Source: an optimization exercise on an open RTL-to-GDS flow (aim: a short achievable clock period and few clock cycles). Production flows keep margins and buffers that such runs may drop.
Function was checked by simulation only, so behaviour that the tests miss may differ from the original.
Not every run is shown, and edits may drop behaviour that the tests do not exercise.
Power and IR drop assume default switching activity.

### Power grid, run 1

Bar = 100 um. Pins as bars on the die edge. Tap cells in gray.
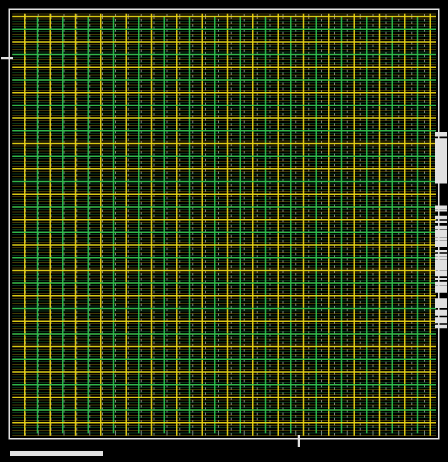
### Placement by cell class, run 1

Fill, decap, tap and diode cells in gray.
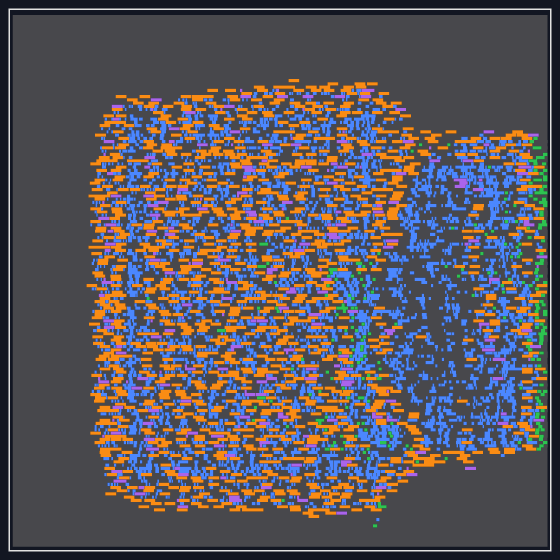
### Clock distribution, run 1

Bar = 100 um.
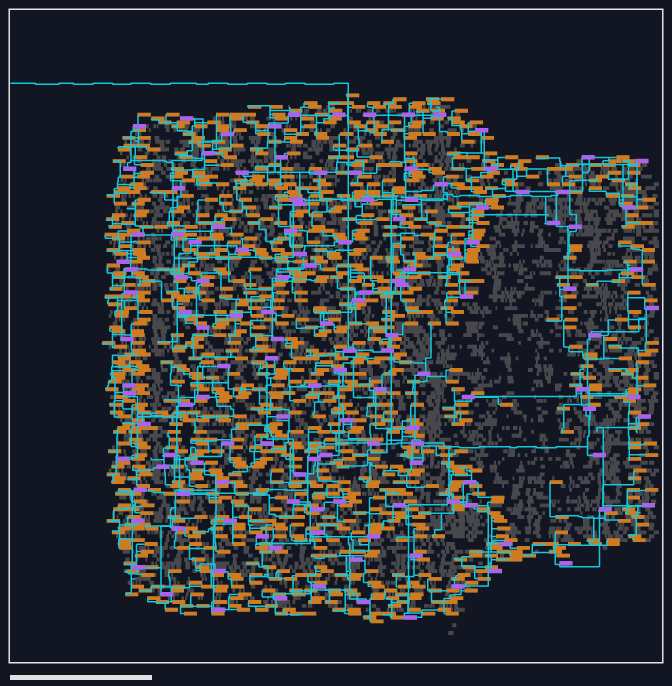
## design.v

```verilog
module ALU(a, b, ALU_Operation, ALU_Result, Zero);
  input [31:0] a, b;
  input [2:0] ALU_Operation;
  output reg[31:0] ALU_Result;
  output wire Zero;
  always@(a, b , ALU_Operation)
  begin
    case(ALU_Operation)
      3'b000:ALU_Result = a & b;
      3'b001:ALU_Result = a | b;
      3'b010:ALU_Result = a + b;
      3'b011:ALU_Result = a - b;
      3'b111:begin if(a < b)
                      ALU_Result = 32'b00000000000000000000000000000001;
                  else
                    ALU_Result = 32'b0;
                  end
      default:ALU_Result = 32'b0;
    endcase
  end
  assign Zero = (ALU_Result == 32'b0) ?
                1'b1 : 1'b0;
endmodule
module AluController(aluOp, func, aluOperation);
  input [1:0] aluOp;
  input [5:0] func;
  output reg [2:0] aluOperation;
  always@ (aluOp or func)
  begin
    aluOperation = 3'b000;
    if(aluOp == 2'b00)
    	aluOperation = 3'b010;
   	else if(aluOp == 2'b01)
    	aluOperation = 3'b011;
    else if(aluOp == 2'b11)
    	aluOperation = 3'b000;
    else if(aluOp == 2'b10)
    begin
    	if(func == 6'b100100)
    		aluOperation = 3'b000;
    	if(func == 6'b100101)
    		aluOperation = 3'b001;
    	if(func == 6'b100000)
    		aluOperation = 3'b010;
    	if(func == 6'b100010)
    		aluOperation = 3'b011;
    	if(func == 6'b101010)
    		aluOperation = 3'b111;
    end
  end
endmodule
module Controller(clk, rst, opcode, PCWrite, PCWriteCond, PCBne, MemWrite, MemRead, IRWrite, 
					IorD, MemToReg, RegWrite, Sel1, Sel2, Sel3, RegDst, ALUSrcB, ALUSrcA, PCSrc, ALUOp);
input [5:0] opcode;
input clk, rst;
output reg PCWrite, PCWriteCond, PCBne, MemWrite, MemRead, IRWrite, IorD, MemToReg, RegWrite, 
			Sel1, Sel2, Sel3, RegDst, ALUSrcA;
output reg [1:0] ALUSrcB, PCSrc, ALUOp;
reg [3:0] ps, ns;
localparam IF = 4'b0000;
localparam ID = 4'b0001;
localparam j = 4'b0010;
localparam beq = 4'b0011;
localparam rt = 4'b0100;
localparam rtFinish = 4'b0101;
localparam memRef = 4'b0110;
localparam lw = 4'b0111;
localparam lwFinish = 4'b1000;
localparam sw = 4'b1001;
localparam bne = 4'b1010;
localparam andi = 4'b1011;
localparam addi = 4'b1100;
localparam immFinish = 4'b1101;
localparam jr = 4'b1110;
localparam jal = 4'b1111;
always @(posedge clk or posedge rst)begin
	if(rst)
		ps <= IF;
	else
		ps <= ns;
end
always @(opcode or ps)begin
	case(ps)
		IF: ns = ID;
		ID: begin
			if(opcode == 6'b0) ns = rt;
			else if(opcode == 6'b001000) ns = addi;
			else if(opcode == 6'b001100) ns = andi;
			else if(opcode == 6'b000100) ns = beq;
			else if(opcode == 6'b000101) ns = bne;
			else if(opcode == 6'b000001) ns = jr;
			else if(opcode == 6'b000011) ns = jal;
			else if(opcode == 6'b000010) ns = j;
			else ns = memRef;
		end
		j: ns = IF;
		beq: ns = IF;
		rt: ns = rtFinish;
		memRef: begin
			if(opcode == 6'b100011) ns = lw;
			else ns = sw;
		end
		lw: ns = lwFinish;
		sw: ns = IF;
		rtFinish: ns = IF;
		lwFinish: ns = IF;
		jal: ns = IF;
		bne: ns = IF;
		andi: ns = immFinish;
		addi: ns = immFinish;
		immFinish: ns = IF;
		jr: ns = IF;
	endcase
end
always @(ps)begin
	{PCWrite, PCWriteCond, PCBne, MemWrite, MemRead, IRWrite, IorD, MemToReg, RegWrite, 
		Sel1, Sel2, Sel3, RegDst, ALUSrcA} = 14'b0;
	ALUSrcB = 2'b00;
	PCSrc = 2'b00;
	ALUOp = 2'b00;
	case(ps)
		IF: begin
			{MemRead, IRWrite, PCWrite} = 3'b111;
			ALUSrcB = 2'b01;
		end
		ID: ALUSrcB = 2'b11;
		j: begin
			PCWrite = 1'b1;
			PCSrc = 2'b01;
		end
		beq: begin
			{ALUSrcA, PCWriteCond} = 2'b11;
			ALUOp = 2'b01;
			PCSrc = 2'b10; 
		end
		rt: begin
			ALUOp = 2'b10;
			ALUSrcA = 1'b1;
		end
		rtFinish: {RegDst, RegWrite} = 2'b11;
		memRef: begin
			ALUSrcA = 1'b1;
			ALUSrcB = 2'b10;
		end
		lw: {IorD, MemRead} = 2'b11;
		lwFinish: {MemToReg, RegWrite} = 2'b11;
		sw: {IorD, MemWrite} = 2'b11;
		jal: {Sel1, Sel2, RegWrite, PCSrc, PCWrite} = 5'b11111;
		bne: begin
			{ALUSrcA, PCBne} = 2'b11;
			ALUOp = 2'b01;
			PCSrc = 2'b10; 
		end
		andi: begin
			ALUSrcA = 1'b1;
			ALUSrcB = 2'b10;
			ALUOp = 2'b11;
		end
		addi: begin
			ALUSrcA = 1'b1;
			ALUSrcB = 2'b10;
			ALUOp = 2'b00;
		end
		immFinish: RegWrite = 1'b1;
		jr: begin
			{ALUSrcA, Sel3, PCWrite} = 3'b111;
			ALUSrcB = 2'b01;
		end
	endcase
end
endmodule
module Mux32bits(a, b, sel, y);
  input [31:0] a, b;
  input sel;
  output wire [31:0] y;
  assign y = sel ? a : b;
endmodule
module Mux5bits(a, b, sel, y);
  input [4:0] a, b;
  input sel;
  output wire [4:0] y;
  assign y = sel ? a : b;
endmodule
module Mux3(a, b, c, sel, y);
  input [31:0] a, b, c;
  input [1:0] sel;
  output wire [31:0] y;
  assign y = (sel == 2'b00) ? a:
             (sel == 2'b01) ? b:
             (sel == 2'b10) ? c : a;
endmodule
module Mux4(a, b, c, d, sel, y);
  input [31:0] a, b, c, d;
  input [1:0] sel;
  output wire [31:0] y;
  assign y = (sel == 2'b00) ? a:
             (sel == 2'b01) ? b:
             (sel == 2'b10) ? c:
             (sel == 2'b11) ? d: a;
endmodule
module Register(a, clk, reset, w);
  input [31:0] a;
  input clk, reset;
  output reg [31:0] w;
  always @(posedge clk, posedge reset)
  begin
    if(reset == 1'b1)
      w <= 32'b0;
    else
      w <= a;
    end
  endmodule
module Register_with_control(a, clk, reset, control_signal, w);
  input [31:0] a;
  input clk, reset, control_signal;
  output reg [31:0] w;
  always @(posedge clk, posedge reset)
  begin
    if(reset == 1'b1)
      w <= 32'b0;
    else if(control_signal == 1'b1)
      w <= a;
    end
endmodule
module RegisterFile(Read_Register1, Read_Register2, Write_Register, Write_Data,
RegWrite, clk, reset, Read_Data1, Read_Data2);
input [4:0] Read_Register1, Read_Register2, Write_Register;
input [31:0] Write_Data;
input clk, reset, RegWrite;
output wire [31:0] Read_Data1, Read_Data2;
reg [31:0] reg_File [0:31];
integer i;
always @(posedge clk, posedge reset)
  begin
    if(reset == 1'b1)
      for(i = 0; i < 32; i = i + 1)begin
        reg_File[i] <= 32'b0;
      end
    else if(RegWrite == 1'b1)
            reg_File[Write_Register] <= Write_Data;
    end
assign Read_Data1 = reg_File[Read_Register1];
assign Read_Data2 = reg_File[Read_Register2];
endmodule
module Shifter26bits(a, y);
  input [25:0] a;
  output wire [27:0] y;
  assign y = {a[25:0], 2'b00};
endmodule
module Shifter32bits(a, y);
  input [31:0] a;
  output wire [31:0] y;
  assign y = {a[29:0], 2'b00};
endmodule
module SignExtender(a, y);
  input [15:0] a;
  output wire [31:0] y;
  assign y = a[15] ? {16'b1111111111111111, a[15:0]} : 
                     {16'b0000000000000000, a[15:0]};
endmodule
module DataPath(clk, reset, x, IorD, MemWrite, MemRead, IRWrite, RegDst, MemToReg, RegWrite,
 ALUSrcA, ALUSrcB, ALUOperation, PCSrc, Sel1, Sel2, Sel3, zero, func, opcode,
 mem_addr, mem_we, mem_wdata, mem_rdata);
  output wire [31:0] mem_addr;
  output wire mem_we;
  output wire [31:0] mem_wdata;
  input [31:0] mem_rdata;
  input clk, reset, IorD, MemWrite, MemRead, IRWrite, RegDst, MemToReg, RegWrite, ALUSrcA, x, Sel1, Sel2, Sel3;
  input [2:0] ALUOperation;
  input [1:0] PCSrc, ALUSrcB;
  output wire [5:0] func, opcode;
  output wire zero;
  wire [31:0] nextPc, pc, ALUOUTReg, address, ReadData, BRegOut, ARegOut, ir, mdr, z, WriteData, a,
  l, Read_Data1, Read_Data2, A, B, c, ALUResult, four, zero_num;
  wire [4:0] y, WriteReg,thirthyOne;
  wire ALUZero;
  wire [27:0]b;
  assign thirthyOne = 5'b11111;
  assign four = 32'b00000000000000000000000000000100;
  assign zero_num = 32'b0;
  assign func = ir[5:0];
  assign opcode = ir[31:26];
  assign zero = ALUZero;
  Register_with_control PC (nextPc, clk, reset, x, pc);
  Mux32bits MuxMemory (ALUOUTReg, pc, IorD, address);
  assign mem_addr = address;
  assign mem_we = MemWrite;
  assign mem_wdata = BRegOut;
  assign ReadData = MemRead ? mem_rdata : 32'b0;
  Register_with_control IR (ReadData, clk, reset, IRWrite, ir);
  Register MDR (ReadData, clk, reset, mdr);
  Mux5bits MaxWriteReg1 (ir[15:11], ir[20:16], RegDst, y);
  Mux5bits MaxWriteReg2 (thirthyOne, y, Sel1, WriteReg);
  Mux32bits MuxWriteData1 (mdr, ALUOUTReg, MemToReg, z);
  Mux32bits MuxWriteData2 (pc, z, Sel2, WriteData);
  SignExtender Extender (ir[15:0], l);
  RegisterFile RegFile (ir[25:21], ir[20:16], WriteReg, WriteData, RegWrite, clk, reset, Read_Data1, Read_Data2);
  Register RegA (Read_Data1, clk, reset, ARegOut);
  Register RegB (Read_Data2, clk, reset, BRegOut);
  Shifter32bits Shifter32 (l, a);
  Mux32bits MuxAReg (ARegOut, pc, ALUSrcA, A);
  Mux32bits MuxConstantValue (zero_num, four, Sel3, c);
  Mux4 Mux4 (BRegOut, c, l, a, ALUSrcB, B);
  ALU ALU (A, B, ALUOperation, ALUResult, ALUZero);
  Register ALUOut (ALUResult, clk, reset, ALUOUTReg);
  Shifter26bits Shifter26 (ir[25:0], b);
  Mux3 Mux3 (ALUResult,{pc[31:28],b}, ALUOUTReg, PCSrc, nextPc);
endmodule
module MIPS_MultiCycle(clk, reset, mem_addr, mem_we, mem_wdata, mem_rdata);
  input clk, reset;
  output wire [31:0] mem_addr;
  output wire mem_we;
  output wire [31:0] mem_wdata;
  input [31:0] mem_rdata;
  wire x, IorD, MemWrite, MemRead, IRWrite, RegDst, MemToReg, RegWrite, ALUSrcA, Sel1, Sel2, Sel3, zero,
  PCWrite, PCWriteCond, PCBne;
  wire [1:0] ALUSrcB, PCSrc, ALUOp;
  wire [2:0] ALUOperation;
  wire [5:0] func, opcode;
  wire e,f;
  DataPath DataPath (clk, reset, x, IorD, MemWrite, MemRead, IRWrite, RegDst, MemToReg, RegWrite,
  ALUSrcA, ALUSrcB, ALUOperation, PCSrc, Sel1, Sel2, Sel3, zero, func, opcode,
  mem_addr, mem_we, mem_wdata, mem_rdata);
  Controller Controller (clk, reset, opcode, PCWrite, PCWriteCond, PCBne, MemWrite, MemRead, IRWrite, 
	IorD, MemToReg, RegWrite, Sel1, Sel2, Sel3, RegDst, ALUSrcB, ALUSrcA, PCSrc, ALUOp);
	AluController AluController (ALUOp, func, ALUOperation);	
  assign e = PCWriteCond & zero;
  assign f = PCBne & ~zero;
  assign x = PCWrite | e | f;
endmodule
```

## run.sh

```bash
#!/bin/bash
# synth_recipe.tcl (not shown) runs the flow's synth.tcl, then flattens the netlist and writes it again
# the make line also repeats each setting of config.mk as NAME=value (left out here)
make -C /OpenROAD-flow-scripts/flow DESIGN_CONFIG=/design/flow/config.mk WORK_HOME=/design/flow/orfs CLKGATE_MAP_FILE= SYNTH_SCRIPT=/design/flow/synth_recipe.tcl finish
```

## config.mk

```make
export PLATFORM = sky130hd
export DESIGN_NAME = MIPS_MultiCycle
export DESIGN_NICKNAME = MIPS_MultiCycle
export VERILOG_FILES = /design/flow/design.v
export SDC_FILE = /design/flow/constraint.sdc
export NUM_CORES = 4
export LEC_CHECK = 0
export CAP_MARGIN = 20
export CORE_MARGIN = 2
export CORE_UTILIZATION = 30
export SLEW_MARGIN = 20
```

## constraint.sdc

```tcl
create_clock -name core_clock -period 10.0 [get_ports {clk}]
set_input_delay 2.0000 -clock core_clock [delete_from_list [all_inputs] [get_ports {clk}]]
set_output_delay 2.0000 -clock core_clock [all_outputs]
set_load 0.01 [all_outputs]
```

==> results_dict.tcl, run 1 <==
set metrics [dict create \
    status "no timing/DRC/antenna violations" \
    nonClockBufferCount 243 \
    fp-row-count 166 \
    antenna_found_initial 18 \
    endpoint_kind "flip-flop" \
    critPathLaunch "Controller.ps[3]" \
    slowest_delay_ns 0.98 \
    rsz0062_at_grt "false" \
    finalSetupViolCount 0 \
    tns_ns 0 \
    largestClassByArea "registers" \
    cts_setup_buffers 0 \
    use_met2_pct 40.0 \
    final_common_cell "dfrtp_1" \
    ir_drop_mv 0.208 \
    synth-warning-count 7 \
    synth_top_family_by_area "compound AO/OA/AOI/OAI gates" \
    drc 0 \
    path_max_fanout 28 \
    postRouteAntennaNets 0 \
    grt_max_degree 186 \
    netSwitchingPower_uw 11400 \
    ys_dominant_reg_cell "dfrtp_1" \
    first_pass_iters 10 \
    yosys.area.top_type "dfrtp_1" \
    final_cell_mix "dfrtp_1 (1220), nand2_1 (1186), o21ai_0 (1113)" \
    regMostFlops "DataPath.RegFile.reg_File" \
    rr_endpoint "DataPath.PC.w[21]" \
    dr_wl_met2_um 124000 \
    grt_use_met3_pct 13.8 \
    buf_share_pct 3.08 \
    p_leak_uw 0.0301 \
    finalWeightedCongestion 0.949 \
    power-top-group "combinational logic" \
    hold_path_class "flip-flop to flip-flop" \
    r2r_setup_slack_ns 1.58 \
    power_frac_seq_pct 32.2 \
    yosysSeqAreaShare_pct 49.3 \
    taps 2688 \
    core-area_um2 205000 \
    synth-xor-area-share_pct 0.382 \
    clockBufferCount 197 \
    synth_most_common_cell "dfrtp_1" \
    powerComb_uw 11000 \
    worst_slack_ns 1.58 \
    wl_met3_um 51600 \
    hold_start "DataPath.RegFile.reg_File[22][6]" \
    path_cells "nand2b_1, and2_1, mux2i_1, and2_1, buf_4, a21oi_1, o21ai_0, ha_1, nor4_2, o2111ai_2, and3_1, nor3_1, o21ai_0, nor4_1, nand4b_1, nor4_2, mux2i_1, and3_2, mux2_2" \
    ys_top_cells_by_count "dfrtp_1 (1220), nand2_1 (1218), o21ai_0 (1145), clkbuf_1 (550), a22oi_1 (338)" \
    clock_area_share_pct 6.48 \
    die_w_um 458 \
    cts_tree "built" \
    n_all_inverters 112 \
    preCtsSetupSlack_ns 1.66 \
    fillCellCount 20700 \
    syn_inst 6613 \
    endpoint "DataPath.PC.w[21]" \
    dp_hpwl_um 178000 \
    pg_clk_uw 5260 \
    cts_max_path_buffers 3 \
    layout.cells.non_filler 9210 \
    setup.worst_path.start_class "flip-flop" \
    insertion_delay_ns 0.81 \
    wl_met1_um 120000 \
    met1_usage_pct 37.9 \
    clock_sinks 1220 \
    synthSimpleGateAreaFrac_pct 12.4 \
    die_area_um2 210000 \
    path_delay_family "simple AND/OR/NAND/NOR gates" \
    grt_pass1_vias 56000 \
    cp.buffers_inverters 1 \
    multi_input_area_share_pct 41.9 \
    grt_overflow 0 \
    skew_ns 0.0418 \
    place_area_um2 66200 \
    yosysTopAreaCellShare_pct 49.3 \
    drtIter0Drc 10100 \
    htreeDepth 4 \
    syn_nets 6766 \
    dp_cells 8945 \
    crit_type "flip-flop to flip-flop" \
    ctsResizeCount 0 \
    finalHoldViolations 0 \
    max_freq_mhz 119 \
    clkPwrFrac_pct 22.0 \
    yosys-top-cells-area "dfrtp_1 (49%), o21ai_0 (9.2%), nand2_1 (7.4%), a22o_1 (4.7%), a221oi_1 (4.6%)" \
    stdcell_area_um2 70800 \
]
Testbench counts for the RTL of run 1, summed over its fixed seeds: cycles 848,682.
## Picture notes: 'Power grid'
[yellow] VSS
[green] VDD
met5 straps: 33
met1 rails: 167
signal pins: 99

## Picture notes: 'Placement by cell class'
[purple] clock drivers and dummy loads | cells: 245 | share of their area: 6.8%
[blue] remaining logic cells | cells: 4795 | share of their area: 45%
[green] remaining buffers and delay cells | cells: 243 | share of their area: 3.2%
[orange] sequential cells | cells: 1220 | share of their area: 45%

## Picture notes: 'Clock distribution'
[cyan] clock wires | length: 16800 um
[purple] clock-net drivers | count: 135
[orange] flip-flops | count: 1220
routed clock nets: 136

### Wiring by layer, run 1

Only two layers are drawn.
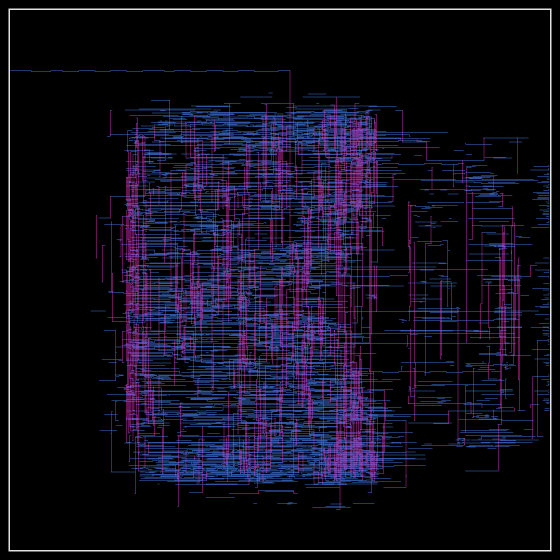

## Run 2: files that changed since run 1, shown whole
removed: run.sh
==> design.v <==
module MIPS_MultiCycle(clk, reset, mem_addr, mem_we, mem_wdata, mem_rdata);
  input clk, reset;
  output wire [31:0] mem_addr;
  output wire mem_we;
  output wire [31:0] mem_wdata;
  input [31:0] mem_rdata;
  localparam BI = 5;               
  localparam NB = 1 << BI;
  localparam TW = 16 - 2 - BI;     
  reg [31:0] aq;         
  reg        mcyc;       
  reg        mwe;        
  reg        mlw;        
  reg [31:0] wq;         
  reg        dv;         
  reg        ev;         
  reg        lrv;        
  reg        wpend;      
  reg [31:0] rfv;        
  reg [NB-1:0] bv;       
  reg        buv;        
  reg        seq;        
  reg [31:0] ras;        
  reg [4:0]  mrd;        
  reg [31:0] fpc;        
  reg [31:0] lrt;
  reg [31:0] ir;
  reg [31:0] pc_d;
  reg [31:0] pc4_d;      
  reg [13:0] pm1_d, pp1_d;   
  reg        pt_d;       
  reg [31:0] ptgt_d;     
  reg        hit_d;      
  reg [1:0]  ctr_d;
  reg [31:0] pc_e;
  reg [13:0] pm1_e, pp1_e;
  reg [31:0] a_e;           
  reg [31:0] b_e;           
  reg [31:0] s_e;           
  reg [4:0]  sa_e, sb_e;     
  reg        useimm_e;
  reg        op_and_e, op_or_e, op_add_e, op_sub_e, op_slt_e;
  reg        wr_e;
  reg [4:0]  rd_e;
  reg        lw_e, sw_e, br_e, bne_e, jal_e, jr_e, j_e;
  reg        pt_e;
  reg [31:0] ptgt_e;
  reg [31:0] fall_e;         
  reg [31:0] btgt_e;         
  reg        bok_e;          
  reg [31:0] alt_e;          
  reg [31:0] chk_e;          
  reg        hit_e;
  reg [1:0]  ctr_e;
  reg [31:0] W;
  reg [4:0]  wtag;
  reg [31:0] rf [0:31];
  reg [TW-1:0] btag [0:NB-1];
  reg [1:0]    btyp [0:NB-1];    
  reg [13:0]   btgt [0:NB-1];
  reg [1:0]    bctr [0:NB-1];
  reg          pq_hit;
  reg [1:0]    pq_typ;
  reg [1:0]    pq_ctr;
  reg [13:0]   pq_tgt;
  reg [BI-1:0] bu_idx;
  reg [TW-1:0] bu_tag;
  reg [1:0]    bu_typ;
  reg [13:0]   bu_tgt;
  reg [1:0]    bu_ctr;
  reg          bu_wt;           
  reg          bu_inv;          
  assign mem_addr = aq;
  assign mem_we = mwe;
  assign mem_wdata = wq;
  wire [BI-1:0] lidx = aq[BI+1:2];
  wire l_hit = bv[lidx] && (btag[lidx] == aq[15:BI+2]);
  wire f_hit = pq_hit && seq;
  wire [1:0] f_ctr = pq_ctr;
  wire f_pt = f_hit && (pq_typ != 2'd0 || pq_ctr[1]);
  wire [31:0] f_ptgt = (pq_typ == 2'd2) ? ras : {aq[31:16], pq_tgt, 2'b00};
  wire [31:0] f_seq = aq + 32'd4;
  wire [31:0] f_next = f_pt ? f_ptgt : f_seq;
  wire [5:0] op = ir[31:26];
  wire [5:0] fn = ir[5:0];
  wire [4:0] rs = ir[25:21];
  wire [4:0] rt = ir[20:16];
  wire [4:0] rdf = ir[15:11];
  wire [31:0] sext = {{16{ir[15]}}, ir[15:0]};
  wire d_r    = op == 6'b000000;
  wire d_addi = op == 6'b001000;
  wire d_andi = op == 6'b001100;
  wire d_beq  = op == 6'b000100;
  wire d_bne  = op == 6'b000101;
  wire d_jr   = op == 6'b000001;
  wire d_jal  = op == 6'b000011;
  wire d_j    = op == 6'b000010;
  wire d_lw   = op == 6'b100011;
  wire d_sw   = !(d_r | d_addi | d_andi | d_beq | d_bne | d_jr | d_jal | d_j | d_lw);
  wire d_br   = d_beq | d_bne;
  wire [31:0] d_fall = pc4_d;
  wire [31:0] d_btgt = pc4_d + {sext[29:0], 2'b00};
  wire [31:0] d_jtgt = {pc4_d[31:28], ir[25:0], 2'b00};
  reg        d_pt;
  reg [31:0] d_ptgt;
  always @* begin
    d_pt = 1'b0;
    d_ptgt = d_fall;
    if (d_j) begin
      d_pt = 1'b1; d_ptgt = d_jtgt;
    end else if (d_br) begin
      if (pt_d) begin
        d_pt = 1'b1; d_ptgt = ptgt_d;
      end else if (!hit_d && ir[15]) begin
        d_pt = 1'b1; d_ptgt = d_btgt;
      end
    end else if (d_jal) begin
      d_pt = pt_d; d_ptgt = ptgt_d;
    end else if (d_jr) begin
      d_pt = 1'b1; d_ptgt = pt_d ? ptgt_d : ras;
    end
  end
  wire d_redirect = dv && ((d_j && (!pt_d || (d_jtgt != ptgt_d))) ||
                           (d_br && !pt_d && !hit_d && ir[15]) ||
                           (d_jr && !pt_d) ||
                           (!(d_j || d_br || d_jal || d_jr) && pt_d));
  wire [31:0] d_next = d_pt ? d_ptgt : d_fall;
  wire f_add = fn == 6'b100000;
  wire f_sub = fn == 6'b100010;
  wire f_or  = fn == 6'b100101;
  wire f_slt = fn == 6'b101010;
  wire [31:0] rf_rs = rfv[rs] ? rf[rs] : 32'd0;
  wire [31:0] rf_rt = rfv[rt] ? rf[rt] : 32'd0;
  wire [31:0] d_rs = (wpend && wtag == rs) ? W : rf_rs;
  wire [31:0] d_b = (wpend && wtag == rt) ? W : rf_rt;
  wire [31:0] d_a = d_jal ? d_b : d_rs;       
  wire [4:0] d_sa = d_jal ? rt : rs;
  wire [31:0] a_x = a_e;
  wire [31:0] b_x = b_e;
  wire [31:0] e_add = a_x + b_x;
  wire [31:0] e_sub = a_x - b_x;
  wire e_lt = a_x < b_x;
  wire [31:0] e_res = ({32{op_add_e}} & e_add) | ({32{op_sub_e}} & e_sub) |
                      ({32{op_and_e}} & (a_x & b_x)) | ({32{op_or_e}} & (a_x | b_x)) |
                      {31'd0, op_slt_e & e_lt} | ({32{jal_e}} & fall_e);
  wire e_eq = a_x == b_x;
  wire e_chk = a_x == chk_e;
  wire e_taken = bne_e ? !e_eq : e_eq;
  wire run = !mcyc;                   
  wire ex = run && ev;
  wire e_brmis = ex && br_e && (pt_e ? (bok_e && !e_taken) : e_taken);
  wire e_brlate = ex && br_e && pt_e && !bok_e;      
  wire e_useadd = ex && (lw_e || sw_e || (jal_e && !pt_e));
  wire e_late = (ex && (jal_e || jr_e) && pt_e && !e_chk) || e_brlate;
  wire e_kill = e_brmis || (ex && jal_e && !pt_e) || e_late;    
  wire e_mem = ex && (lw_e || sw_e);
  wire e_wr = ex && wr_e;
  wire wr_now = mcyc ? mlw : (ex && wr_e);
  wire [4:0] wtag_now = mcyc ? mrd : rd_e;
  wire [31:0] wval_now = mcyc ? mem_rdata : e_res;
  wire [13:0] sw_w = aq[15:2];
  wire ov_e = ev && (sw_w == pc_e[15:2] || sw_w == pm1_e || sw_w == pp1_e);
  wire ov_d = dv && (sw_w == pc_d[15:2] || sw_w == pm1_d || sw_w == pp1_d);
  wire flush = mcyc && mwe && (ov_e || ov_d);
  wire [31:0] refetch = ev ? pc_e : pc_d;
  wire e_ctl = br_e || j_e || jal_e || jr_e;
  wire [1:0] e_ctr_new = !hit_e ? (e_taken ? 2'd2 : 2'd1) :
                         e_taken ? (ctr_e == 2'd3 ? 2'd3 : ctr_e + 2'd1) :
                                   (ctr_e == 2'd0 ? 2'd0 : ctr_e - 2'd1);
  wire [31:0] e_jtgt = jal_e ? e_add : jr_e ? a_x : j_e ? ptgt_e : btgt_e;
  wire [31:0] nf = d_redirect ? d_next : f_next;
  wire [15:0] pc_em4 = pc_e[15:0] - 16'd4;     
  always @(posedge clk or posedge reset) begin
    if (reset) begin
      aq <= 32'd0; mcyc <= 1'b0; mwe <= 1'b0; mlw <= 1'b0; wq <= 32'd0;
      dv <= 1'b0; ev <= 1'b0; lrv <= 1'b0; wpend <= 1'b0; rfv <= 32'd0;
      bv <= {NB{1'b0}}; buv <= 1'b0; ras <= 32'd0; seq <= 1'b0;
    end else begin
      wpend <= wr_now;
      if (wpend) rfv[wtag] <= 1'b1;
      if (dv && d_jal) ras <= d_fall;
      if (buv) begin
        if (bu_inv) bv[bu_idx] <= 1'b0;
        else bv[bu_idx] <= 1'b1;
      end
      buv <= ex && (e_ctl ? (hit_e || e_taken || !br_e) : hit_e);
      if (run) begin
        ev <= dv && !e_kill && !lrv;
        dv <= !e_kill && !d_redirect && !lrv;
        if (e_useadd) aq <= e_add;
        else if (e_brmis) aq <= alt_e;
        else if (lrv) aq <= lrt;
        else aq <= nf;
        seq <= !(e_brmis || (ex && jal_e && !pt_e) || lrv || d_redirect || f_pt);
        lrv <= e_late;
        mcyc <= e_mem;
        mwe <= e_mem && sw_e;
        mlw <= e_mem && lw_e;
        wq <= s_e;
      end else begin
        mcyc <= 1'b0;
        mwe <= 1'b0;
        mlw <= 1'b0;
        if (flush) begin
          ev <= 1'b0;
          dv <= 1'b0;
          aq <= refetch;
          seq <= 1'b0;
        end else if (d_redirect) begin
          aq <= d_next;
          seq <= 1'b0;
        end else aq <= fpc;
      end
    end
  end
  always @(posedge clk) begin
    if (wpend) rf[wtag] <= W;
    if (wr_now) begin
      W <= wval_now;
      wtag <= wtag_now;
    end
    if (buv) begin
      btag[bu_idx] <= bu_tag;
      btyp[bu_idx] <= bu_typ;
      bctr[bu_idx] <= bu_ctr;
      if (bu_wt) btgt[bu_idx] <= bu_tgt;
    end
    bu_idx <= pc_em4[BI+1:2];
    bu_tag <= pc_em4[15:BI+2];
    bu_typ <= jr_e ? 2'd2 : br_e ? 2'd0 : 2'd1;
    bu_tgt <= e_jtgt[15:2];
    bu_ctr <= e_ctr_new;
    bu_wt <= !br_e || e_taken;
    bu_inv <= !e_ctl;
    lrt <= br_e ? (e_taken ? btgt_e : fall_e) : jal_e ? e_add : a_x;
    if (run) begin
      pc_e <= pc_d;
      pm1_e <= pm1_d; pp1_e <= pp1_d;
      a_e <= d_jal ? ((e_wr && rd_e == rt) ? e_res : d_b) : ((e_wr && rd_e == rs) ? e_res : d_rs);
      b_e <= d_jal ? d_fall : (!d_r && !d_br) ? sext : (e_wr && rd_e == rt) ? e_res : d_b;
      s_e <= (e_wr && rd_e == rt) ? e_res : d_b;
      sa_e <= d_sa; sb_e <= rt;
      useimm_e <= !d_r && !d_br;
      op_add_e <= (d_r && f_add) || d_addi || d_lw || d_sw;
      op_sub_e <= d_r && f_sub;
      op_or_e  <= d_r && f_or;
      op_slt_e <= d_r && f_slt;
      op_and_e <= (d_r && !f_add && !f_sub && !f_or && !f_slt) || d_andi;
      wr_e <= d_r || d_addi || d_andi || d_jal;
      rd_e <= d_r ? rdf : rt;
      lw_e <= d_lw; sw_e <= d_sw; br_e <= d_br; bne_e <= d_bne;
      jal_e <= d_jal; jr_e <= d_jr; j_e <= d_j;
      pt_e <= d_pt; ptgt_e <= d_ptgt;
      fall_e <= d_fall; btgt_e <= d_btgt;
      chk_e <= d_jal ? (ptgt_d - pc4_d) : d_ptgt;
      bok_e <= !pt_d || (d_btgt == ptgt_d);
      alt_e <= d_pt ? d_fall : d_btgt;
      hit_e <= hit_d; ctr_e <= ctr_d;
      ir <= mem_rdata;
      pq_hit <= l_hit;
      pq_typ <= btyp[lidx];
      pq_ctr <= bctr[lidx];
      pq_tgt <= btgt[lidx];
      pc_d <= aq;
      pm1_d <= aq[15:2] - 14'd1;
      pp1_d <= aq[15:2] + 14'd1;
      pc4_d <= f_seq;
      pt_d <= f_pt; ptgt_d <= f_ptgt; hit_d <= f_hit; ctr_d <= f_ctr;
      fpc <= nf;
      mrd <= rd_e;
    end else begin
      if (mlw && mrd == sa_e) a_e <= mem_rdata;
      if (mlw && mrd == sb_e && !useimm_e) b_e <= mem_rdata;
      if (mlw && mrd == sb_e) s_e <= mem_rdata;
      if (dv) begin
        pt_d <= d_pt; ptgt_d <= d_ptgt;
      end
    end
  end
endmodule
==> flow/run.sh <==
#!/bin/bash
set -uo pipefail
bash standard.sh SETUP_SLACK_MARGIN=6.5 finish > standard.log 2>&1
==> standard.sh <==
#!/bin/bash
# synth_recipe.tcl (not shown) runs the flow's synth.tcl, then flattens the netlist and writes it again
# the make line also repeats each setting of config.mk as NAME=value (left out here)
make -C /OpenROAD-flow-scripts/flow DESIGN_CONFIG=/design/flow/config.mk WORK_HOME=/design/flow/orfs CLKGATE_MAP_FILE= SYNTH_SCRIPT=/design/flow/synth_recipe.tcl "${@:-finish}"
==> config.mk <==
export PLATFORM = sky130hd
export DESIGN_NAME = MIPS_MultiCycle
export DESIGN_NICKNAME = MIPS_MultiCycle
export VERILOG_FILES = /design/flow/design.v
export SDC_FILE = /design/flow/constraint.sdc
export NUM_CORES = 4
export LEC_CHECK = 0
export ABC_CLOCK_PERIOD_IN_PS = 3000
export CAP_MARGIN = 20
export CORE_MARGIN = 2
export CORE_UTILIZATION = 30
export SLEW_MARGIN = 20
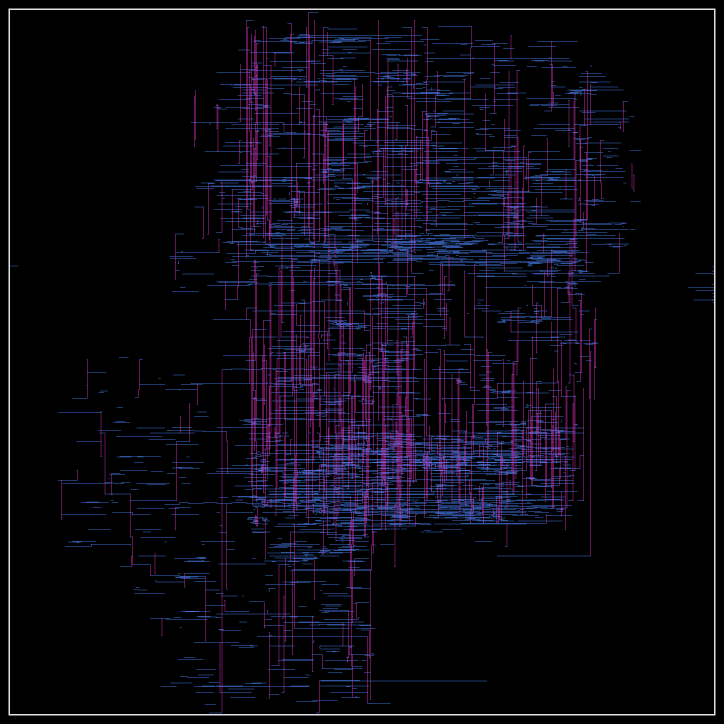
*Wiring by layer, run 2*
Only two layers are drawn.
[magenta] M4 | wire length: 31.0 mm
[blue] M3 | wire length: 48.2 mm

==> run 2 against run 1 <==
Die area up 110%. Maximum frequency up 120%. Largest cell class unchanged. Sequential power up 130%. Wire length up 51%. Clock power up 110%. Count of clock-buffer cells in the layout up 179. Final area up 120%. Synthesized cell count up 25%. Area after synthesis up 110%. Critical endpoint is now a_e[30]. Clock skew up 0.030 ns. First-iteration DRC count up 29%. Highest routed layer unchanged.
==> results_dict.tcl, run 2 <==
set metrics [dict create \
    status "no timing/DRC/antenna violations" \
    path_delay_family "compound AO/OA/AOI/OAI gates" \
    ys_dominant_reg_cell "edfxtp_1" \
    yosys.area.top_type "edfxtp_1" \
    synthSimpleGateAreaFrac_pct 5.46 \
    fillCellCount 39500 \
    synth-warning-count 1 \
    syn_nets 8475 \
    flops_and_latches 2680 \
    critPathLaunch "a_e[0]" \
    endpoint_kind "flip-flop" \
    wl_met1_um 185000 \
    antenna_found_initial 28 \
    setup.worst_path.start_class "flip-flop" \
    core-area_um2 427000 \
    worstMarginPinSlew_ns 1.15 \
    postRouteAntennaNets 0 \
    drive_gt1_share_pct 35.1 \
    dp_hpwl_um 293000 \
    drtIter0Drc 13000 \
    tns_ns 0 \
    finalWeightedCongestion 0.984 \
    rr_endpoint "a_e[30]" \
    wl_um 486000 \
    multi_input_area_share_pct 32.8 \
    grt_use_met3_pct 3.36 \
    drc 0 \
    layout.cells.non_filler 14800 \
    cts_tree "built" \
    power-top-group "combinational logic" \
    largestClassByArea "registers" \
    grt_max_degree 158 \
    wl_met3_um 48200 \
    hold_path_class "flip-flop to flip-flop" \
    n_all_inverters 211 \
    power_frac_seq_pct 31.6 \
    regMostFlops "rf" \
    powerComb_uw 27400 \
    r2r_setup_slack_ns 6.14 \
    first_pass_iters 7 \
    cp.buffers_inverters 1 \
    ir_drop_mv 0.195 \
    hold_buffers 0 \
    clock_sinks 2680 \
    die_area_um2 434000 \
    fp-row-count 240 \
    synth-xor-area-share_pct 2.44 \
    finalSetupViolCount 0 \
    place_area_um2 137000 \
    yosysTopAreaCellShare_pct 56.8 \
    use_met2_pct 33.3 \
    worst_slack_ns 6.14 \
    synth_top_family_by_area "multiplexers" \
    grt_overflow 0 \
    hold_start "ctr_d[0]" \
    pg_clk_uw 11200 \
    slowest_delay_ns 0.58 \
    clkPwrFrac_pct 19.9 \
    dr_wl_met2_um 221000 \
    ys_top_cells_by_count "edfxtp_1 (2430), mux4_2 (940), nand2_1 (621), nor2_1 (434), o21ai_0 (408)" \
    clockBufferCount 376 \
    endpoint "a_e[30]" \
    final_common_cell "edfxtp_1" \
    cts_setup_buffers 322 \
    p_leak_uw 0.0527 \
    ctsResizeCount 1106 \
    synth_most_common_cell "edfxtp_1" \
    rsz0062_at_grt "true" \
    final_cell_mix "edfxtp_1 (2430), mux4_2 (940), nand2_1 (595)" \
    crit_type "flip-flop to flip-flop" \
    yosysSeqAreaShare_pct 61.3 \
    preCtsSetupSlack_ns 4.44 \
    max_freq_mhz 259 \
    skew_ns 0.0717 \
    yosys-top-cells-area "edfxtp_1 (57%), mux4_2 (16%), dfrtp_1 (3.3%), nand2_1 (1.8%), xnor2_1 (1.8%)" \
    stdcell_area_um2 158000 \
    htreeDepth 5 \
    clock_area_share_pct 6.22 \
    grt_pass1_vias 83600 \
    finalHoldViolations 0 \
    path_cells "ha_4, fa_2, a211oi_4, nor2_2, o31ai_2, or4b_4, nand4_1, buf_6, nand2_8, mux2i_2, a221o_1, o211ai_1, o211ai_1" \
    dp_cells 13700 \
    syn_inst 8256 \
    nonClockBufferCount 905 \
    insertion_delay_ns 0.94 \
    die_w_um 659 \
    cts_max_path_buffers 4 \
    path_max_fanout 3 \
    met1_usage_pct 28.2 \
]
Testbench counts for the RTL of run 2, summed over its fixed seeds: cycles 284,229.
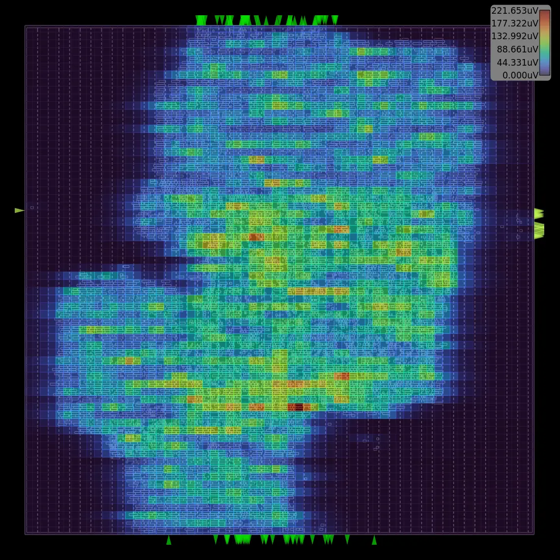
*IR drop map, run 2*
Net Switching: 23100 uW
Pwr Total: 56400 uW

### Power grid, run 2

Bar = 200 um. Pins as bars on the die edge. Tap cells in gray.
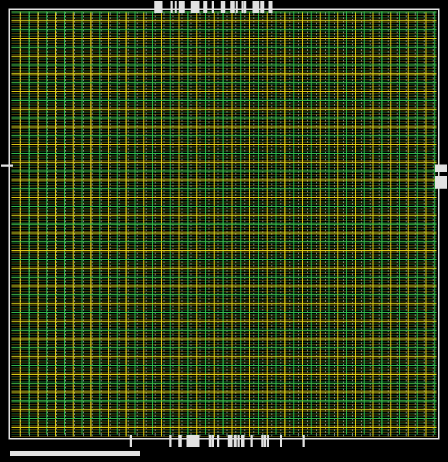

==> run 3: changes to the inputs <==
==> run.sh (new file) <==
#!/bin/bash
# synth_recipe.tcl (not shown) runs the flow's synth.tcl, then flattens the netlist and writes it again
# the make line also repeats each setting of config.mk as NAME=value (left out here)
make -C /OpenROAD-flow-scripts/flow DESIGN_CONFIG=/design/flow/config.mk WORK_HOME=/design/flow/orfs CLKGATE_MAP_FILE= SYNTH_SCRIPT=/design/flow/synth_recipe.tcl finish
--- a/config.mk
+++ b/config.mk
@@ -11,2 +11,3 @@
 export CORE_UTILIZATION = 30
+export SETUP_SLACK_MARGIN = 5
 export SLEW_MARGIN = 20
removed: flow/run.sh
removed: standard.sh
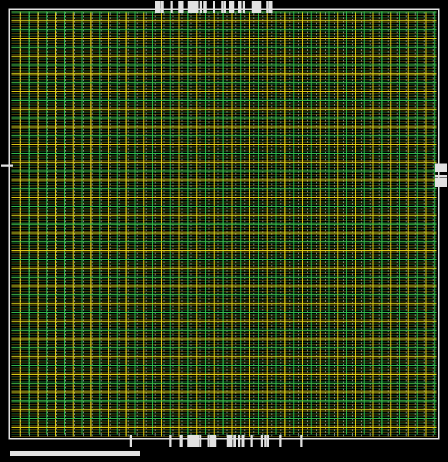
*Power grid, run 3*
Bar = 200 um. Pins as bars on the die edge. Tap cells in gray.
[yellow] VSS
[green] VDD
tap cells: 5687
met5 straps: 48
met4 straps: 48
met1 rails: 241
rows: 240

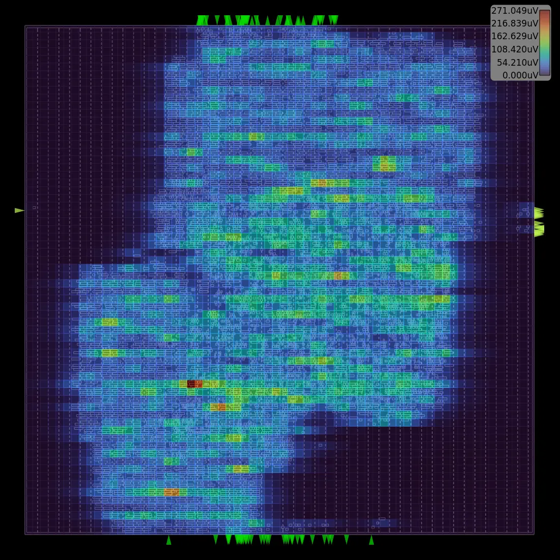
*IR drop map, run 3*
Pint: 29500 uW
Pwr Total: 49900 uW
power per cell area: 341 nW/um2
Net Switching: 20400 uW

==> run 3 against run 2 <==
Area after synthesis stayed put. Clock power is 4% lower. Sequential power is 2% higher. Worst setup slack worse by 1.1 ns. Total power is 12% lower. Synthesized cell count stayed put. Final area is 7.3% lower. Non-clock buffer count is 560 lower. Count of clock-buffer cells in the layout is 8 lower. Critical path type is now flip-flop to output port.
==> results_dict.tcl, run 3 <==
set metrics [dict create \
    max_freq_mhz 202 \
    worst_slack_ns 5.05 \
    crit_type "flip-flop to output port" \
    n_all_inverters 210 \
    status "no timing/DRC/antenna violations" \
    cts_tree "built" \
    rsz0062_at_grt "true" \
    clockBufferCount 368 \
    syn_inst 8256 \
    final_common_cell "edfxtp_1" \
    hold_buffers 0 \
    drtIter0Drc 11000 \
    multi_input_area_share_pct 32.1 \
    drive_gt1_share_pct 23.1 \
    yosysSeqAreaShare_pct 61.3 \
    die_w_um 659 \
    rr_endpoint "s_e[19]" \
    ctsResizeCount 5 \
    layout.cells.non_filler 14300 \
    yosys.area.top_type "edfxtp_1" \
    clock_area_share_pct 6.42 \
    largestClassByArea "registers" \
    synthSimpleGateAreaFrac_pct 5.46 \
    drc 0 \
    hold_start "pq_ctr[0]" \
    worstMarginPinSlew_ns 1.20 \
    yosysTopAreaCellShare_pct 56.8 \
    preCtsSetupSlack_ns 4.89 \
    yosys-top-cells-area "edfxtp_1 (57%), mux4_2 (16%), dfrtp_1 (3.3%), nand2_1 (1.8%), xnor2_1 (1.8%)" \
    dr_wl_met2_um 209000 \
    ys_dominant_reg_cell "edfxtp_1" \
    dp_cells 13700 \
    syn_nets 8475 \
    slowest_delay_ns 0.68 \
    wl_met1_um 176000 \
    wl_met3_um 38300 \
    fillCellCount 40600 \
    die_area_um2 434000 \
    antenna_found_initial 23 \
    synth_most_common_cell "edfxtp_1" \
    grt_max_degree 155 \
    endpoint_kind "output port" \
    skew_ns 0.0611 \
    finalSetupViolCount 0 \
    grt_pass1_vias 80700 \
    cts_setup_buffers 2 \
    ir_drop_mv 0.236 \
    path_max_fanout 35 \
    endpoint "mem_addr[6]" \
    synth-xor-area-share_pct 2.44 \
    finalHoldViolations 0 \
    insertion_delay_ns 0.94 \
    path_cells "buf_4, clkdlybuf4s50_1" \
    power-top-group "combinational logic" \
    p_leak_uw 0.0479 \
    place_area_um2 137000 \
    first_pass_iters 7 \
    clock_sinks 2680 \
    ys_top_cells_by_count "edfxtp_1 (2430), mux4_2 (940), nand2_1 (621), nor2_1 (434), o21ai_0 (408)" \
    power_frac_seq_pct 36.5 \
    synth_top_family_by_area "multiplexers" \
    pg_clk_uw 10800 \
    wl_um 451000 \
    r2r_setup_slack_ns 5.08 \
    nonClockBufferCount 345 \
    regMostFlops "rf" \
    use_met2_pct 31.9 \
    postRouteAntennaNets 0 \
    path_delay_family "buffers and inverters" \
]
### Wiring by layer, run 3

Only two layers are drawn.
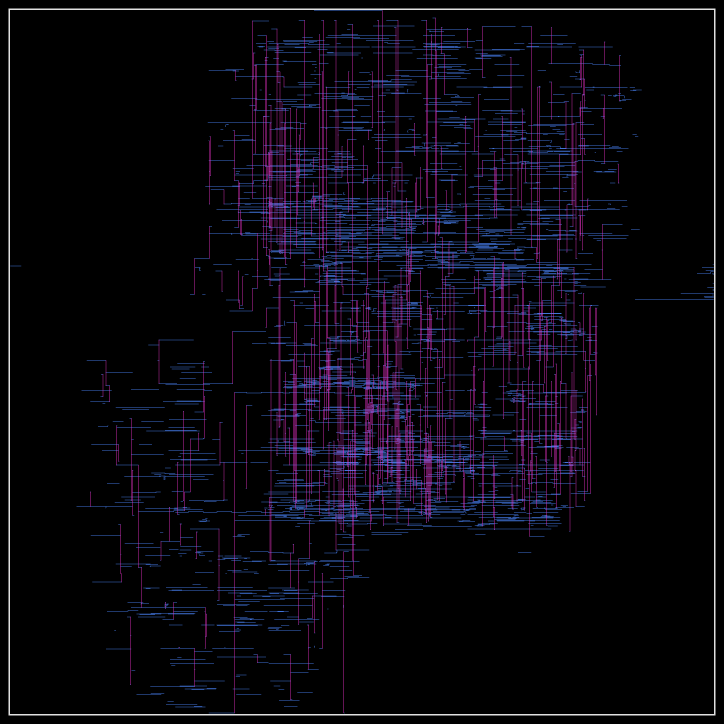

==> run 4: changes to the inputs <==
--- a/design.v
+++ b/design.v
@@ -10,2 +10,3 @@
   reg [31:0] aq;         
+  reg [31:0] ao;         
   reg        mcyc;       
@@ -33,3 +34,2 @@
   reg        hit_d;      
-  reg [1:0]  ctr_d;
   reg [31:0] pc_e;
@@ -44,2 +44,3 @@
   reg [4:0]  rd_e;
+  reg        back_e;         
   reg        lw_e, sw_e, br_e, bne_e, jal_e, jr_e, j_e;
@@ -49,3 +50,2 @@
   reg [31:0] btgt_e;         
-  reg        bok_e;          
   reg [31:0] alt_e;          
@@ -53,3 +53,2 @@
   reg        hit_e;
-  reg [1:0]  ctr_e;
   reg [31:0] W;
@@ -61,2 +60,4 @@
   reg [1:0]    bctr [0:NB-1];
+  reg [2:0]    biter [0:NB-1];   
+  reg [2:0]    btrip [0:NB-1];   
   reg          pq_hit;
@@ -65,2 +66,3 @@
   reg [13:0]   pq_tgt;
+  reg          pq_lexit;        
   reg [BI-1:0] bu_idx;
@@ -70,5 +72,6 @@
   reg [1:0]    bu_ctr;
+  reg [2:0]    bu_iter, bu_trip;
   reg          bu_wt;           
   reg          bu_inv;          
-  assign mem_addr = aq;
+  assign mem_addr = ao;
   assign mem_we = mwe;
@@ -76,6 +79,13 @@
   wire [BI-1:0] lidx = aq[BI+1:2];
-  wire l_hit = bv[lidx] && (btag[lidx] == aq[15:BI+2]);
+  wire l_bu = buv && (bu_idx == lidx);
+  wire l_v = l_bu ? !bu_inv : bv[lidx];
+  wire [TW-1:0] l_tag = l_bu ? bu_tag : btag[lidx];
+  wire [1:0] l_typ = l_bu ? bu_typ : btyp[lidx];
+  wire [1:0] l_ctr = l_bu ? bu_ctr : bctr[lidx];
+  wire [13:0] l_tgt = (l_bu && bu_wt) ? bu_tgt : btgt[lidx];
+  wire [2:0] l_iter = l_bu ? bu_iter : biter[lidx];
+  wire [2:0] l_trip = l_bu ? bu_trip : btrip[lidx];
+  wire l_hit = l_v && (l_tag == aq[15:BI+2]);
   wire f_hit = pq_hit && seq;
-  wire [1:0] f_ctr = pq_ctr;
-  wire f_pt = f_hit && (pq_typ != 2'd0 || pq_ctr[1]);
+  wire f_pt = f_hit && (pq_typ != 2'd0 || (pq_ctr[1] && !pq_lexit));
   wire [31:0] f_ptgt = (pq_typ == 2'd2) ? ras : {aq[31:16], pq_tgt, 2'b00};
@@ -150,2 +160,3 @@
   wire ex = run && ev;
+  wire bok_e = ptgt_e == btgt_e;      
   wire e_brmis = ex && br_e && (pt_e ? (bok_e && !e_taken) : e_taken);
@@ -166,11 +177,17 @@
   wire e_ctl = br_e || j_e || jal_e || jr_e;
-  wire [1:0] e_ctr_new = !hit_e ? (e_taken ? 2'd2 : 2'd1) :
-                         e_taken ? (ctr_e == 2'd3 ? 2'd3 : ctr_e + 2'd1) :
-                                   (ctr_e == 2'd0 ? 2'd0 : ctr_e - 2'd1);
+  wire [BI-1:0] eidx = pm1_e[BI-1:0];
+  wire [1:0] r_ctr = bctr[eidx];
+  wire [2:0] r_iter = biter[eidx];
+  wire [2:0] r_trip = btrip[eidx];
+  wire r_hit = bv[eidx] && btag[eidx] == pm1_e[13:BI] && btyp[eidx] == 2'd0;
+  wire [1:0] e_ctr_new = !r_hit ? (e_taken ? 2'd2 : 2'd1) :
+                         e_taken ? (r_ctr == 2'd3 ? 2'd3 : r_ctr + 2'd1) :
+                                   (r_ctr == 2'd0 ? 2'd0 : r_ctr - 2'd1);
+  wire [2:0] e_iter_new = !e_taken ? 3'd0 : !r_hit ? 3'd1 : (r_iter == 3'd7 ? 3'd7 : r_iter + 3'd1);
+  wire [2:0] e_trip_new = !r_hit ? (e_taken ? 3'd7 : 3'd0) : e_taken ? r_trip : r_iter;
   wire [31:0] e_jtgt = jal_e ? e_add : jr_e ? a_x : j_e ? ptgt_e : btgt_e;
   wire [31:0] nf = d_redirect ? d_next : f_next;
-  wire [15:0] pc_em4 = pc_e[15:0] - 16'd4;     
   always @(posedge clk or posedge reset) begin
     if (reset) begin
-      aq <= 32'd0; mcyc <= 1'b0; mwe <= 1'b0; mlw <= 1'b0; wq <= 32'd0;
+      aq <= 32'd0; ao <= 32'd0; mcyc <= 1'b0; mwe <= 1'b0; mlw <= 1'b0; wq <= 32'd0;
       dv <= 1'b0; ev <= 1'b0; lrv <= 1'b0; wpend <= 1'b0; rfv <= 32'd0;
@@ -185,3 +202,3 @@
       end
-      buv <= ex && (e_ctl ? (hit_e || e_taken || !br_e) : hit_e);
+      buv <= ex && (e_ctl ? (r_hit || e_taken || !br_e || back_e) : hit_e);
       if (run) begin
@@ -193,2 +210,6 @@
         else aq <= nf;
+        if (e_brmis) ao <= alt_e;
+        else if (e_useadd) ao <= e_add;
+        else if (lrv) ao <= lrt;
+        else ao <= nf;
         seq <= !(e_brmis || (ex && jal_e && !pt_e) || lrv || d_redirect || f_pt);
@@ -207,2 +228,3 @@
           aq <= refetch;
+          ao <= refetch;
           seq <= 1'b0;
@@ -210,4 +232,8 @@
           aq <= d_next;
+          ao <= d_next;
           seq <= 1'b0;
-        end else aq <= fpc;
+        end else begin
+          aq <= fpc;
+          ao <= fpc;
+        end
       end
@@ -225,6 +251,8 @@
       bctr[bu_idx] <= bu_ctr;
+      biter[bu_idx] <= bu_iter;
+      btrip[bu_idx] <= bu_trip;
       if (bu_wt) btgt[bu_idx] <= bu_tgt;
     end
-    bu_idx <= pc_em4[BI+1:2];
-    bu_tag <= pc_em4[15:BI+2];
+    bu_idx <= eidx;
+    bu_tag <= pm1_e[13:BI];
     bu_typ <= jr_e ? 2'd2 : br_e ? 2'd0 : 2'd1;
@@ -232,2 +260,4 @@
     bu_ctr <= e_ctr_new;
+    bu_iter <= e_iter_new;
+    bu_trip <= e_trip_new;
     bu_wt <= !br_e || e_taken;
@@ -255,10 +285,11 @@
       chk_e <= d_jal ? (ptgt_d - pc4_d) : d_ptgt;
-      bok_e <= !pt_d || (d_btgt == ptgt_d);
       alt_e <= d_pt ? d_fall : d_btgt;
-      hit_e <= hit_d; ctr_e <= ctr_d;
+      hit_e <= hit_d;
+      back_e <= ir[15];
       ir <= mem_rdata;
       pq_hit <= l_hit;
-      pq_typ <= btyp[lidx];
-      pq_ctr <= bctr[lidx];
-      pq_tgt <= btgt[lidx];
+      pq_typ <= l_typ;
+      pq_ctr <= l_ctr;
+      pq_tgt <= l_tgt;
+      pq_lexit <= (l_trip != 3'd7) && (l_iter == l_trip);
       pc_d <= aq;
@@ -267,3 +298,3 @@
       pc4_d <= f_seq;
-      pt_d <= f_pt; ptgt_d <= f_ptgt; hit_d <= f_hit; ctr_d <= f_ctr;
+      pt_d <= f_pt; ptgt_d <= f_ptgt; hit_d <= f_hit;
       fpc <= nf;
==> flow/run.sh (new file) <==
#!/bin/bash
set -uo pipefail
bash standard.sh SETUP_SLACK_MARGIN=6.5 finish > standard.log 2>&1
==> standard.sh (new file) <==
#!/bin/bash
# synth_recipe.tcl (not shown) runs the flow's synth.tcl, then flattens the netlist and writes it again
# the make line also repeats each setting of config.mk as NAME=value (left out here)
make -C /OpenROAD-flow-scripts/flow DESIGN_CONFIG=/design/flow/config.mk WORK_HOME=/design/flow/orfs CLKGATE_MAP_FILE= SYNTH_SCRIPT=/design/flow/synth_recipe.tcl "${@:-finish}"
--- a/config.mk
+++ b/config.mk
@@ -11,3 +11,2 @@
 export CORE_UTILIZATION = 30
-export SETUP_SLACK_MARGIN = 5
 export SLEW_MARGIN = 20
removed: run.sh
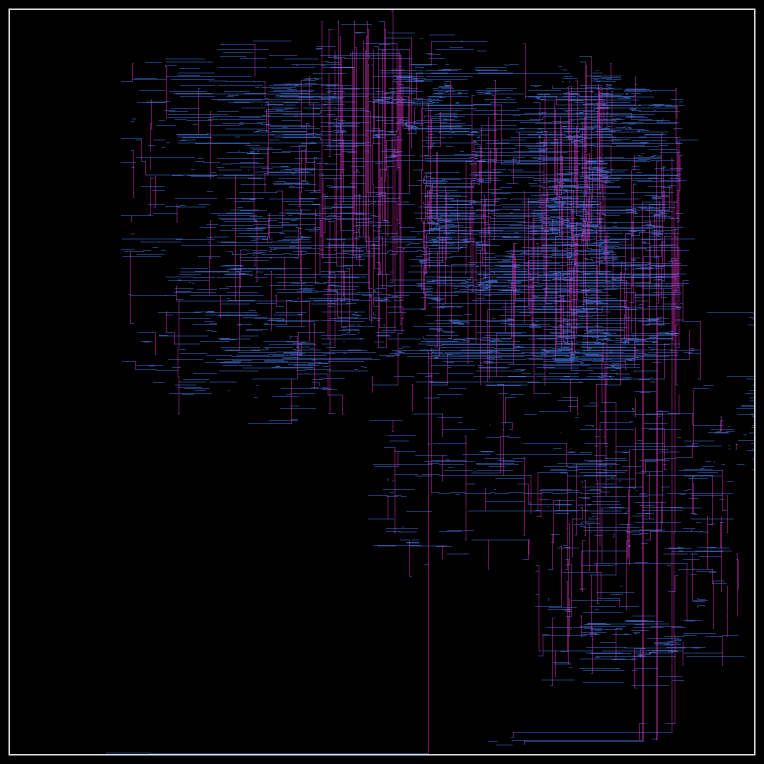
*Wiring by layer, run 4*
Only two layers are drawn.
[blue] M3 | wire length: 56.5 mm
[magenta] M4 | wire length: 29.1 mm

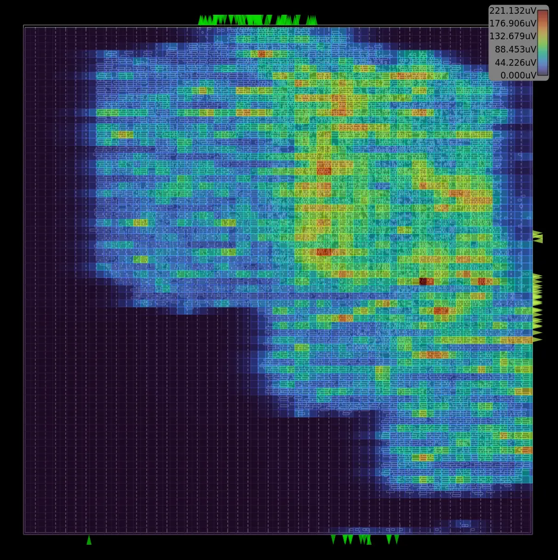
*IR drop map, run 4*
Pint: 36600 uW
Net Switching: 25900 uW
power per cell area: 361 nW/um2
Pwr Total: 62500 uW

==> run 4 against run 3 <==
Clock power rose by 13%. Sequential share of layout area fell by 4.1 points. Total power rose by 25%. Die area rose by 11%. Hold slack improved by 0.016 ns. Core utilization rose by 2.2 points. Wire length rose by 15%. Combinational power rose by 45%. Area after synthesis rose by 11%. Count of clock-buffer cells in the layout rose by 30. Critical path type is now flip-flop to flip-flop. Largest cell class unchanged.
==> results_dict.tcl, run 4 <==
set metrics [dict create \
    grt_pass1_vias 89900 \
    wl_um 520000 \
    syn_nets 9386 \
    ys_top_cells_by_count "edfxtp_1 (2636), mux4_2 (1164), nand2_1 (693), nor2_1 (457), o21ai_0 (436)" \
    slowest_delay_ns 0.60 \
    grt_max_degree 128 \
    hold-path-endpoint "pc_e[16]" \
    hold_buffers 0 \
    wl_met3_um 56500 \
    drive_gt1_share_pct 33.7 \
    area_delta_synth_final_pct 21.2 \
    rsz0062_at_grt "true" \
    yosys-top-cells-area "edfxtp_1 (55%), mux4_2 (18%), dfrtp_1 (3.5%), nand2_1 (1.8%), ha_1 (1.6%)" \
    vias 94300 \
    cts_tree "built" \
    highest_layer "met5" \
    status "no timing/DRC/antenna violations" \
    hold_start "pc_d[16]" \
    synthSimpleGateAreaFrac_pct 5.48 \
    clock_sinks 2929 \
    grt_pass1_wl_um 707000 \
    multi_input_area_share_pct 33.7 \
    synth_most_common_cell "edfxtp_1" \
    synth-warning-count 1 \
    die_w_um 694 \
    nonClockBufferCount 874 \
    path_cells "buf_4, inv_4, ha_4, fa_2, nor2_4, o211ai_1, buf_4, a2111oi_4, buf_6, nor4_4, o21ai_2, a21o_1, buf_6, a41oi_4, o21ai_0, a222oi_1" \
    synth_edf_count 2636 \
    insertion_delay_ns 0.96 \
    largestClassByArea "registers" \
    yosysSeqAreaShare_pct 60.2 \
    synth_top_family_by_area "multiplexers" \
    cts_setup_buffers 268 \
    rr_endpoint "a_e[0]" \
    endpoint "a_e[0]" \
    max_freq_mhz 259 \
    clock_area_share_pct 6.15 \
    ys_dominant_reg_cell "edfxtp_1" \
    pg_clk_uw 12200 \
    postRouteAntennaNets 0 \
    syn_inst 9167 \
    clockBufferCount 398 \
    dp_cells 15100 \
    synth-xor-area-share_pct 2.20 \
    r2r_cells 16 \
    ctsResizeCount 1040 \
    path_max_fanout 4 \
    path_delay_family "compound AO/OA/AOI/OAI gates" \
    fp-row-count 253 \
    worstMarginPinSlew_ns 1.28 \
    regMostFlops "rf" \
    yosys.area.top_type "edfxtp_1" \
    layout.cells.non_filler 16300 \
    fillCellCount 43900 \
    die_area_um2 482000 \
    ir_drop_mv 0.271 \
    power_frac_seq_pct 31.9 \
    r2r_setup_slack_ns 6.13 \
    worst_slack_ns 6.13 \
    crit_type "flip-flop to flip-flop" \
    p_leak_uw 0.0580 \
    final_common_cell "edfxtp_1" \
    wl_met1_um 200000 \
    initial_core_util_pct 30.1 \
    use_met2_pct 31.6 \
    endpoint_kind "flip-flop" \
    yosysTopAreaCellShare_pct 55.4 \
    finalSetupViolCount 0 \
    n_all_inverters 209 \
    antenna_found_initial 34 \
    drc 0 \
    skew_ns 0.121 \
    drtIter0Drc 13500 \
    place_area_um2 152000 \
]
Testbench counts for the RTL of run 4, summed over its fixed seeds: cycles 278,507.
### Clock distribution, run 4

Bar = 200 um.
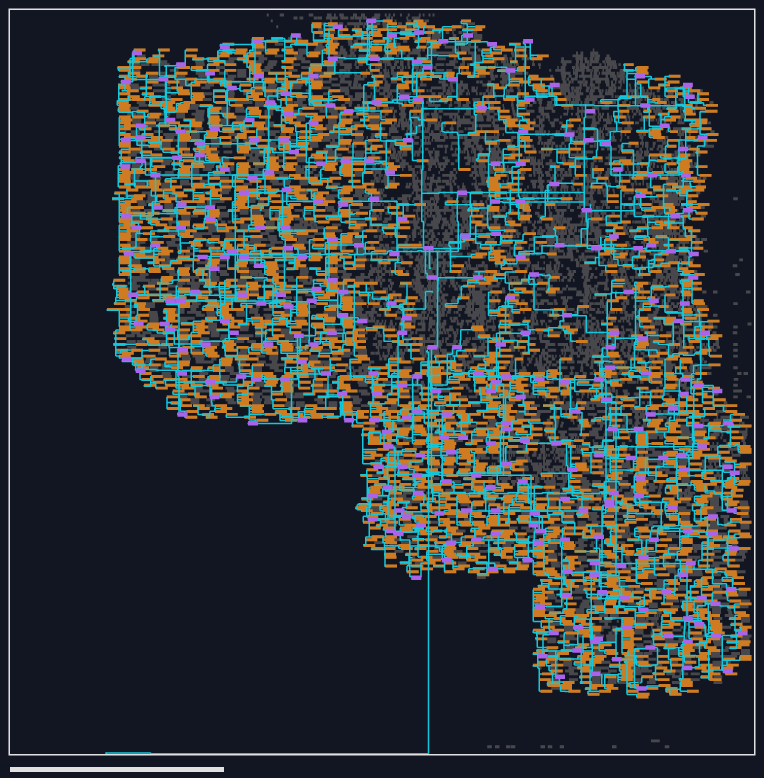

==> run 5: changes to the inputs <==
==> flow/run.sh (replaced) <==
#!/bin/bash
set -uo pipefail
bash standard.sh SETUP_SLACK_MARGIN=7.5 finish > standard.log 2>&1
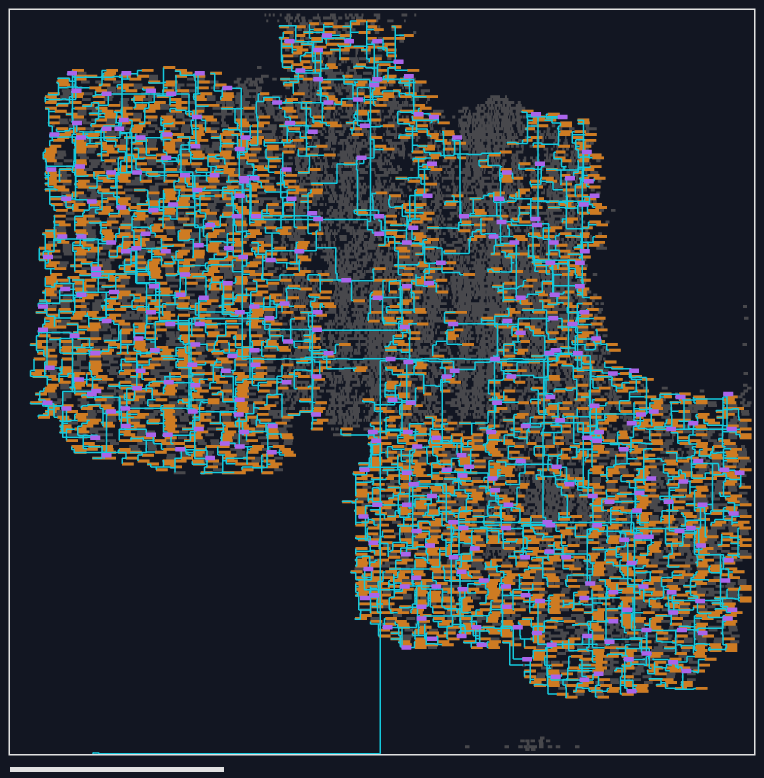
*Clock distribution, run 5*
Bar = 200 um.
[cyan] clock wires | length: 38.3 mm
[purple] clock-net drivers | count: 323
[orange] flip-flops | count: 2929
flops lie: widely spread
routed clock nets: 324

==> run 5 against run 4 <==
Still clean. First-iteration DRC count increased by 10%. Worst setup slack got worse by 0.16 ns. Combinational power increased by about 20%. Clock skew decreased by 0.017 ns. Sequential share of layout area decreased by 2.9 points. Hold slack got worse by 0.0049 ns. Register-to-register slack got worse by 0.16 ns. Largest cell class unchanged.
==> results_dict.tcl, run 5 <==
set metrics [dict create \
    r2r_cells 12 \
    synth_edf_count 2636 \
    hold_buffers 0 \
    worstMarginPinSlew_ns 1.25 \
    p_leak_uw 0.0625 \
    r2r_setup_slack_ns 5.98 \
    drtIter0Drc 14900 \
    fillCellCount 42700 \
    grt_max_degree 77 \
    largestClassByArea "registers" \
    crit_type "flip-flop to flip-flop" \
    yosys.area.top_type "edfxtp_1" \
    cts_tree "built" \
    synth_most_common_cell "edfxtp_1" \
    drc 0 \
    hold-path-endpoint "pc_e[22]" \
    layout.cells.non_filler 16800 \
    synth-xor-area-share_pct 2.20 \
    endpoint "ao[28]" \
    path_max_fanout 9 \
    syn_inst 9167 \
    power_frac_seq_pct 29.1 \
    area_delta_synth_final_pct 28.7 \
    max_freq_mhz 249 \
    worst_slack_ns 5.98 \
    rr_endpoint "ao[28]" \
    syn_nets 9386 \
    antenna_found_initial 29 \
    nonClockBufferCount 1364 \
    final_common_cell "edfxtp_1" \
    endpoint_kind "flip-flop" \
    pg_clk_uw 12300 \
    path_cells "ha_4, and2_4, a311oi_2, nand4_1, buf_6, a21o_4, o21a_4, a2111o_1, a311oi_2, a211oi_2, o32a_1, nand2_1" \
    die_w_um 694 \
    status "no timing/DRC/antenna violations" \
    hold_start "pc_d[22]" \
    dp_cells 15100 \
    highest_layer "met5" \
    drive_gt1_share_pct 41.0 \
    ys_dominant_reg_cell "edfxtp_1" \
    wl_um 553000 \
    use_met2_pct 33.3 \
    insertion_delay_ns 0.98 \
    place_area_um2 152000 \
]
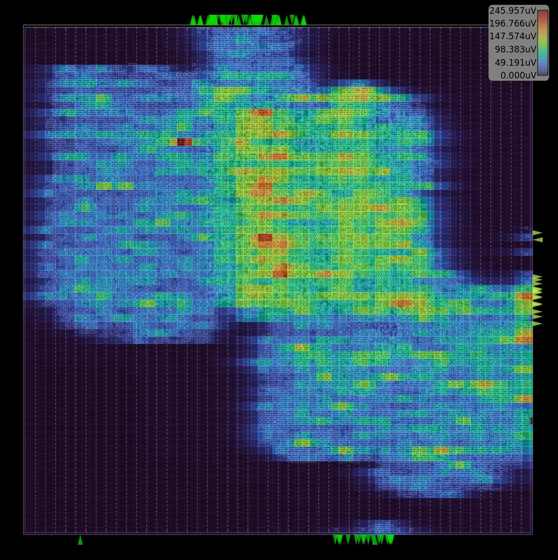
*IR drop map, run 5*
Pwr Total: 68700 uW
Net Switching: 28300 uW
Pint: 40400 uW
power per cell area: 374 nW/um2

### Wiring by layer, run 5

Only two layers are drawn.
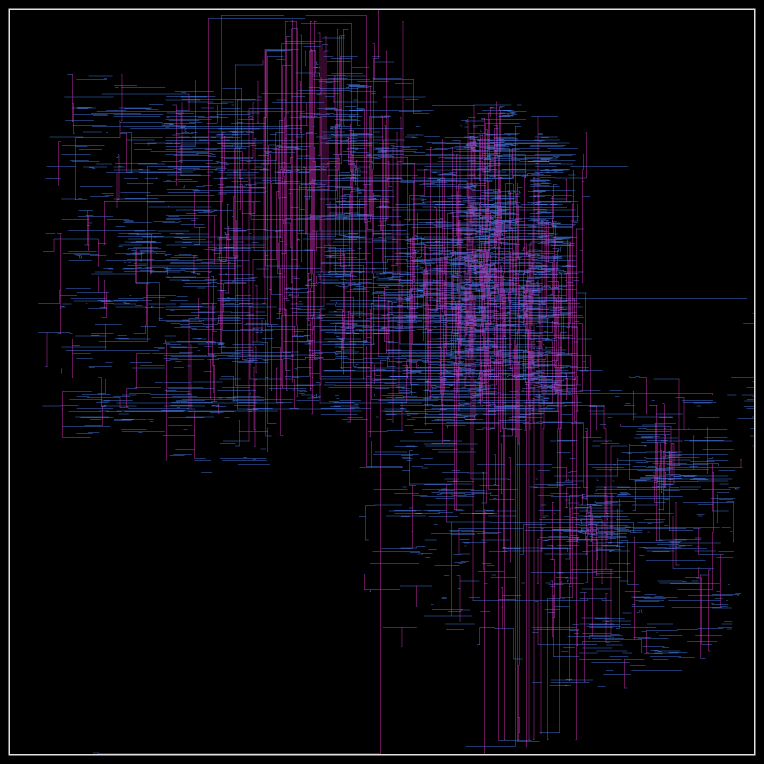

==> run 6: changes to the inputs <==
--- a/design.v
+++ b/design.v
@@ -6,3 +6,3 @@
   input [31:0] mem_rdata;
-  localparam BI = 5;               
+  localparam BI = 6;               
   localparam NB = 1 << BI;
@@ -41,3 +41,4 @@
   reg        useimm_e;
-  reg        op_and_e, op_or_e, op_add_e, op_sub_e, op_slt_e;
+  reg        op_and_e, op_or_e, op_add_e, op_slt_e;
+  reg        inv_e;          
   reg        wr_e;
@@ -92,3 +93,8 @@
   wire [31:0] f_seq = aq + 32'd4;
-  wire [31:0] f_next = f_pt ? f_ptgt : f_seq;
+  wire fr_j = mem_rdata[31:26] == 6'b000010;
+  wire fr_jr = mem_rdata[31:26] == 6'b000001;
+  wire [31:0] fr_jt = {f_seq[31:28], mem_rdata[25:0], 2'b00};
+  wire fx_pt = f_pt || fr_j || fr_jr;
+  wire [31:0] fx_tgt = fr_j ? fr_jt : fr_jr ? ras : f_ptgt;
+  wire [31:0] f_next = fx_pt ? fx_tgt : f_seq;
   wire [5:0] op = ir[31:26];
@@ -149,8 +155,8 @@
   wire [31:0] b_x = b_e;
-  wire [31:0] e_add = a_x + b_x;
-  wire [31:0] e_sub = a_x - b_x;
-  wire e_lt = a_x < b_x;
-  wire [31:0] e_res = ({32{op_add_e}} & e_add) | ({32{op_sub_e}} & e_sub) |
+  wire [32:0] e_sum = {1'b0, a_x} + {1'b0, b_x} + {32'd0, inv_e};
+  wire [31:0] e_add = e_sum[31:0];
+  wire [31:0] e_lres = 
                       ({32{op_and_e}} & (a_x & b_x)) | ({32{op_or_e}} & (a_x | b_x)) |
-                      {31'd0, op_slt_e & e_lt} | ({32{jal_e}} & fall_e);
+                      ({32{jal_e}} & fall_e);
+  wire [31:0] e_res = op_add_e ? e_add : op_slt_e ? {31'd0, !e_sum[32]} : e_lres;
   wire e_eq = a_x == b_x;
@@ -189,2 +195,3 @@
   wire [31:0] nf = d_redirect ? d_next : f_next;
+  wire r_other = e_useadd || e_brmis || lrv || d_redirect;    
   always @(posedge clk or posedge reset) begin
@@ -202,3 +209,3 @@
       end
-      buv <= ex && (e_ctl ? (r_hit || e_taken || !br_e || back_e) : hit_e);
+      buv <= ex && (br_e ? (r_hit || e_taken || back_e) : jal_e || (!e_ctl && hit_e));
       if (run) begin
@@ -206,11 +213,17 @@
         dv <= !e_kill && !d_redirect && !lrv;
-        if (e_useadd) aq <= e_add;
+        if (!r_other && fr_j) aq <= fr_jt;
+        else if (!r_other && fr_jr) aq <= ras;
+        else if (e_useadd) aq <= e_add;
         else if (e_brmis) aq <= alt_e;
         else if (lrv) aq <= lrt;
-        else aq <= nf;
-        if (e_brmis) ao <= alt_e;
+        else if (d_redirect) aq <= d_next;
+        else aq <= f_pt ? f_ptgt : f_seq;
+        if (!r_other && fr_j) ao <= fr_jt;
+        else if (!r_other && fr_jr) ao <= ras;
+        else if (e_brmis) ao <= alt_e;
         else if (e_useadd) ao <= e_add;
         else if (lrv) ao <= lrt;
-        else ao <= nf;
-        seq <= !(e_brmis || (ex && jal_e && !pt_e) || lrv || d_redirect || f_pt);
+        else if (d_redirect) ao <= d_next;
+        else ao <= f_pt ? f_ptgt : f_seq;
+        seq <= !(e_brmis || (ex && jal_e && !pt_e) || lrv || d_redirect || fx_pt);
         lrv <= e_late;
@@ -269,3 +282,6 @@
       a_e <= d_jal ? ((e_wr && rd_e == rt) ? e_res : d_b) : ((e_wr && rd_e == rs) ? e_res : d_rs);
-      b_e <= d_jal ? d_fall : (!d_r && !d_br) ? sext : (e_wr && rd_e == rt) ? e_res : d_b;
+      b_e <= d_jal ? d_fall : (!d_r && !d_br) ? sext :
+             (d_r && (f_sub || f_slt)) ? ~((e_wr && rd_e == rt) ? e_res : d_b) :
+             (e_wr && rd_e == rt) ? e_res : d_b;
+      inv_e <= d_r && (f_sub || f_slt);
       s_e <= (e_wr && rd_e == rt) ? e_res : d_b;
@@ -273,4 +289,3 @@
       useimm_e <= !d_r && !d_br;
-      op_add_e <= (d_r && f_add) || d_addi || d_lw || d_sw;
-      op_sub_e <= d_r && f_sub;
+      op_add_e <= (d_r && (f_add || f_sub)) || d_addi || d_lw || d_sw;
       op_or_e  <= d_r && f_or;
@@ -298,3 +313,3 @@
       pc4_d <= f_seq;
-      pt_d <= f_pt; ptgt_d <= f_ptgt; hit_d <= f_hit;
+      pt_d <= fx_pt; ptgt_d <= fx_tgt; hit_d <= f_hit;
       fpc <= nf;
@@ -303,3 +318,3 @@
       if (mlw && mrd == sa_e) a_e <= mem_rdata;
-      if (mlw && mrd == sb_e && !useimm_e) b_e <= mem_rdata;
+      if (mlw && mrd == sb_e && !useimm_e) b_e <= inv_e ? ~mem_rdata : mem_rdata;
       if (mlw && mrd == sb_e) s_e <= mem_rdata;
==> flow/run.sh (replaced) <==
#!/bin/bash
set -uo pipefail
bash standard.sh SETUP_SLACK_MARGIN=6.5 finish > standard.log 2>&1
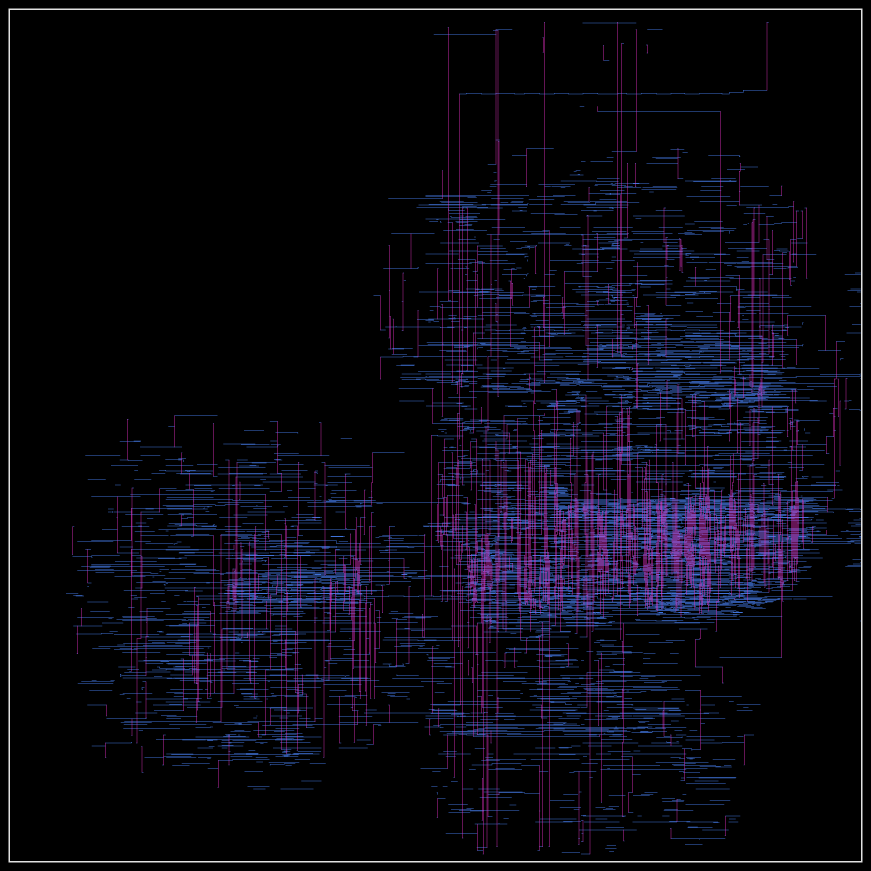
*Wiring by layer, run 6*
Only two layers are drawn.
[blue] M3 | wire length: 83.1 mm
[magenta] M4 | wire length: 38.5 mm

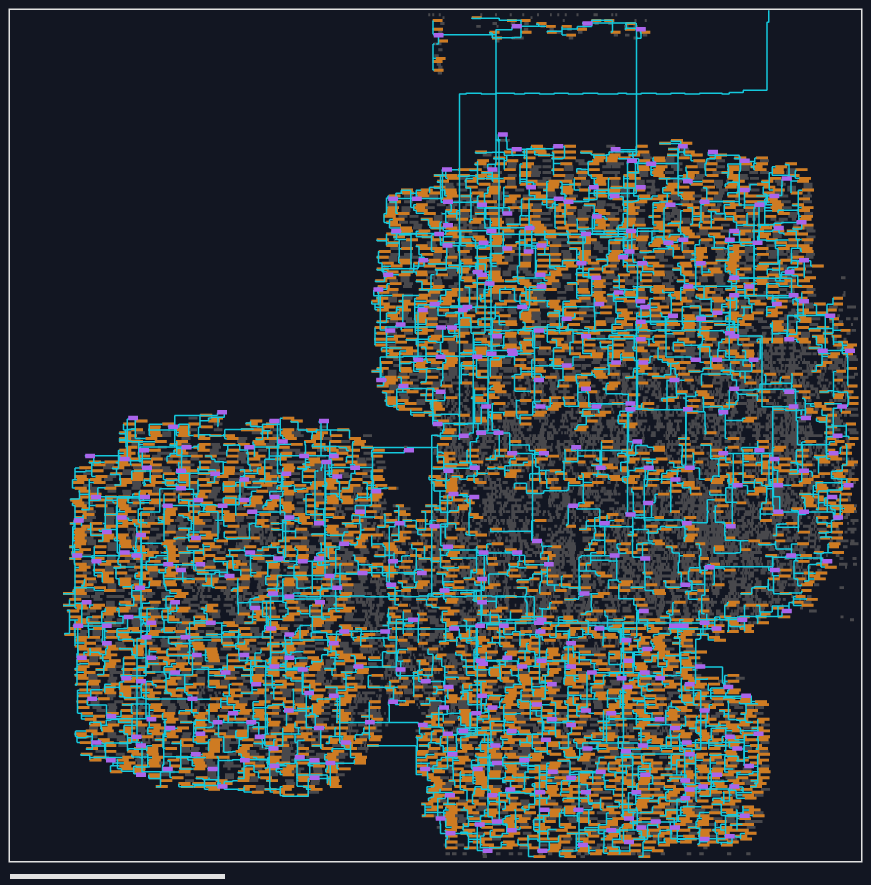
*Clock distribution, run 6*
Bar = 200 um.
[cyan] clock wires | length: 50.7 mm
[orange] flip-flops | count: 3954
[purple] clock-net drivers | count: 417
routed clock nets: 418
flops lie: widely spread

==> run 6 against run 5 <==
Hold slack got worse by 0.041 ns. Count of clock-buffer cells in the layout grew 114. First-iteration DRC count grew 21%. Critical path type unchanged.
==> results_dict.tcl, run 6 <==
set metrics [dict create \
    status "no timing/DRC/antenna violations" \
    final_max_slew_viol_count 0 \
    use_met2_pct 30.5 \
    p_leak_uw 0.0736 \
    highest_layer "met5" \
    path_max_fanout 4 \
    hold-path-endpoint "pc_e[18]" \
    largestClassByArea "registers" \
    synth_most_common_cell "edfxtp_1" \
    drc 0 \
    grt_max_degree 152 \
    place_area_um2 199000 \
    drtIter0Drc 18000 \
    r2r_setup_slack_ns 5.98 \
    yosys.area.top_type "edfxtp_1" \
    hold_start "pc_d[18]" \
    nonClockBufferCount 1143 \
    pg_clk_uw 15700 \
    crit_type "flip-flop to flip-flop" \
    switching_share_pct 39.9 \
    antenna_found_initial 49 \
    worst_slack_ns 5.98 \
    ir_drop_mv 0.218 \
    wl_um 671000 \
    fin_total_pwr_uw 77800 \
    synth-xor-area-share_pct 1.85 \
    dp_cells 19100 \
    wl_met3_um 83100 \
    netSwitchingPower_uw 31000 \
    power.internal_uw 46800 \
    drive_gt1_share_pct 36.1 \
    taps 8293 \
    r2r_cells 14 \
    layout.cells.non_filler 20500 \
    power_frac_seq_pct 32.1 \
    die_w_um 792 \
    final_common_cell "edfxtp_1" \
    path_cells "fa_2, inv_2, fa_2, nor2b_2, o211ai_1, a21oi_2, o211a_4, a211o_4, nand2_4, o31ai_2, a2111o_1, a31o_4, mux2i_1, o221ai_1" \
    syn_nets 11200 \
    cellPowerDensity_nw_per_um2 345 \
    insertion_delay_ns 1.08 \
    endpoint "b_e[0]" \
]
Testbench counts for the RTL of run 6, summed over its fixed seeds: cycles 271,954.
### Placement by cell class, run 6

Fill, decap, tap and diode cells in gray.
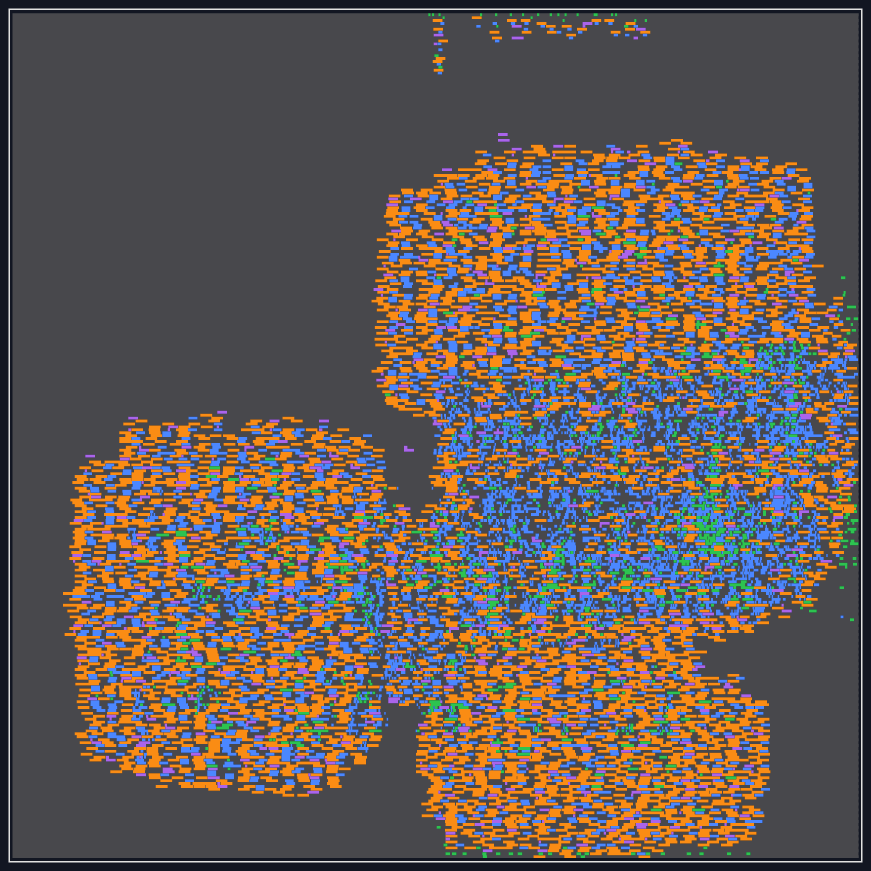

==> run 7: changes to the inputs <==
--- a/config.mk
+++ b/config.mk
@@ -10,3 +10,3 @@
 export CORE_MARGIN = 2
-export CORE_UTILIZATION = 30
+export CORE_UTILIZATION = 45
 export SLEW_MARGIN = 20
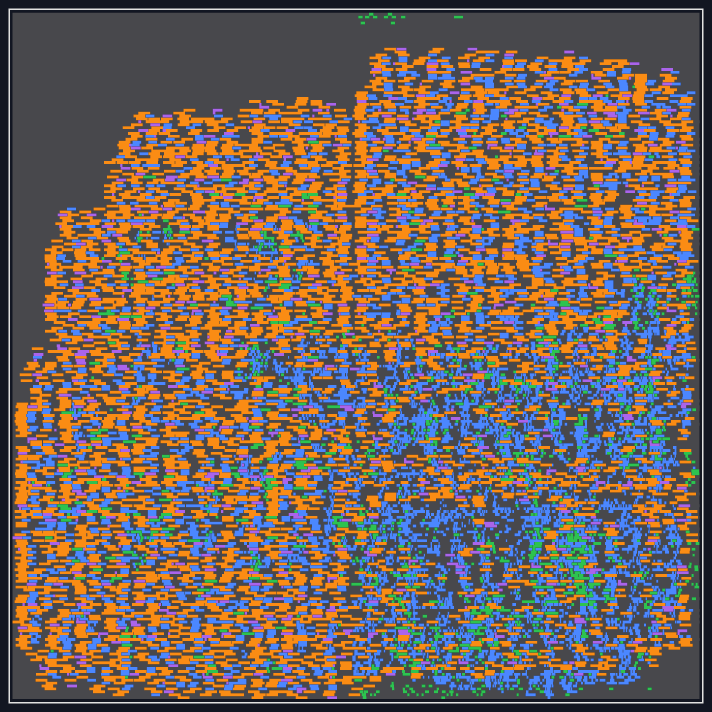
*Placement by cell class, run 7*
Fill, decap, tap and diode cells in gray.
[purple] clock drivers and dummy loads | cells: 773 | share of their area: 6.4%
[green] remaining buffers and delay cells | cells: 1220 | share of their area: 6.8%
[orange] sequential cells | cells: 3954 | share of their area: 54%
[blue] remaining logic cells | cells: 6325 | share of their area: 33%

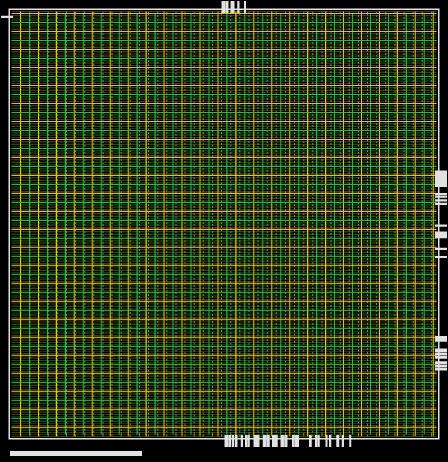
*Power grid, run 7*
Bar = 200 um. Pins as bars on the die edge. Tap cells in gray.
[green] VDD
[yellow] VSS
rows: 236
met1 rails: 237

==> run 7 against run 6 <==
Area after synthesis did not move. Final area fell by 0.33%. Clock power barely moved. Sequential cell count did not move. Total power rose by 3.5%. Sequential power barely moved. Via count rose by 0.50%. Cell count fell by 13%. Global-route usage rose by 12 points. Still clean.
==> results_dict.tcl, run 7 <==
set metrics [dict create \
    status "no timing/DRC/antenna violations" \
    initial_core_util_pct 45.1 \
    place_area_um2 195000 \
    grt_use_met3_pct 6.63 \
    endpoint "b_e[29]" \
    cp.depth 15 \
    synth_compound_area_share_pct 6.11 \
    netSwitchingPower_uw 32200 \
    taps 5474 \
    drc 0 \
    fin_total_pwr_uw 80600 \
    grt_max_degree 154 \
    synth_most_common_cell "edfxtp_1" \
    seq_share_pct 51.9 \
    hold_start "pc_d[22]" \
    switching_share_pct 40.0 \
    antenna_found_initial 27 \
    hold-path-endpoint "pc_e[22]" \
    yosys.area.top_type "edfxtp_1" \
    insertion_delay_ns 1.02 \
    clock_sinks 3954 \
    die_w_um 647 \
    power_frac_seq_pct 31.2 \
    vias 120000 \
    wl_met3_um 69700 \
    synth-xor-area-share_pct 1.85 \
    syn_nets 11200 \
    r2r_cells 15 \
    ir_drop_mv 0.282 \
    p_leak_uw 0.0748 \
    highest_layer "met5" \
    grt.busiest_layer "met2" \
    final_max_slew_viol_count 0 \
    final_common_cell "edfxtp_1" \
    nonClockBufferCount 1220 \
    multi_input_area_share_pct 31.9 \
    path_cells "buf_12, fa_2, buf_6, a211o_4, a211oi_4, buf_4, o21a_4, o21ai_4, nand4b_1, and2_4, o211ai_1, a21oi_2, a21oi_2, mux2i_2, a211oi_1" \
    min_period_ns 4.17 \
    cellPowerDensity_nw_per_um2 358 \
    drtIter0Drc 17000 \
    clkPwrFrac_pct 19.8 \
    power.internal_uw 48400 \
    avgSynthCellArea_um2 16.8 \
    drive_gt1_share_pct 37.5 \
    layout.cells.non_filler 17800 \
    fillCellCount 31800 \
    path_max_fanout 3 \
    crit_arrival_ns 4.89 \
    pg_clk_uw 16000 \
    ctsResizeCount 1429 \
    r2r_setup_slack_ns 5.83 \
    crit_type "flip-flop to flip-flop" \
    largestClassByArea "registers" \
    cts_setup_buffers 440 \
    use_met2_pct 49.9 \
]
### Wiring by layer, run 7

Only two layers are drawn.
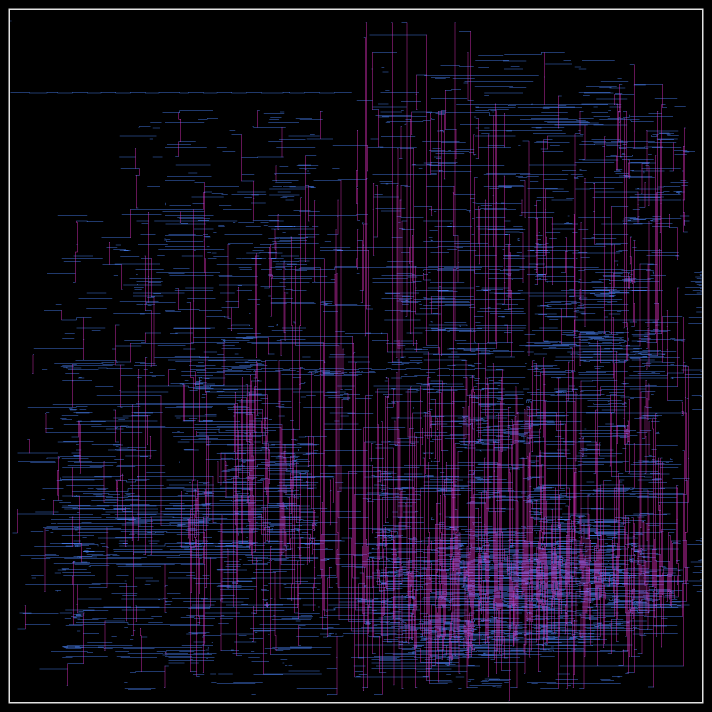

==> run 8: changes to the inputs <==
--- a/design.v
+++ b/design.v
@@ -41,4 +41,3 @@
   reg        useimm_e;
-  reg        op_and_e, op_or_e, op_add_e, op_slt_e;
-  reg        inv_e;          
+  reg        op_and_e, op_or_e, op_add_e, op_sub_e, op_slt_e;
   reg        wr_e;
@@ -155,4 +154,5 @@
   wire [31:0] b_x = b_e;
-  wire [32:0] e_sum = {1'b0, a_x} + {1'b0, b_x} + {32'd0, inv_e};
-  wire [31:0] e_add = e_sum[31:0];
+  wire [31:0] e_add = a_x + b_x;
+  wire [31:0] e_sub = a_x - b_x;
+  wire e_lt = a_x < b_x;
   wire [31:0] e_lres = 
@@ -160,3 +160,5 @@
                       ({32{jal_e}} & fall_e);
-  wire [31:0] e_res = op_add_e ? e_add : op_slt_e ? {31'd0, !e_sum[32]} : e_lres;
+  wire [31:0] e_res = op_add_e ? e_add : op_sub_e ? e_sub : op_slt_e ? {31'd0, e_lt} : e_lres;
+  wire e_isfast = op_add_e || op_sub_e || op_slt_e;
+  wire [31:0] e_fast = ({32{op_add_e}} & e_add) | ({32{op_sub_e}} & e_sub) | {31'd0, op_slt_e & e_lt};
   wire e_eq = a_x == b_x;
@@ -174,5 +176,7 @@
   wire e_wr = ex && wr_e;
+  wire fw_a = e_wr && (d_jal ? rd_e == rt : rd_e == rs);
+  wire fw_b = e_wr && rd_e == rt && (d_r || d_br);
   wire wr_now = mcyc ? mlw : (ex && wr_e);
   wire [4:0] wtag_now = mcyc ? mrd : rd_e;
-  wire [31:0] wval_now = mcyc ? mem_rdata : e_res;
+  wire [31:0] wval_now = (!mcyc && e_isfast) ? e_fast : mcyc ? mem_rdata : e_lres;
   wire [13:0] sw_w = aq[15:2];
@@ -281,11 +285,10 @@
       pm1_e <= pm1_d; pp1_e <= pp1_d;
-      a_e <= d_jal ? ((e_wr && rd_e == rt) ? e_res : d_b) : ((e_wr && rd_e == rs) ? e_res : d_rs);
-      b_e <= d_jal ? d_fall : (!d_r && !d_br) ? sext :
-             (d_r && (f_sub || f_slt)) ? ~((e_wr && rd_e == rt) ? e_res : d_b) :
-             (e_wr && rd_e == rt) ? e_res : d_b;
-      inv_e <= d_r && (f_sub || f_slt);
-      s_e <= (e_wr && rd_e == rt) ? e_res : d_b;
+      a_e <= (fw_a && e_isfast) ? e_fast : fw_a ? e_lres : d_a;
+      b_e <= (fw_b && e_isfast) ? e_fast : fw_b ? e_lres :
+             d_jal ? d_fall : (!d_r && !d_br) ? sext : d_b;
+      s_e <= (e_wr && rd_e == rt && e_isfast) ? e_fast : (e_wr && rd_e == rt) ? e_lres : d_b;
       sa_e <= d_sa; sb_e <= rt;
       useimm_e <= !d_r && !d_br;
-      op_add_e <= (d_r && (f_add || f_sub)) || d_addi || d_lw || d_sw;
+      op_add_e <= (d_r && f_add) || d_addi || d_lw || d_sw;
+      op_sub_e <= d_r && f_sub;
       op_or_e  <= d_r && f_or;
@@ -318,3 +321,3 @@
       if (mlw && mrd == sa_e) a_e <= mem_rdata;
-      if (mlw && mrd == sb_e && !useimm_e) b_e <= inv_e ? ~mem_rdata : mem_rdata;
+      if (mlw && mrd == sb_e && !useimm_e) b_e <= mem_rdata;
       if (mlw && mrd == sb_e) s_e <= mem_rdata;
--- a/config.mk
+++ b/config.mk
@@ -10,3 +10,3 @@
 export CORE_MARGIN = 2
-export CORE_UTILIZATION = 45
+export CORE_UTILIZATION = 30
 export SLEW_MARGIN = 20
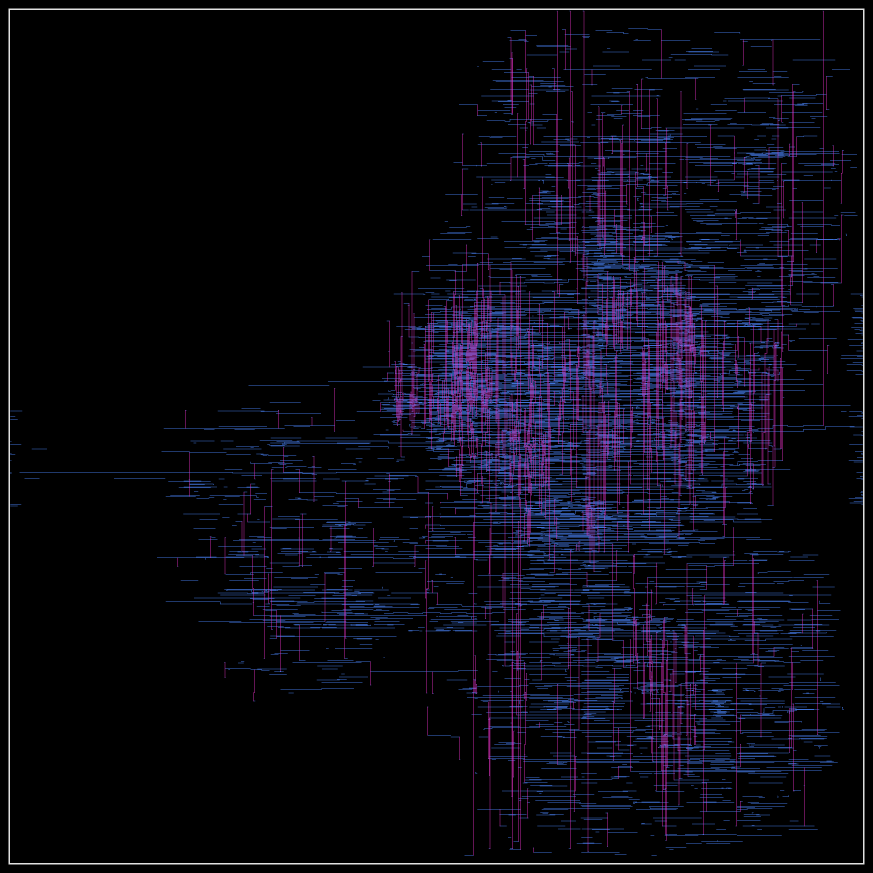
*Wiring by layer, run 8*
Only two layers are drawn.
[blue] M3 | wire length: 93.5 mm
[magenta] M4 | wire length: 37.0 mm

==> run 8 against run 7 <==
Largest power group unchanged. Maximum frequency is 2.5% lower. Sequential power hardly changed. Sequential cell count stayed put. Worst setup slack worse by 0.11 ns. Combinational power is 5% higher. Highest routed layer unchanged. Critical path depth is 2 higher. Critical path type unchanged. First-iteration DRC count is 16% higher. Core utilization is 18 points lower. Wire length is 2.8% higher.
==> results_dict.tcl, run 8 <==
set metrics [dict create \
    path_cells "inv_2, ha_4, nor4_4, buf_4, nand4_1, nor3_4, xnor2_4, mux2_8, or4_4, nor3_4, buf_6, buf_12, buf_6, buf_12, a221o_1, a21oi_2, o21ai_1" \
    crit_arrival_ns 5.20 \
    crit_type "flip-flop to flip-flop" \
    wl_um 709000 \
    vias 123000 \
    drive_gt1_share_pct 37.3 \
    endpoint_kind "flip-flop" \
    area_delta_synth_final_pct 22.4 \
    cts_setup_buffers 433 \
    whs_path_depth 1 \
    reg.largest.list "rf x1024, btgt x896, btag x512" \
    skew_ns 0.126 \
    clkTransAtPathRegs_ns 0.07 \
    seq_share_pct 51.0 \
    final_max_slew_viol_count 0 \
    power_frac_seq_pct 30.7 \
    preCtsSetupSlack_ns 4.39 \
    ctsResizeCount 1502 \
    status "no timing/DRC/antenna violations" \
    final_common_cell "edfxtp_1" \
    synth_most_common_cell "edfxtp_1" \
    finalWeightedCongestion 1.00 \
    required_ns 10.92 \
    seq-power_uw 25300 \
    multi_input_area_um2 73000 \
    max_freq_mhz 234 \
    slowest_delay_ns 0.51 \
    hold_start "s_e[18]" \
    highest_layer "met5" \
    largestClassByArea "registers" \
    synthArstFlopShare_pct 5.89 \
    dp_cells 19300 \
    first_pass_iters 9 \
    vias_per_cell 5.89 \
    yosysSeqAreaShare_pct 62.4 \
    post-route-period-util_pct 42.8 \
    ys_dominant_reg_cell "edfxtp_1" \
    synth.distinct_cells 95 \
    place_area_um2 200000 \
    insertion_delay_ns 1.07 \
    ys_top_cells_by_count "edfxtp_1 (3628), mux4_2 (1688), nand2_1 (724), nor2_1 (675), clkbuf_1 (545)" \
    fillCellCount 57300 \
    synth.area.mux_share_pct 21.9 \
    grt_max_degree 150 \
    yosys-top-cells-area "edfxtp_1 (58%), mux4_2 (20%), dfrtp_1 (3.1%), nand2_1 (1.5%), o21ai_0 (1.4%)" \
    grt.busiest_layer "met2" \
    path_delay_family "simple AND/OR/NAND/NOR gates" \
    use_met2_pct 31.8 \
    synth_adder_area_share_pct 1.16 \
    seq_area_um2 117000 \
    die_w_um 794 \
    clock_area_share_pct 5.97 \
    clock_sinks 3954 \
    post_drt_wl_per_cell_um 34.0 \
    synth-warning-count 1 \
    nNetsFinal 12300 \
    dp_hpwl_um 423000 \
    clkPwrFrac_pct 19.1 \
    yosysTopAreaCellShare_pct 58.3 \
    cp.depth 17 \
    rsz0062_at_grt "true" \
    initial_core_util_pct 30.1 \
    rr_endpoint "ao[15]" \
    synth-xor-area-share_pct 1.70 \
    hold-path-endpoint "wq[18]" \
    grt_use_met3_pct 6.36 \
    taps 8322 \
    pwr-share-comb_pct 50.2 \
    pg_clk_uw 15800 \
    cts_tree "built" \
    finalHoldViolations 0 \
    syn_nets 11500 \
    drc 0 \
    endpoint "ao[15]" \
    layout.cells.non_filler 20800 \
    post-route-util_pct 36.8 \
    avgSynthCellArea_um2 16.6 \
    switching_share_pct 41.5 \
    antenna_found_initial 75 \
    cts-buffers-inserted 408 \
    drtIter0Drc 19600 \
    yosys.area.top_type "edfxtp_1" \
    die_area_um2 630000 \
    nonClockBufferCount 1228 \
    syn_area_um2 187000 \
    r2r_cells 17 \
    p_leak_uw 0.0748 \
    r2r_setup_slack_ns 5.72 \
    min_period_ns 4.28 \
    layout.comb_gates.multi_input 6296 \
    ir_drop_mv 0.215 \
    synth-seq-cells 3954 \
    max_slew_margin_pct 21.8 \
    setup.worst_path.start_class "flip-flop" \
    wl_met3_um 93500 \
    flops_and_latches 3954 \
    hold_buffers 0 \
    path_max_fanout 7 \
    critPathLaunch "a_e[27]" \
    grt_use_total_pct 21.5 \
    multi_input_area_share_pct 31.9 \
    cp_slowest_cell "or4_4" \
    synth_compound_area_share_pct 6.19 \
    stdcell_area_um2 229000 \
]
Testbench counts for the RTL of run 8, summed over its fixed seeds: cycles 271,954.
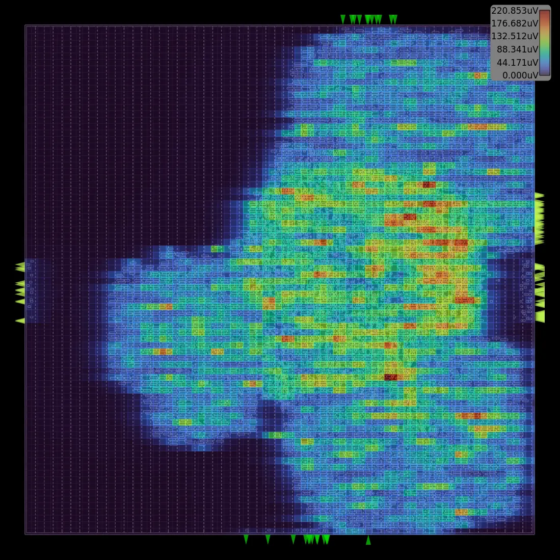
*IR drop map, run 8*
Net Switching: 34200 uW
Pwr Total: 82500 uW
power per cell area: 360 nW/um2
Pint: 48300 uW

### Power grid, run 8

Bar = 200 um. Pins as bars on the die edge. Tap cells in gray.
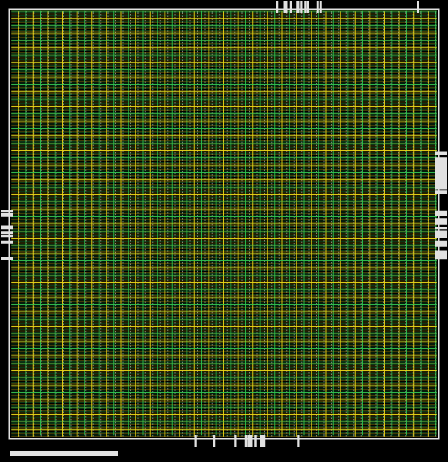

==> run 9: changes to the inputs <==
--- a/design.v
+++ b/design.v
@@ -34,2 +34,4 @@
   reg        hit_d;      
+  reg        dth_d;      
+  reg [1:0]  dtc_d;      
   reg [31:0] pc_e;
@@ -45,2 +47,4 @@
   reg        back_e;         
+  reg        dth_e;
+  reg [1:0]  dtc_e;
   reg        lw_e, sw_e, br_e, bne_e, jal_e, jr_e, j_e;
@@ -62,2 +66,11 @@
   reg [2:0]    btrip [0:NB-1];   
+  localparam DI = 6;
+  localparam DW = 16 - 2 - DI;
+  reg [DW-1:0] dtag [0:(1<<DI)-1];
+  reg [1:0]    dctr [0:(1<<DI)-1];
+  reg [(1<<DI)-1:0] dval;
+  reg          du_v;
+  reg [DI-1:0] du_idx;
+  reg [DW-1:0] du_tag;
+  reg [1:0]    du_ctr;
   reg          pq_hit;
@@ -128,3 +141,3 @@
         d_pt = 1'b1; d_ptgt = ptgt_d;
-      end else if (!hit_d && ir[15]) begin
+      end else if (!hit_d && (dth_d ? dtc_d[1] : ir[15])) begin
         d_pt = 1'b1; d_ptgt = d_btgt;
@@ -138,3 +151,3 @@
   wire d_redirect = dv && ((d_j && (!pt_d || (d_jtgt != ptgt_d))) ||
-                           (d_br && !pt_d && !hit_d && ir[15]) ||
+                           (d_br && !pt_d && !hit_d && (dth_d ? dtc_d[1] : ir[15])) ||
                            (d_jr && !pt_d) ||
@@ -199,3 +212,4 @@
   wire [31:0] nf = d_redirect ? d_next : f_next;
-  wire r_other = e_useadd || e_brmis || lrv || d_redirect;    
+  wire [31:0] f_rest = lrv ? lrt : d_redirect ? d_next : fr_j ? fr_jt : fr_jr ? ras :
+                       f_pt ? f_ptgt : f_seq;
   always @(posedge clk or posedge reset) begin
@@ -204,3 +218,3 @@
       dv <= 1'b0; ev <= 1'b0; lrv <= 1'b0; wpend <= 1'b0; rfv <= 32'd0;
-      bv <= {NB{1'b0}}; buv <= 1'b0; ras <= 32'd0; seq <= 1'b0;
+      bv <= {NB{1'b0}}; buv <= 1'b0; dval <= {(1<<DI){1'b0}}; du_v <= 1'b0; ras <= 32'd0; seq <= 1'b0;
     end else begin
@@ -213,2 +227,4 @@
       end
+      du_v <= ex && br_e;
+      if (du_v) dval[du_idx] <= 1'b1;
       buv <= ex && (br_e ? (r_hit || e_taken || back_e) : jal_e || (!e_ctl && hit_e));
@@ -217,16 +233,8 @@
         dv <= !e_kill && !d_redirect && !lrv;
-        if (!r_other && fr_j) aq <= fr_jt;
-        else if (!r_other && fr_jr) aq <= ras;
-        else if (e_useadd) aq <= e_add;
+        if (e_useadd) aq <= e_add;
         else if (e_brmis) aq <= alt_e;
-        else if (lrv) aq <= lrt;
-        else if (d_redirect) aq <= d_next;
-        else aq <= f_pt ? f_ptgt : f_seq;
-        if (!r_other && fr_j) ao <= fr_jt;
-        else if (!r_other && fr_jr) ao <= ras;
-        else if (e_brmis) ao <= alt_e;
+        else aq <= f_rest;
+        if (e_brmis) ao <= alt_e;
         else if (e_useadd) ao <= e_add;
-        else if (lrv) ao <= lrt;
-        else if (d_redirect) ao <= d_next;
-        else ao <= f_pt ? f_ptgt : f_seq;
+        else ao <= f_rest;
         seq <= !(e_brmis || (ex && jal_e && !pt_e) || lrv || d_redirect || fx_pt);
@@ -281,2 +289,11 @@
     bu_inv <= !e_ctl;
+    if (du_v) begin
+      dtag[du_idx] <= du_tag;
+      dctr[du_idx] <= du_ctr;
+    end
+    du_idx <= pc_e[DI+1:2];
+    du_tag <= pc_e[15:DI+2];
+    du_ctr <= !dth_e ? (e_taken ? 2'd2 : 2'd1) :
+              e_taken ? (dtc_e == 2'd3 ? 2'd3 : dtc_e + 2'd1) :
+                        (dtc_e == 2'd0 ? 2'd0 : dtc_e - 2'd1);
     lrt <= br_e ? (e_taken ? btgt_e : fall_e) : jal_e ? e_add : a_x;
@@ -305,2 +322,3 @@
       hit_e <= hit_d;
+      dth_e <= dth_d; dtc_e <= dtc_d;
       back_e <= ir[15];
@@ -317,2 +335,4 @@
       pt_d <= fx_pt; ptgt_d <= fx_tgt; hit_d <= f_hit;
+      dth_d <= dval[aq[DI+1:2]] && dtag[aq[DI+1:2]] == aq[15:DI+2];
+      dtc_d <= dctr[aq[DI+1:2]];
       fpc <= nf;
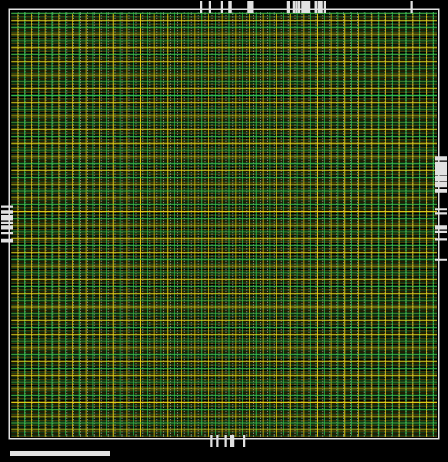
*Power grid, run 9*
Bar = 200 um. Pins as bars on the die edge. Tap cells in gray.
[yellow] VSS
[green] VDD
met5 straps: 62
tap cells: 9546
signal pins: 99
met4 straps: 62

==> run 9 against run 8 <==
Hold slack improved by 0.0045 ns. Sequential share of layout area rose by 1.4 points. Global-route usage fell by 0.28 points. Via count rose by 14%. Count of clock-buffer cells in the layout rose by 173. Maximum frequency rose by 9.8%. Area after synthesis rose by 16%. Cell count rose by 15%. Core utilization fell by 0.090 points. Critical path depth fell by 16. Critical path type is now flip-flop to output port.
==> results_dict.tcl, run 9 <==
set metrics [dict create \
    synthArstFlopShare_pct 6.37 \
    grt_use_met3_pct 5.49 \
    max_slew_margin_pct 14.7 \
    grt_use_total_pct 21.2 \
    initial_core_util_pct 30.1 \
    multi_input_area_um2 80000 \
    crit_arrival_ns 1.90 \
    yosys-top-cells-area "edfxtp_1 (59%), mux4_2 (17%), dfrtp_1 (3.4%), mux2i_1 (2.0%), nand2_1 (1.3%)" \
    wl_met3_um 95100 \
    crit_type "flip-flop to output port" \
    synth-warning-count 1 \
    power_frac_seq_pct 31.9 \
    dp_hpwl_um 471000 \
    vias 139000 \
    insertion_delay_ns 1.13 \
    multi_input_area_share_pct 30.4 \
    slowest_delay_ns 0.60 \
    finalWeightedCongestion 0.990 \
    netSwitchingPower_uw 37700 \
    dp_cells 22200 \
    cts_setup_buffers 379 \
    post_drt_wl_per_cell_um 33.8 \
    cp_slowest_cell "dfrtp_4" \
    path_cells "buf_6" \
    r2r_setup_slack_ns 6.14 \
    place_area_um2 230000 \
    r2r_cells 16 \
    syn_area_um2 216000 \
    pg_clk_uw 19100 \
    post-route-period-util_pct 39.0 \
    min_period_ns 3.90 \
    vias_per_cell 5.83 \
    yosysSeqAreaShare_pct 63.8 \
    switching_share_pct 40.8 \
    whs_path_depth 0 \
    skew_ns 0.0668 \
    drive_gt1_share_pct 33.9 \
    area_delta_synth_final_pct 21.8 \
    required_ns 8.00 \
    clkTransAtPathRegs_ns 0.06 \
    cts-buffers-inserted 519 \
    antenna_found_initial 86 \
    hold_start "dtc_d[0]" \
    endpoint_kind "output port" \
    final_max_slew_viol_count 0 \
    cts_tree "built" \
    drc 0 \
    syn_nets 13200 \
    synth_compound_area_share_pct 6.89 \
    preCtsSetupSlack_ns 4.33 \
    flops_and_latches 4681 \
    seq-power_uw 29500 \
    nonClockBufferCount 1244 \
    fin_total_pwr_uw 92500 \
    status "no timing/DRC/antenna violations" \
    first_pass_iters 7 \
    taps 9546 \
    layout.comb_gates.multi_input 7207 \
    use_met2_pct 32.3 \
    setup.worst_path.start_class "flip-flop" \
    critPathLaunch "ao[1]" \
    grt_max_degree 146 \
    ys_dominant_reg_cell "edfxtp_1" \
    ys_top_cells_by_count "edfxtp_1 (4274), mux4_2 (1670), nand2_1 (772), nor2_1 (701), o21ai_0 (511)" \
    drtIter0Drc 21200 \
]
Testbench counts for the RTL of run 9, summed over its fixed seeds: cycles 270,563.
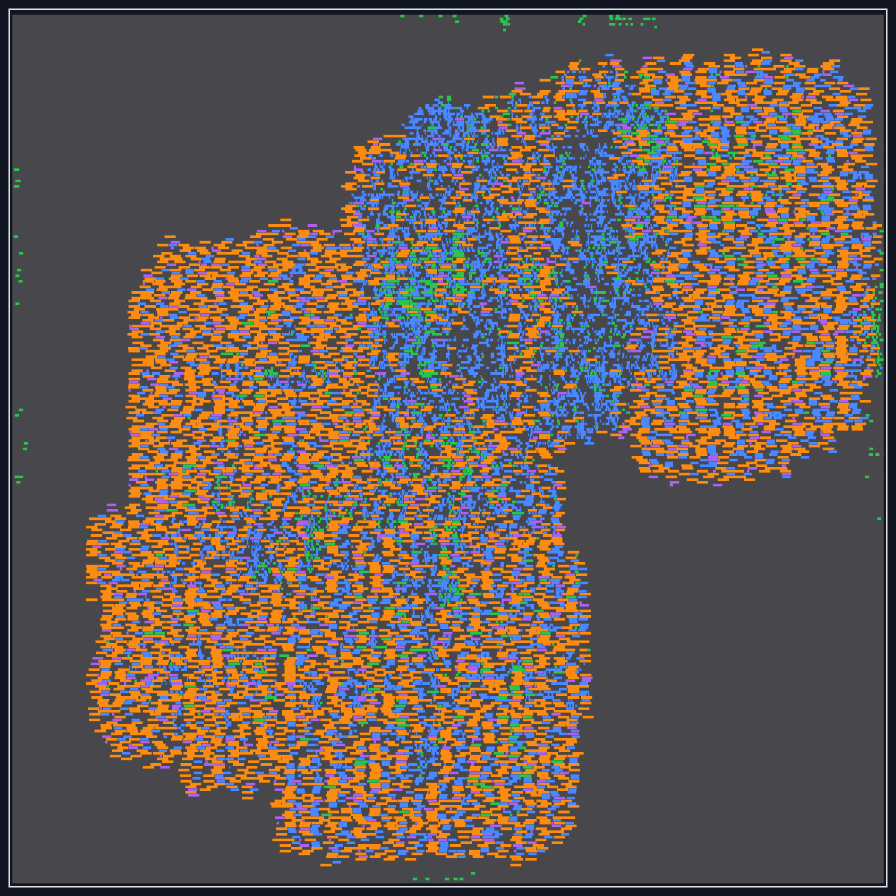
*Placement by cell class, run 9*
Fill, decap, tap and diode cells in gray.
[green] remaining buffers and delay cells | cells: 1244 | share of their area: 6.2%
[orange] sequential cells | cells: 4681 | share of their area: 55%
[purple] clock drivers and dummy loads | cells: 935 | share of their area: 6.6%
[blue] remaining logic cells | cells: 7441 | share of their area: 32%

### Wiring by layer, run 9

Only two layers are drawn.
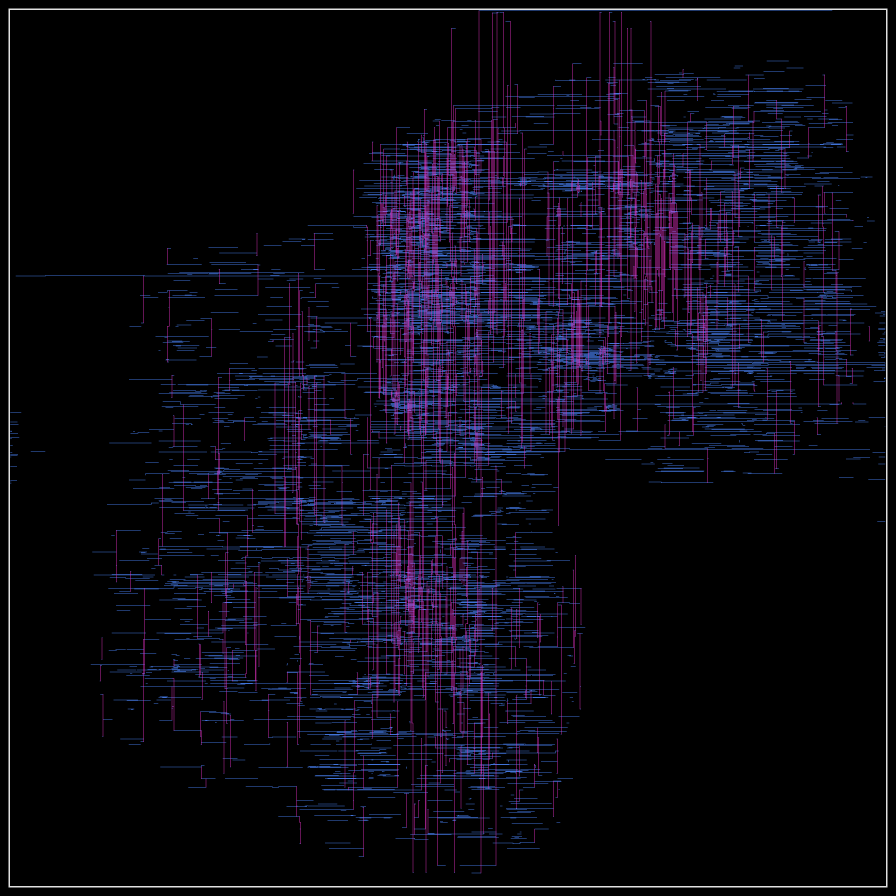

==> run 10: changes to the inputs <==
--- a/design.v
+++ b/design.v
@@ -6,3 +6,3 @@
   input [31:0] mem_rdata;
-  localparam BI = 6;               
+  localparam BI = 5;               
   localparam NB = 1 << BI;
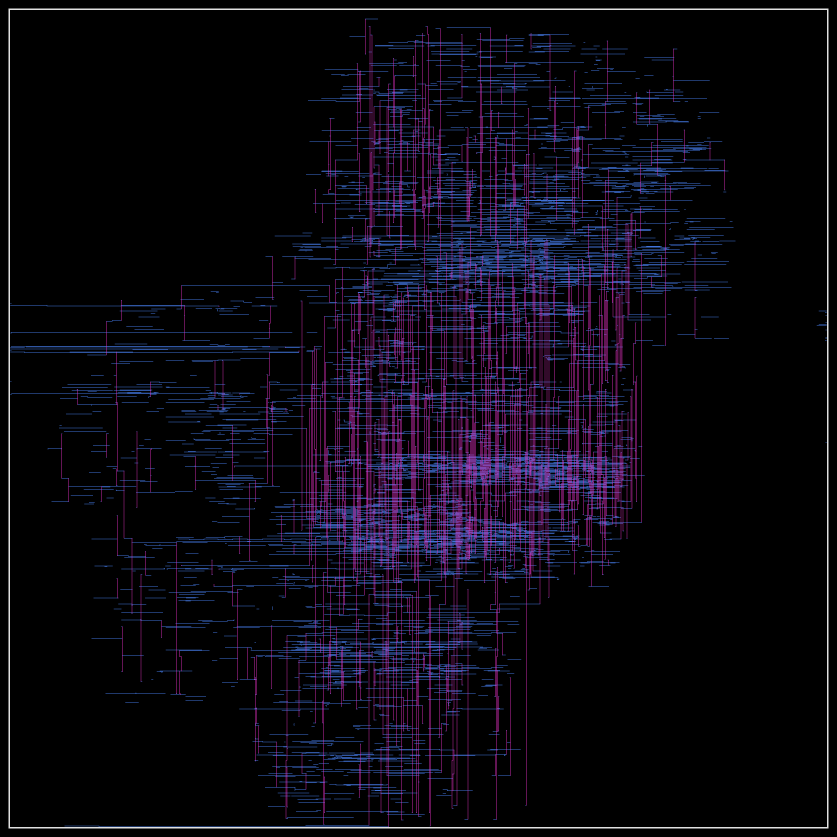
*Wiring by layer, run 10*
Only two layers are drawn.
[blue] M3 | wire length: 66.1 mm
[magenta] M4 | wire length: 44.7 mm

==> run 10 against run 9 <==
Still clean. Cell count decreased by 20%. Sequential cell count decreased by 1025. Combinational power decreased by 24%. Core utilization decreased by 0.26 points. Count of clock-buffer cells in the layout decreased by 165. Register-to-register slack got worse by 0.04 ns. Non-clock buffer count decreased by 246. Die area decreased by 20%. Largest cell class unchanged. Largest power group unchanged.
==> results_dict.tcl, run 10 <==
set metrics [dict create \
    grt_max_degree 151 \
    r2r_cells 12 \
    seq-power_uw 24000 \
    slowest_delay_ns 0.52 \
    cts_setup_buffers 332 \
    drc 0 \
    layout.comb_gates.multi_input 6053 \
    yosysSeqAreaShare_pct 62.5 \
    whs_path_depth 0 \
    crit_type "flip-flop to flip-flop" \
    first_pass_iters 7 \
    status "no timing/DRC/antenna violations" \
    clkTransAtPathRegs_ns 0.06 \
    drive_gt1_share_pct 33.5 \
    synthArstFlopShare_pct 7.28 \
    path_cells "ha_4, fa_2, nor2_4, o211ai_1, a211oi_2, o21bai_2, a221o_1, a311oi_2, xnor2_1, nor2_2, o21ai_2, o211ai_1" \
    fin_total_pwr_uw 72000 \
    initial_core_util_pct 30.2 \
    post-route-period-util_pct 39.0 \
    grt_use_total_pct 20.9 \
    multi_input_area_share_pct 31.8 \
    required_ns 10.68 \
    hold_start "pc_d[28]" \
    cp_slowest_cell "o211ai_1" \
    dp_cells 17900 \
    netSwitchingPower_uw 29200 \
    max_slew_margin_pct 11.9 \
    pg_clk_uw 14600 \
    use_met2_pct 32.1 \
    yosys-top-cells-area "edfxtp_1 (57%), mux4_2 (18%), dfrtp_1 (3.9%), nand2_1 (1.6%), o21ai_0 (1.4%)" \
    vias 112000 \
    endpoint_kind "flip-flop" \
    taps 7533 \
    synth-warning-count 1 \
    syn_area_um2 172000 \
    ys_dominant_reg_cell "edfxtp_1" \
    cts_tree "built" \
    multi_input_area_um2 66000 \
    wl_met3_um 66100 \
    final_max_slew_viol_count 0 \
]
Testbench counts for the RTL of run 10, summed over its fixed seeds: cycles 272,074.
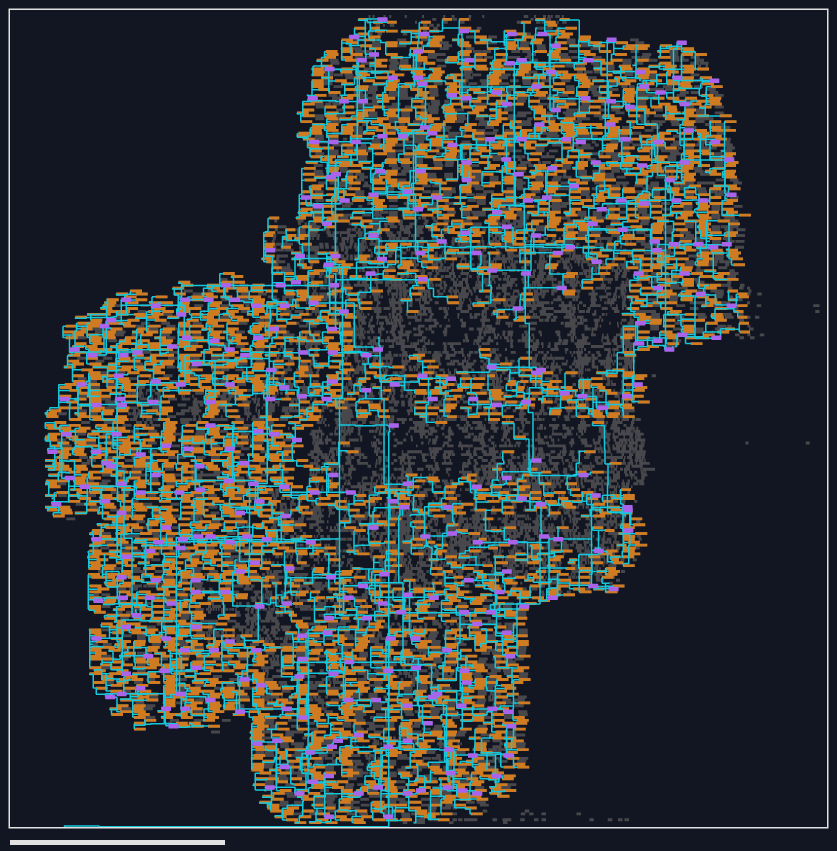
*Clock distribution, run 10*
Bar = 200 um.
[purple] clock-net drivers | count: 378
[orange] flip-flops | count: 3656
[cyan] clock wires | length: 45.5 mm
routed clock nets: 379

### IR drop map, run 10

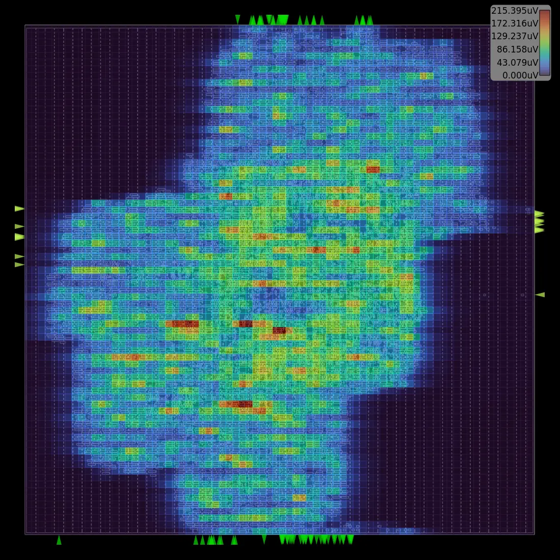

==> run 11: changes to the inputs <==
--- a/design.v
+++ b/design.v
@@ -6,3 +6,3 @@
   input [31:0] mem_rdata;
-  localparam BI = 5;               
+  localparam BI = 6;               
   localparam NB = 1 << BI;
@@ -41,2 +41,3 @@
   reg [31:0] s_e;           
+  reg        fs_e;          
   reg [4:0]  sa_e, sb_e;     
@@ -244,3 +245,3 @@
         mlw <= e_mem && lw_e;
-        wq <= s_e;
+        wq <= fs_e ? W : s_e;
       end else begin
@@ -305,3 +306,4 @@
              d_jal ? d_fall : (!d_r && !d_br) ? sext : d_b;
-      s_e <= (e_wr && rd_e == rt && e_isfast) ? e_fast : (e_wr && rd_e == rt) ? e_lres : d_b;
+      s_e <= d_b;
+      fs_e <= e_wr && rd_e == rt;
       sa_e <= d_sa; sb_e <= rt;
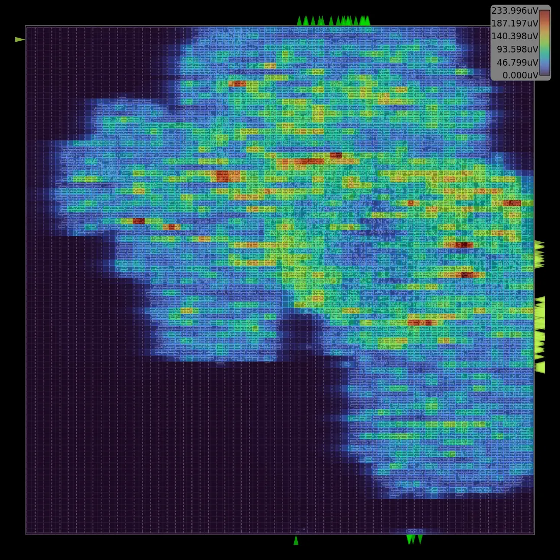
*IR drop map, run 11*
Pwr Total: 94900 uW
power per cell area: 360 nW/um2
Net Switching: 39900 uW

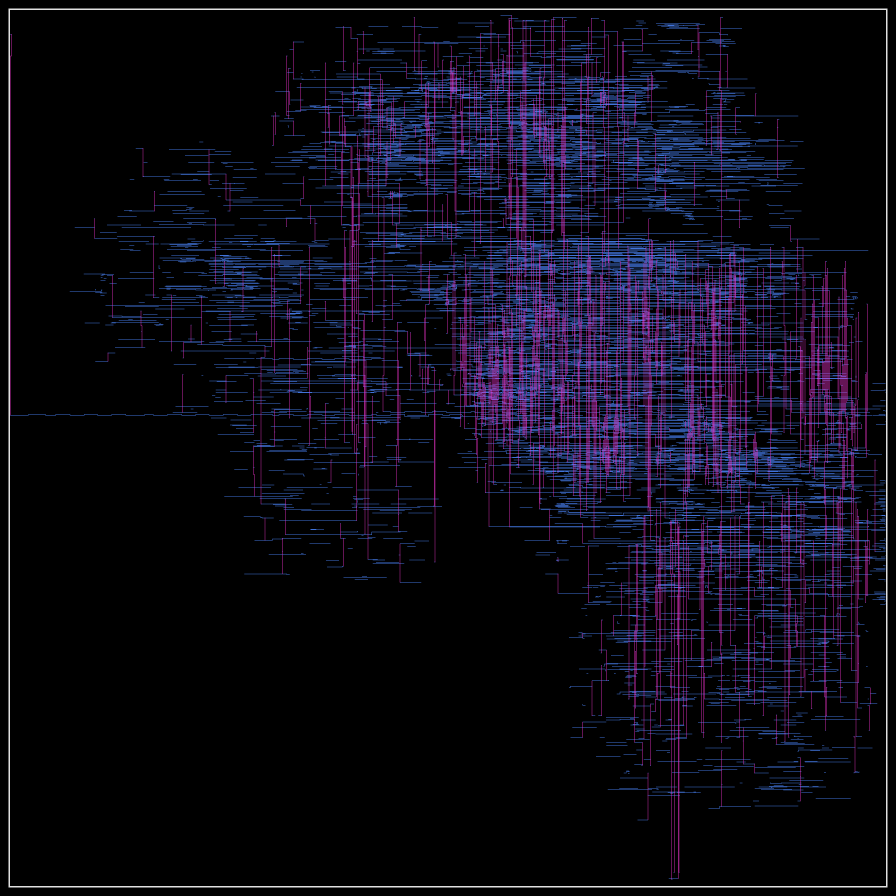
*Wiring by layer, run 11*
Only two layers are drawn.
[blue] M3 | wire length: 112 mm
[magenta] M4 | wire length: 55.5 mm

==> run 11 against run 10 <==
Final area up 27%. Clock power increased by about 30%. Core utilization up 0.34 points. Cell count grew 25%. Critical endpoint is now mem_addr[26]. Largest cell class unchanged. Highest routed layer unchanged.
==> results_dict.tcl, run 11 <==
set metrics [dict create \
    cts_tree "built" \
    required_ns 8.00 \
    r2r-start "a_e[14]" \
    final_max_slew_viol_count 0 \
    max_freq_mhz 262 \
    syn_inst 13000 \
    synthArstFlopShare_pct 6.36 \
    pg_clk_uw 19000 \
    synth.area.mux_share_pct 20.0 \
    power.internal_uw 55000 \
    antenna_found_initial 84 \
    power_frac_seq_pct 31.2 \
    synth_most_common_cell "edfxtp_1" \
    drive_gt1_share_pct 35.2 \
    worstMarginPinSlew_ns 1.37 \
    drc 0 \
    finalSetupViolCount 0 \
    vias 142000 \
    crit_type "flip-flop to output port" \
    endpoint "mem_addr[26]" \
    taps 9546 \
    endpoint_kind "output port" \
    ys_dominant_reg_cell "edfxtp_1" \
    grt_max_degree 157 \
    r2r_cells 12 \
    wl_met3_um 112000 \
    hold-path-endpoint "dtc_e[0]" \
    post-route-period-util_pct 38.2 \
    syn_area_um2 216000 \
    clkTransAtPathRegs_ns 0.06 \
    highest_layer "met5" \
    seq-power_uw 29700 \
    status "no timing/DRC/antenna violations" \
    yosysSeqAreaShare_pct 64.0 \
    vias_per_cell 5.93 \
    regMostFlops "rf" \
    initial_core_util_pct 30.1 \
    yosys-top-cells-area "edfxtp_1 (59%), mux4_2 (18%), dfrtp_1 (3.5%), mux2i_1 (1.8%), nor2_1 (1.4%)" \
    multi_input_area_share_pct 30.3 \
    synth_compound_area_share_pct 6.73 \
    cts-buffers-inserted 524 \
    use_met2_pct 32.7 \
    cp_slowest_cell "dfrtp_2" \
    path_delay_family "flip-flops" \
    ctsResizeCount 1479 \
    synth.distinct_cells 89 \
    die_w_um 852 \
    dp_cells 22200 \
    dp_hpwl_um 523000 \
    grt_use_total_pct 22.4 \
    final_cell_mix "edfxtp_1 (4275), mux4_2 (1695), buf_4 (879)" \
    layout.comb_gates.multi_input 7191 \
    synth_adder_area_share_pct 1.03 \
    synth-warning-count 1 \
    seq_area_um2 138000 \
    cts_setup_buffers 399 \
    slowest_delay_ns 0.60 \
    fp-row-count 311 \
    n_all_inverters 211 \
    multi_input_area_um2 80000 \
    first_pass_iters 7 \
    path_cells "buf_6" \
    path_max_fanout 1 \
    nonClockBufferCount 1376 \
    maxCapViolations 0 \
    hold_start "dtc_d[0]" \
    max_slew_margin_pct 8.39 \
    whs_path_depth 0 \
    yosysTopAreaCellShare_pct 59.5 \
]
Testbench counts for the RTL of run 11, summed over its fixed seeds: cycles 270,563.

what the ideal ports hide:
The flow's constraints put no driver on any port. The routed layouts listed below were extracted and timed again, unchanged, in two steps. Step 1: set_driving_cell puts a clkbuf_16 on clk and a buf_2 on each other input, an assumption about the parent block. Step 2 times the ports against the registers' clock, not the clock port: input delays grow and output delays shrink by t, the midpoint of the rising clock arrivals with the driver on. a / b / c = no drivers / after step 1 / after step 2; a / b = the first two.
run | t, ns | setup slack, ns | hold WS [ns] | worst data-port slew with drivers (ns)
run 1 | 0.875 | 1.580 / 1.580 / 1.580 | 0.508 / 0.508 / 0.508 | 0.06
run 2 | 0.998 | 6.136 / 6.132 / 5.818 | 0.403 / 0.403 / 0.403 | 0.32
run 3 | 1.007 | 5.047 / 4.945 / 5.084 | 0.428 / 0.428 / 0.428 | 0.23
run 4 | 1.006 | 6.134 / 6.079 / 5.657 | 0.444 / 0.444 / 0.444 | 0.24
run 5 | 1.044 | 5.977 / 5.977 / 5.823 | 0.439 / 0.439 / 0.439 | 0.33
run 6 | 1.145 | 5.980 / 5.980 / 5.027 | 0.398 / 0.398 / 0.398 | 0.32
run 7 | 1.085 | 5.831 / 5.831 / 5.245 | 0.450 / 0.450 / 0.450 | 0.23
run 8 | 1.148 | 5.722 / 5.722 / 5.277 | 0.440 / 0.440 / 0.440 | 0.30
run 9 | 1.230 | 6.102 / 5.969 / 5.095 | 0.444 / 0.444 / 0.444 | 0.35
run 10 | 1.107 | 6.103 / 6.103 / 5.195 | 0.416 / 0.416 / 0.416 | 0.31
run 11 | 1.183 | 6.176 / 6.052 / 5.151 | 0.434 / 0.434 / 0.434 | 0.17
After both steps every run listed still meets setup and hold. For run 11, which loses most, drivers alone change the setup slack by -0.124 ns; drivers and shift together by -1.025 ns.
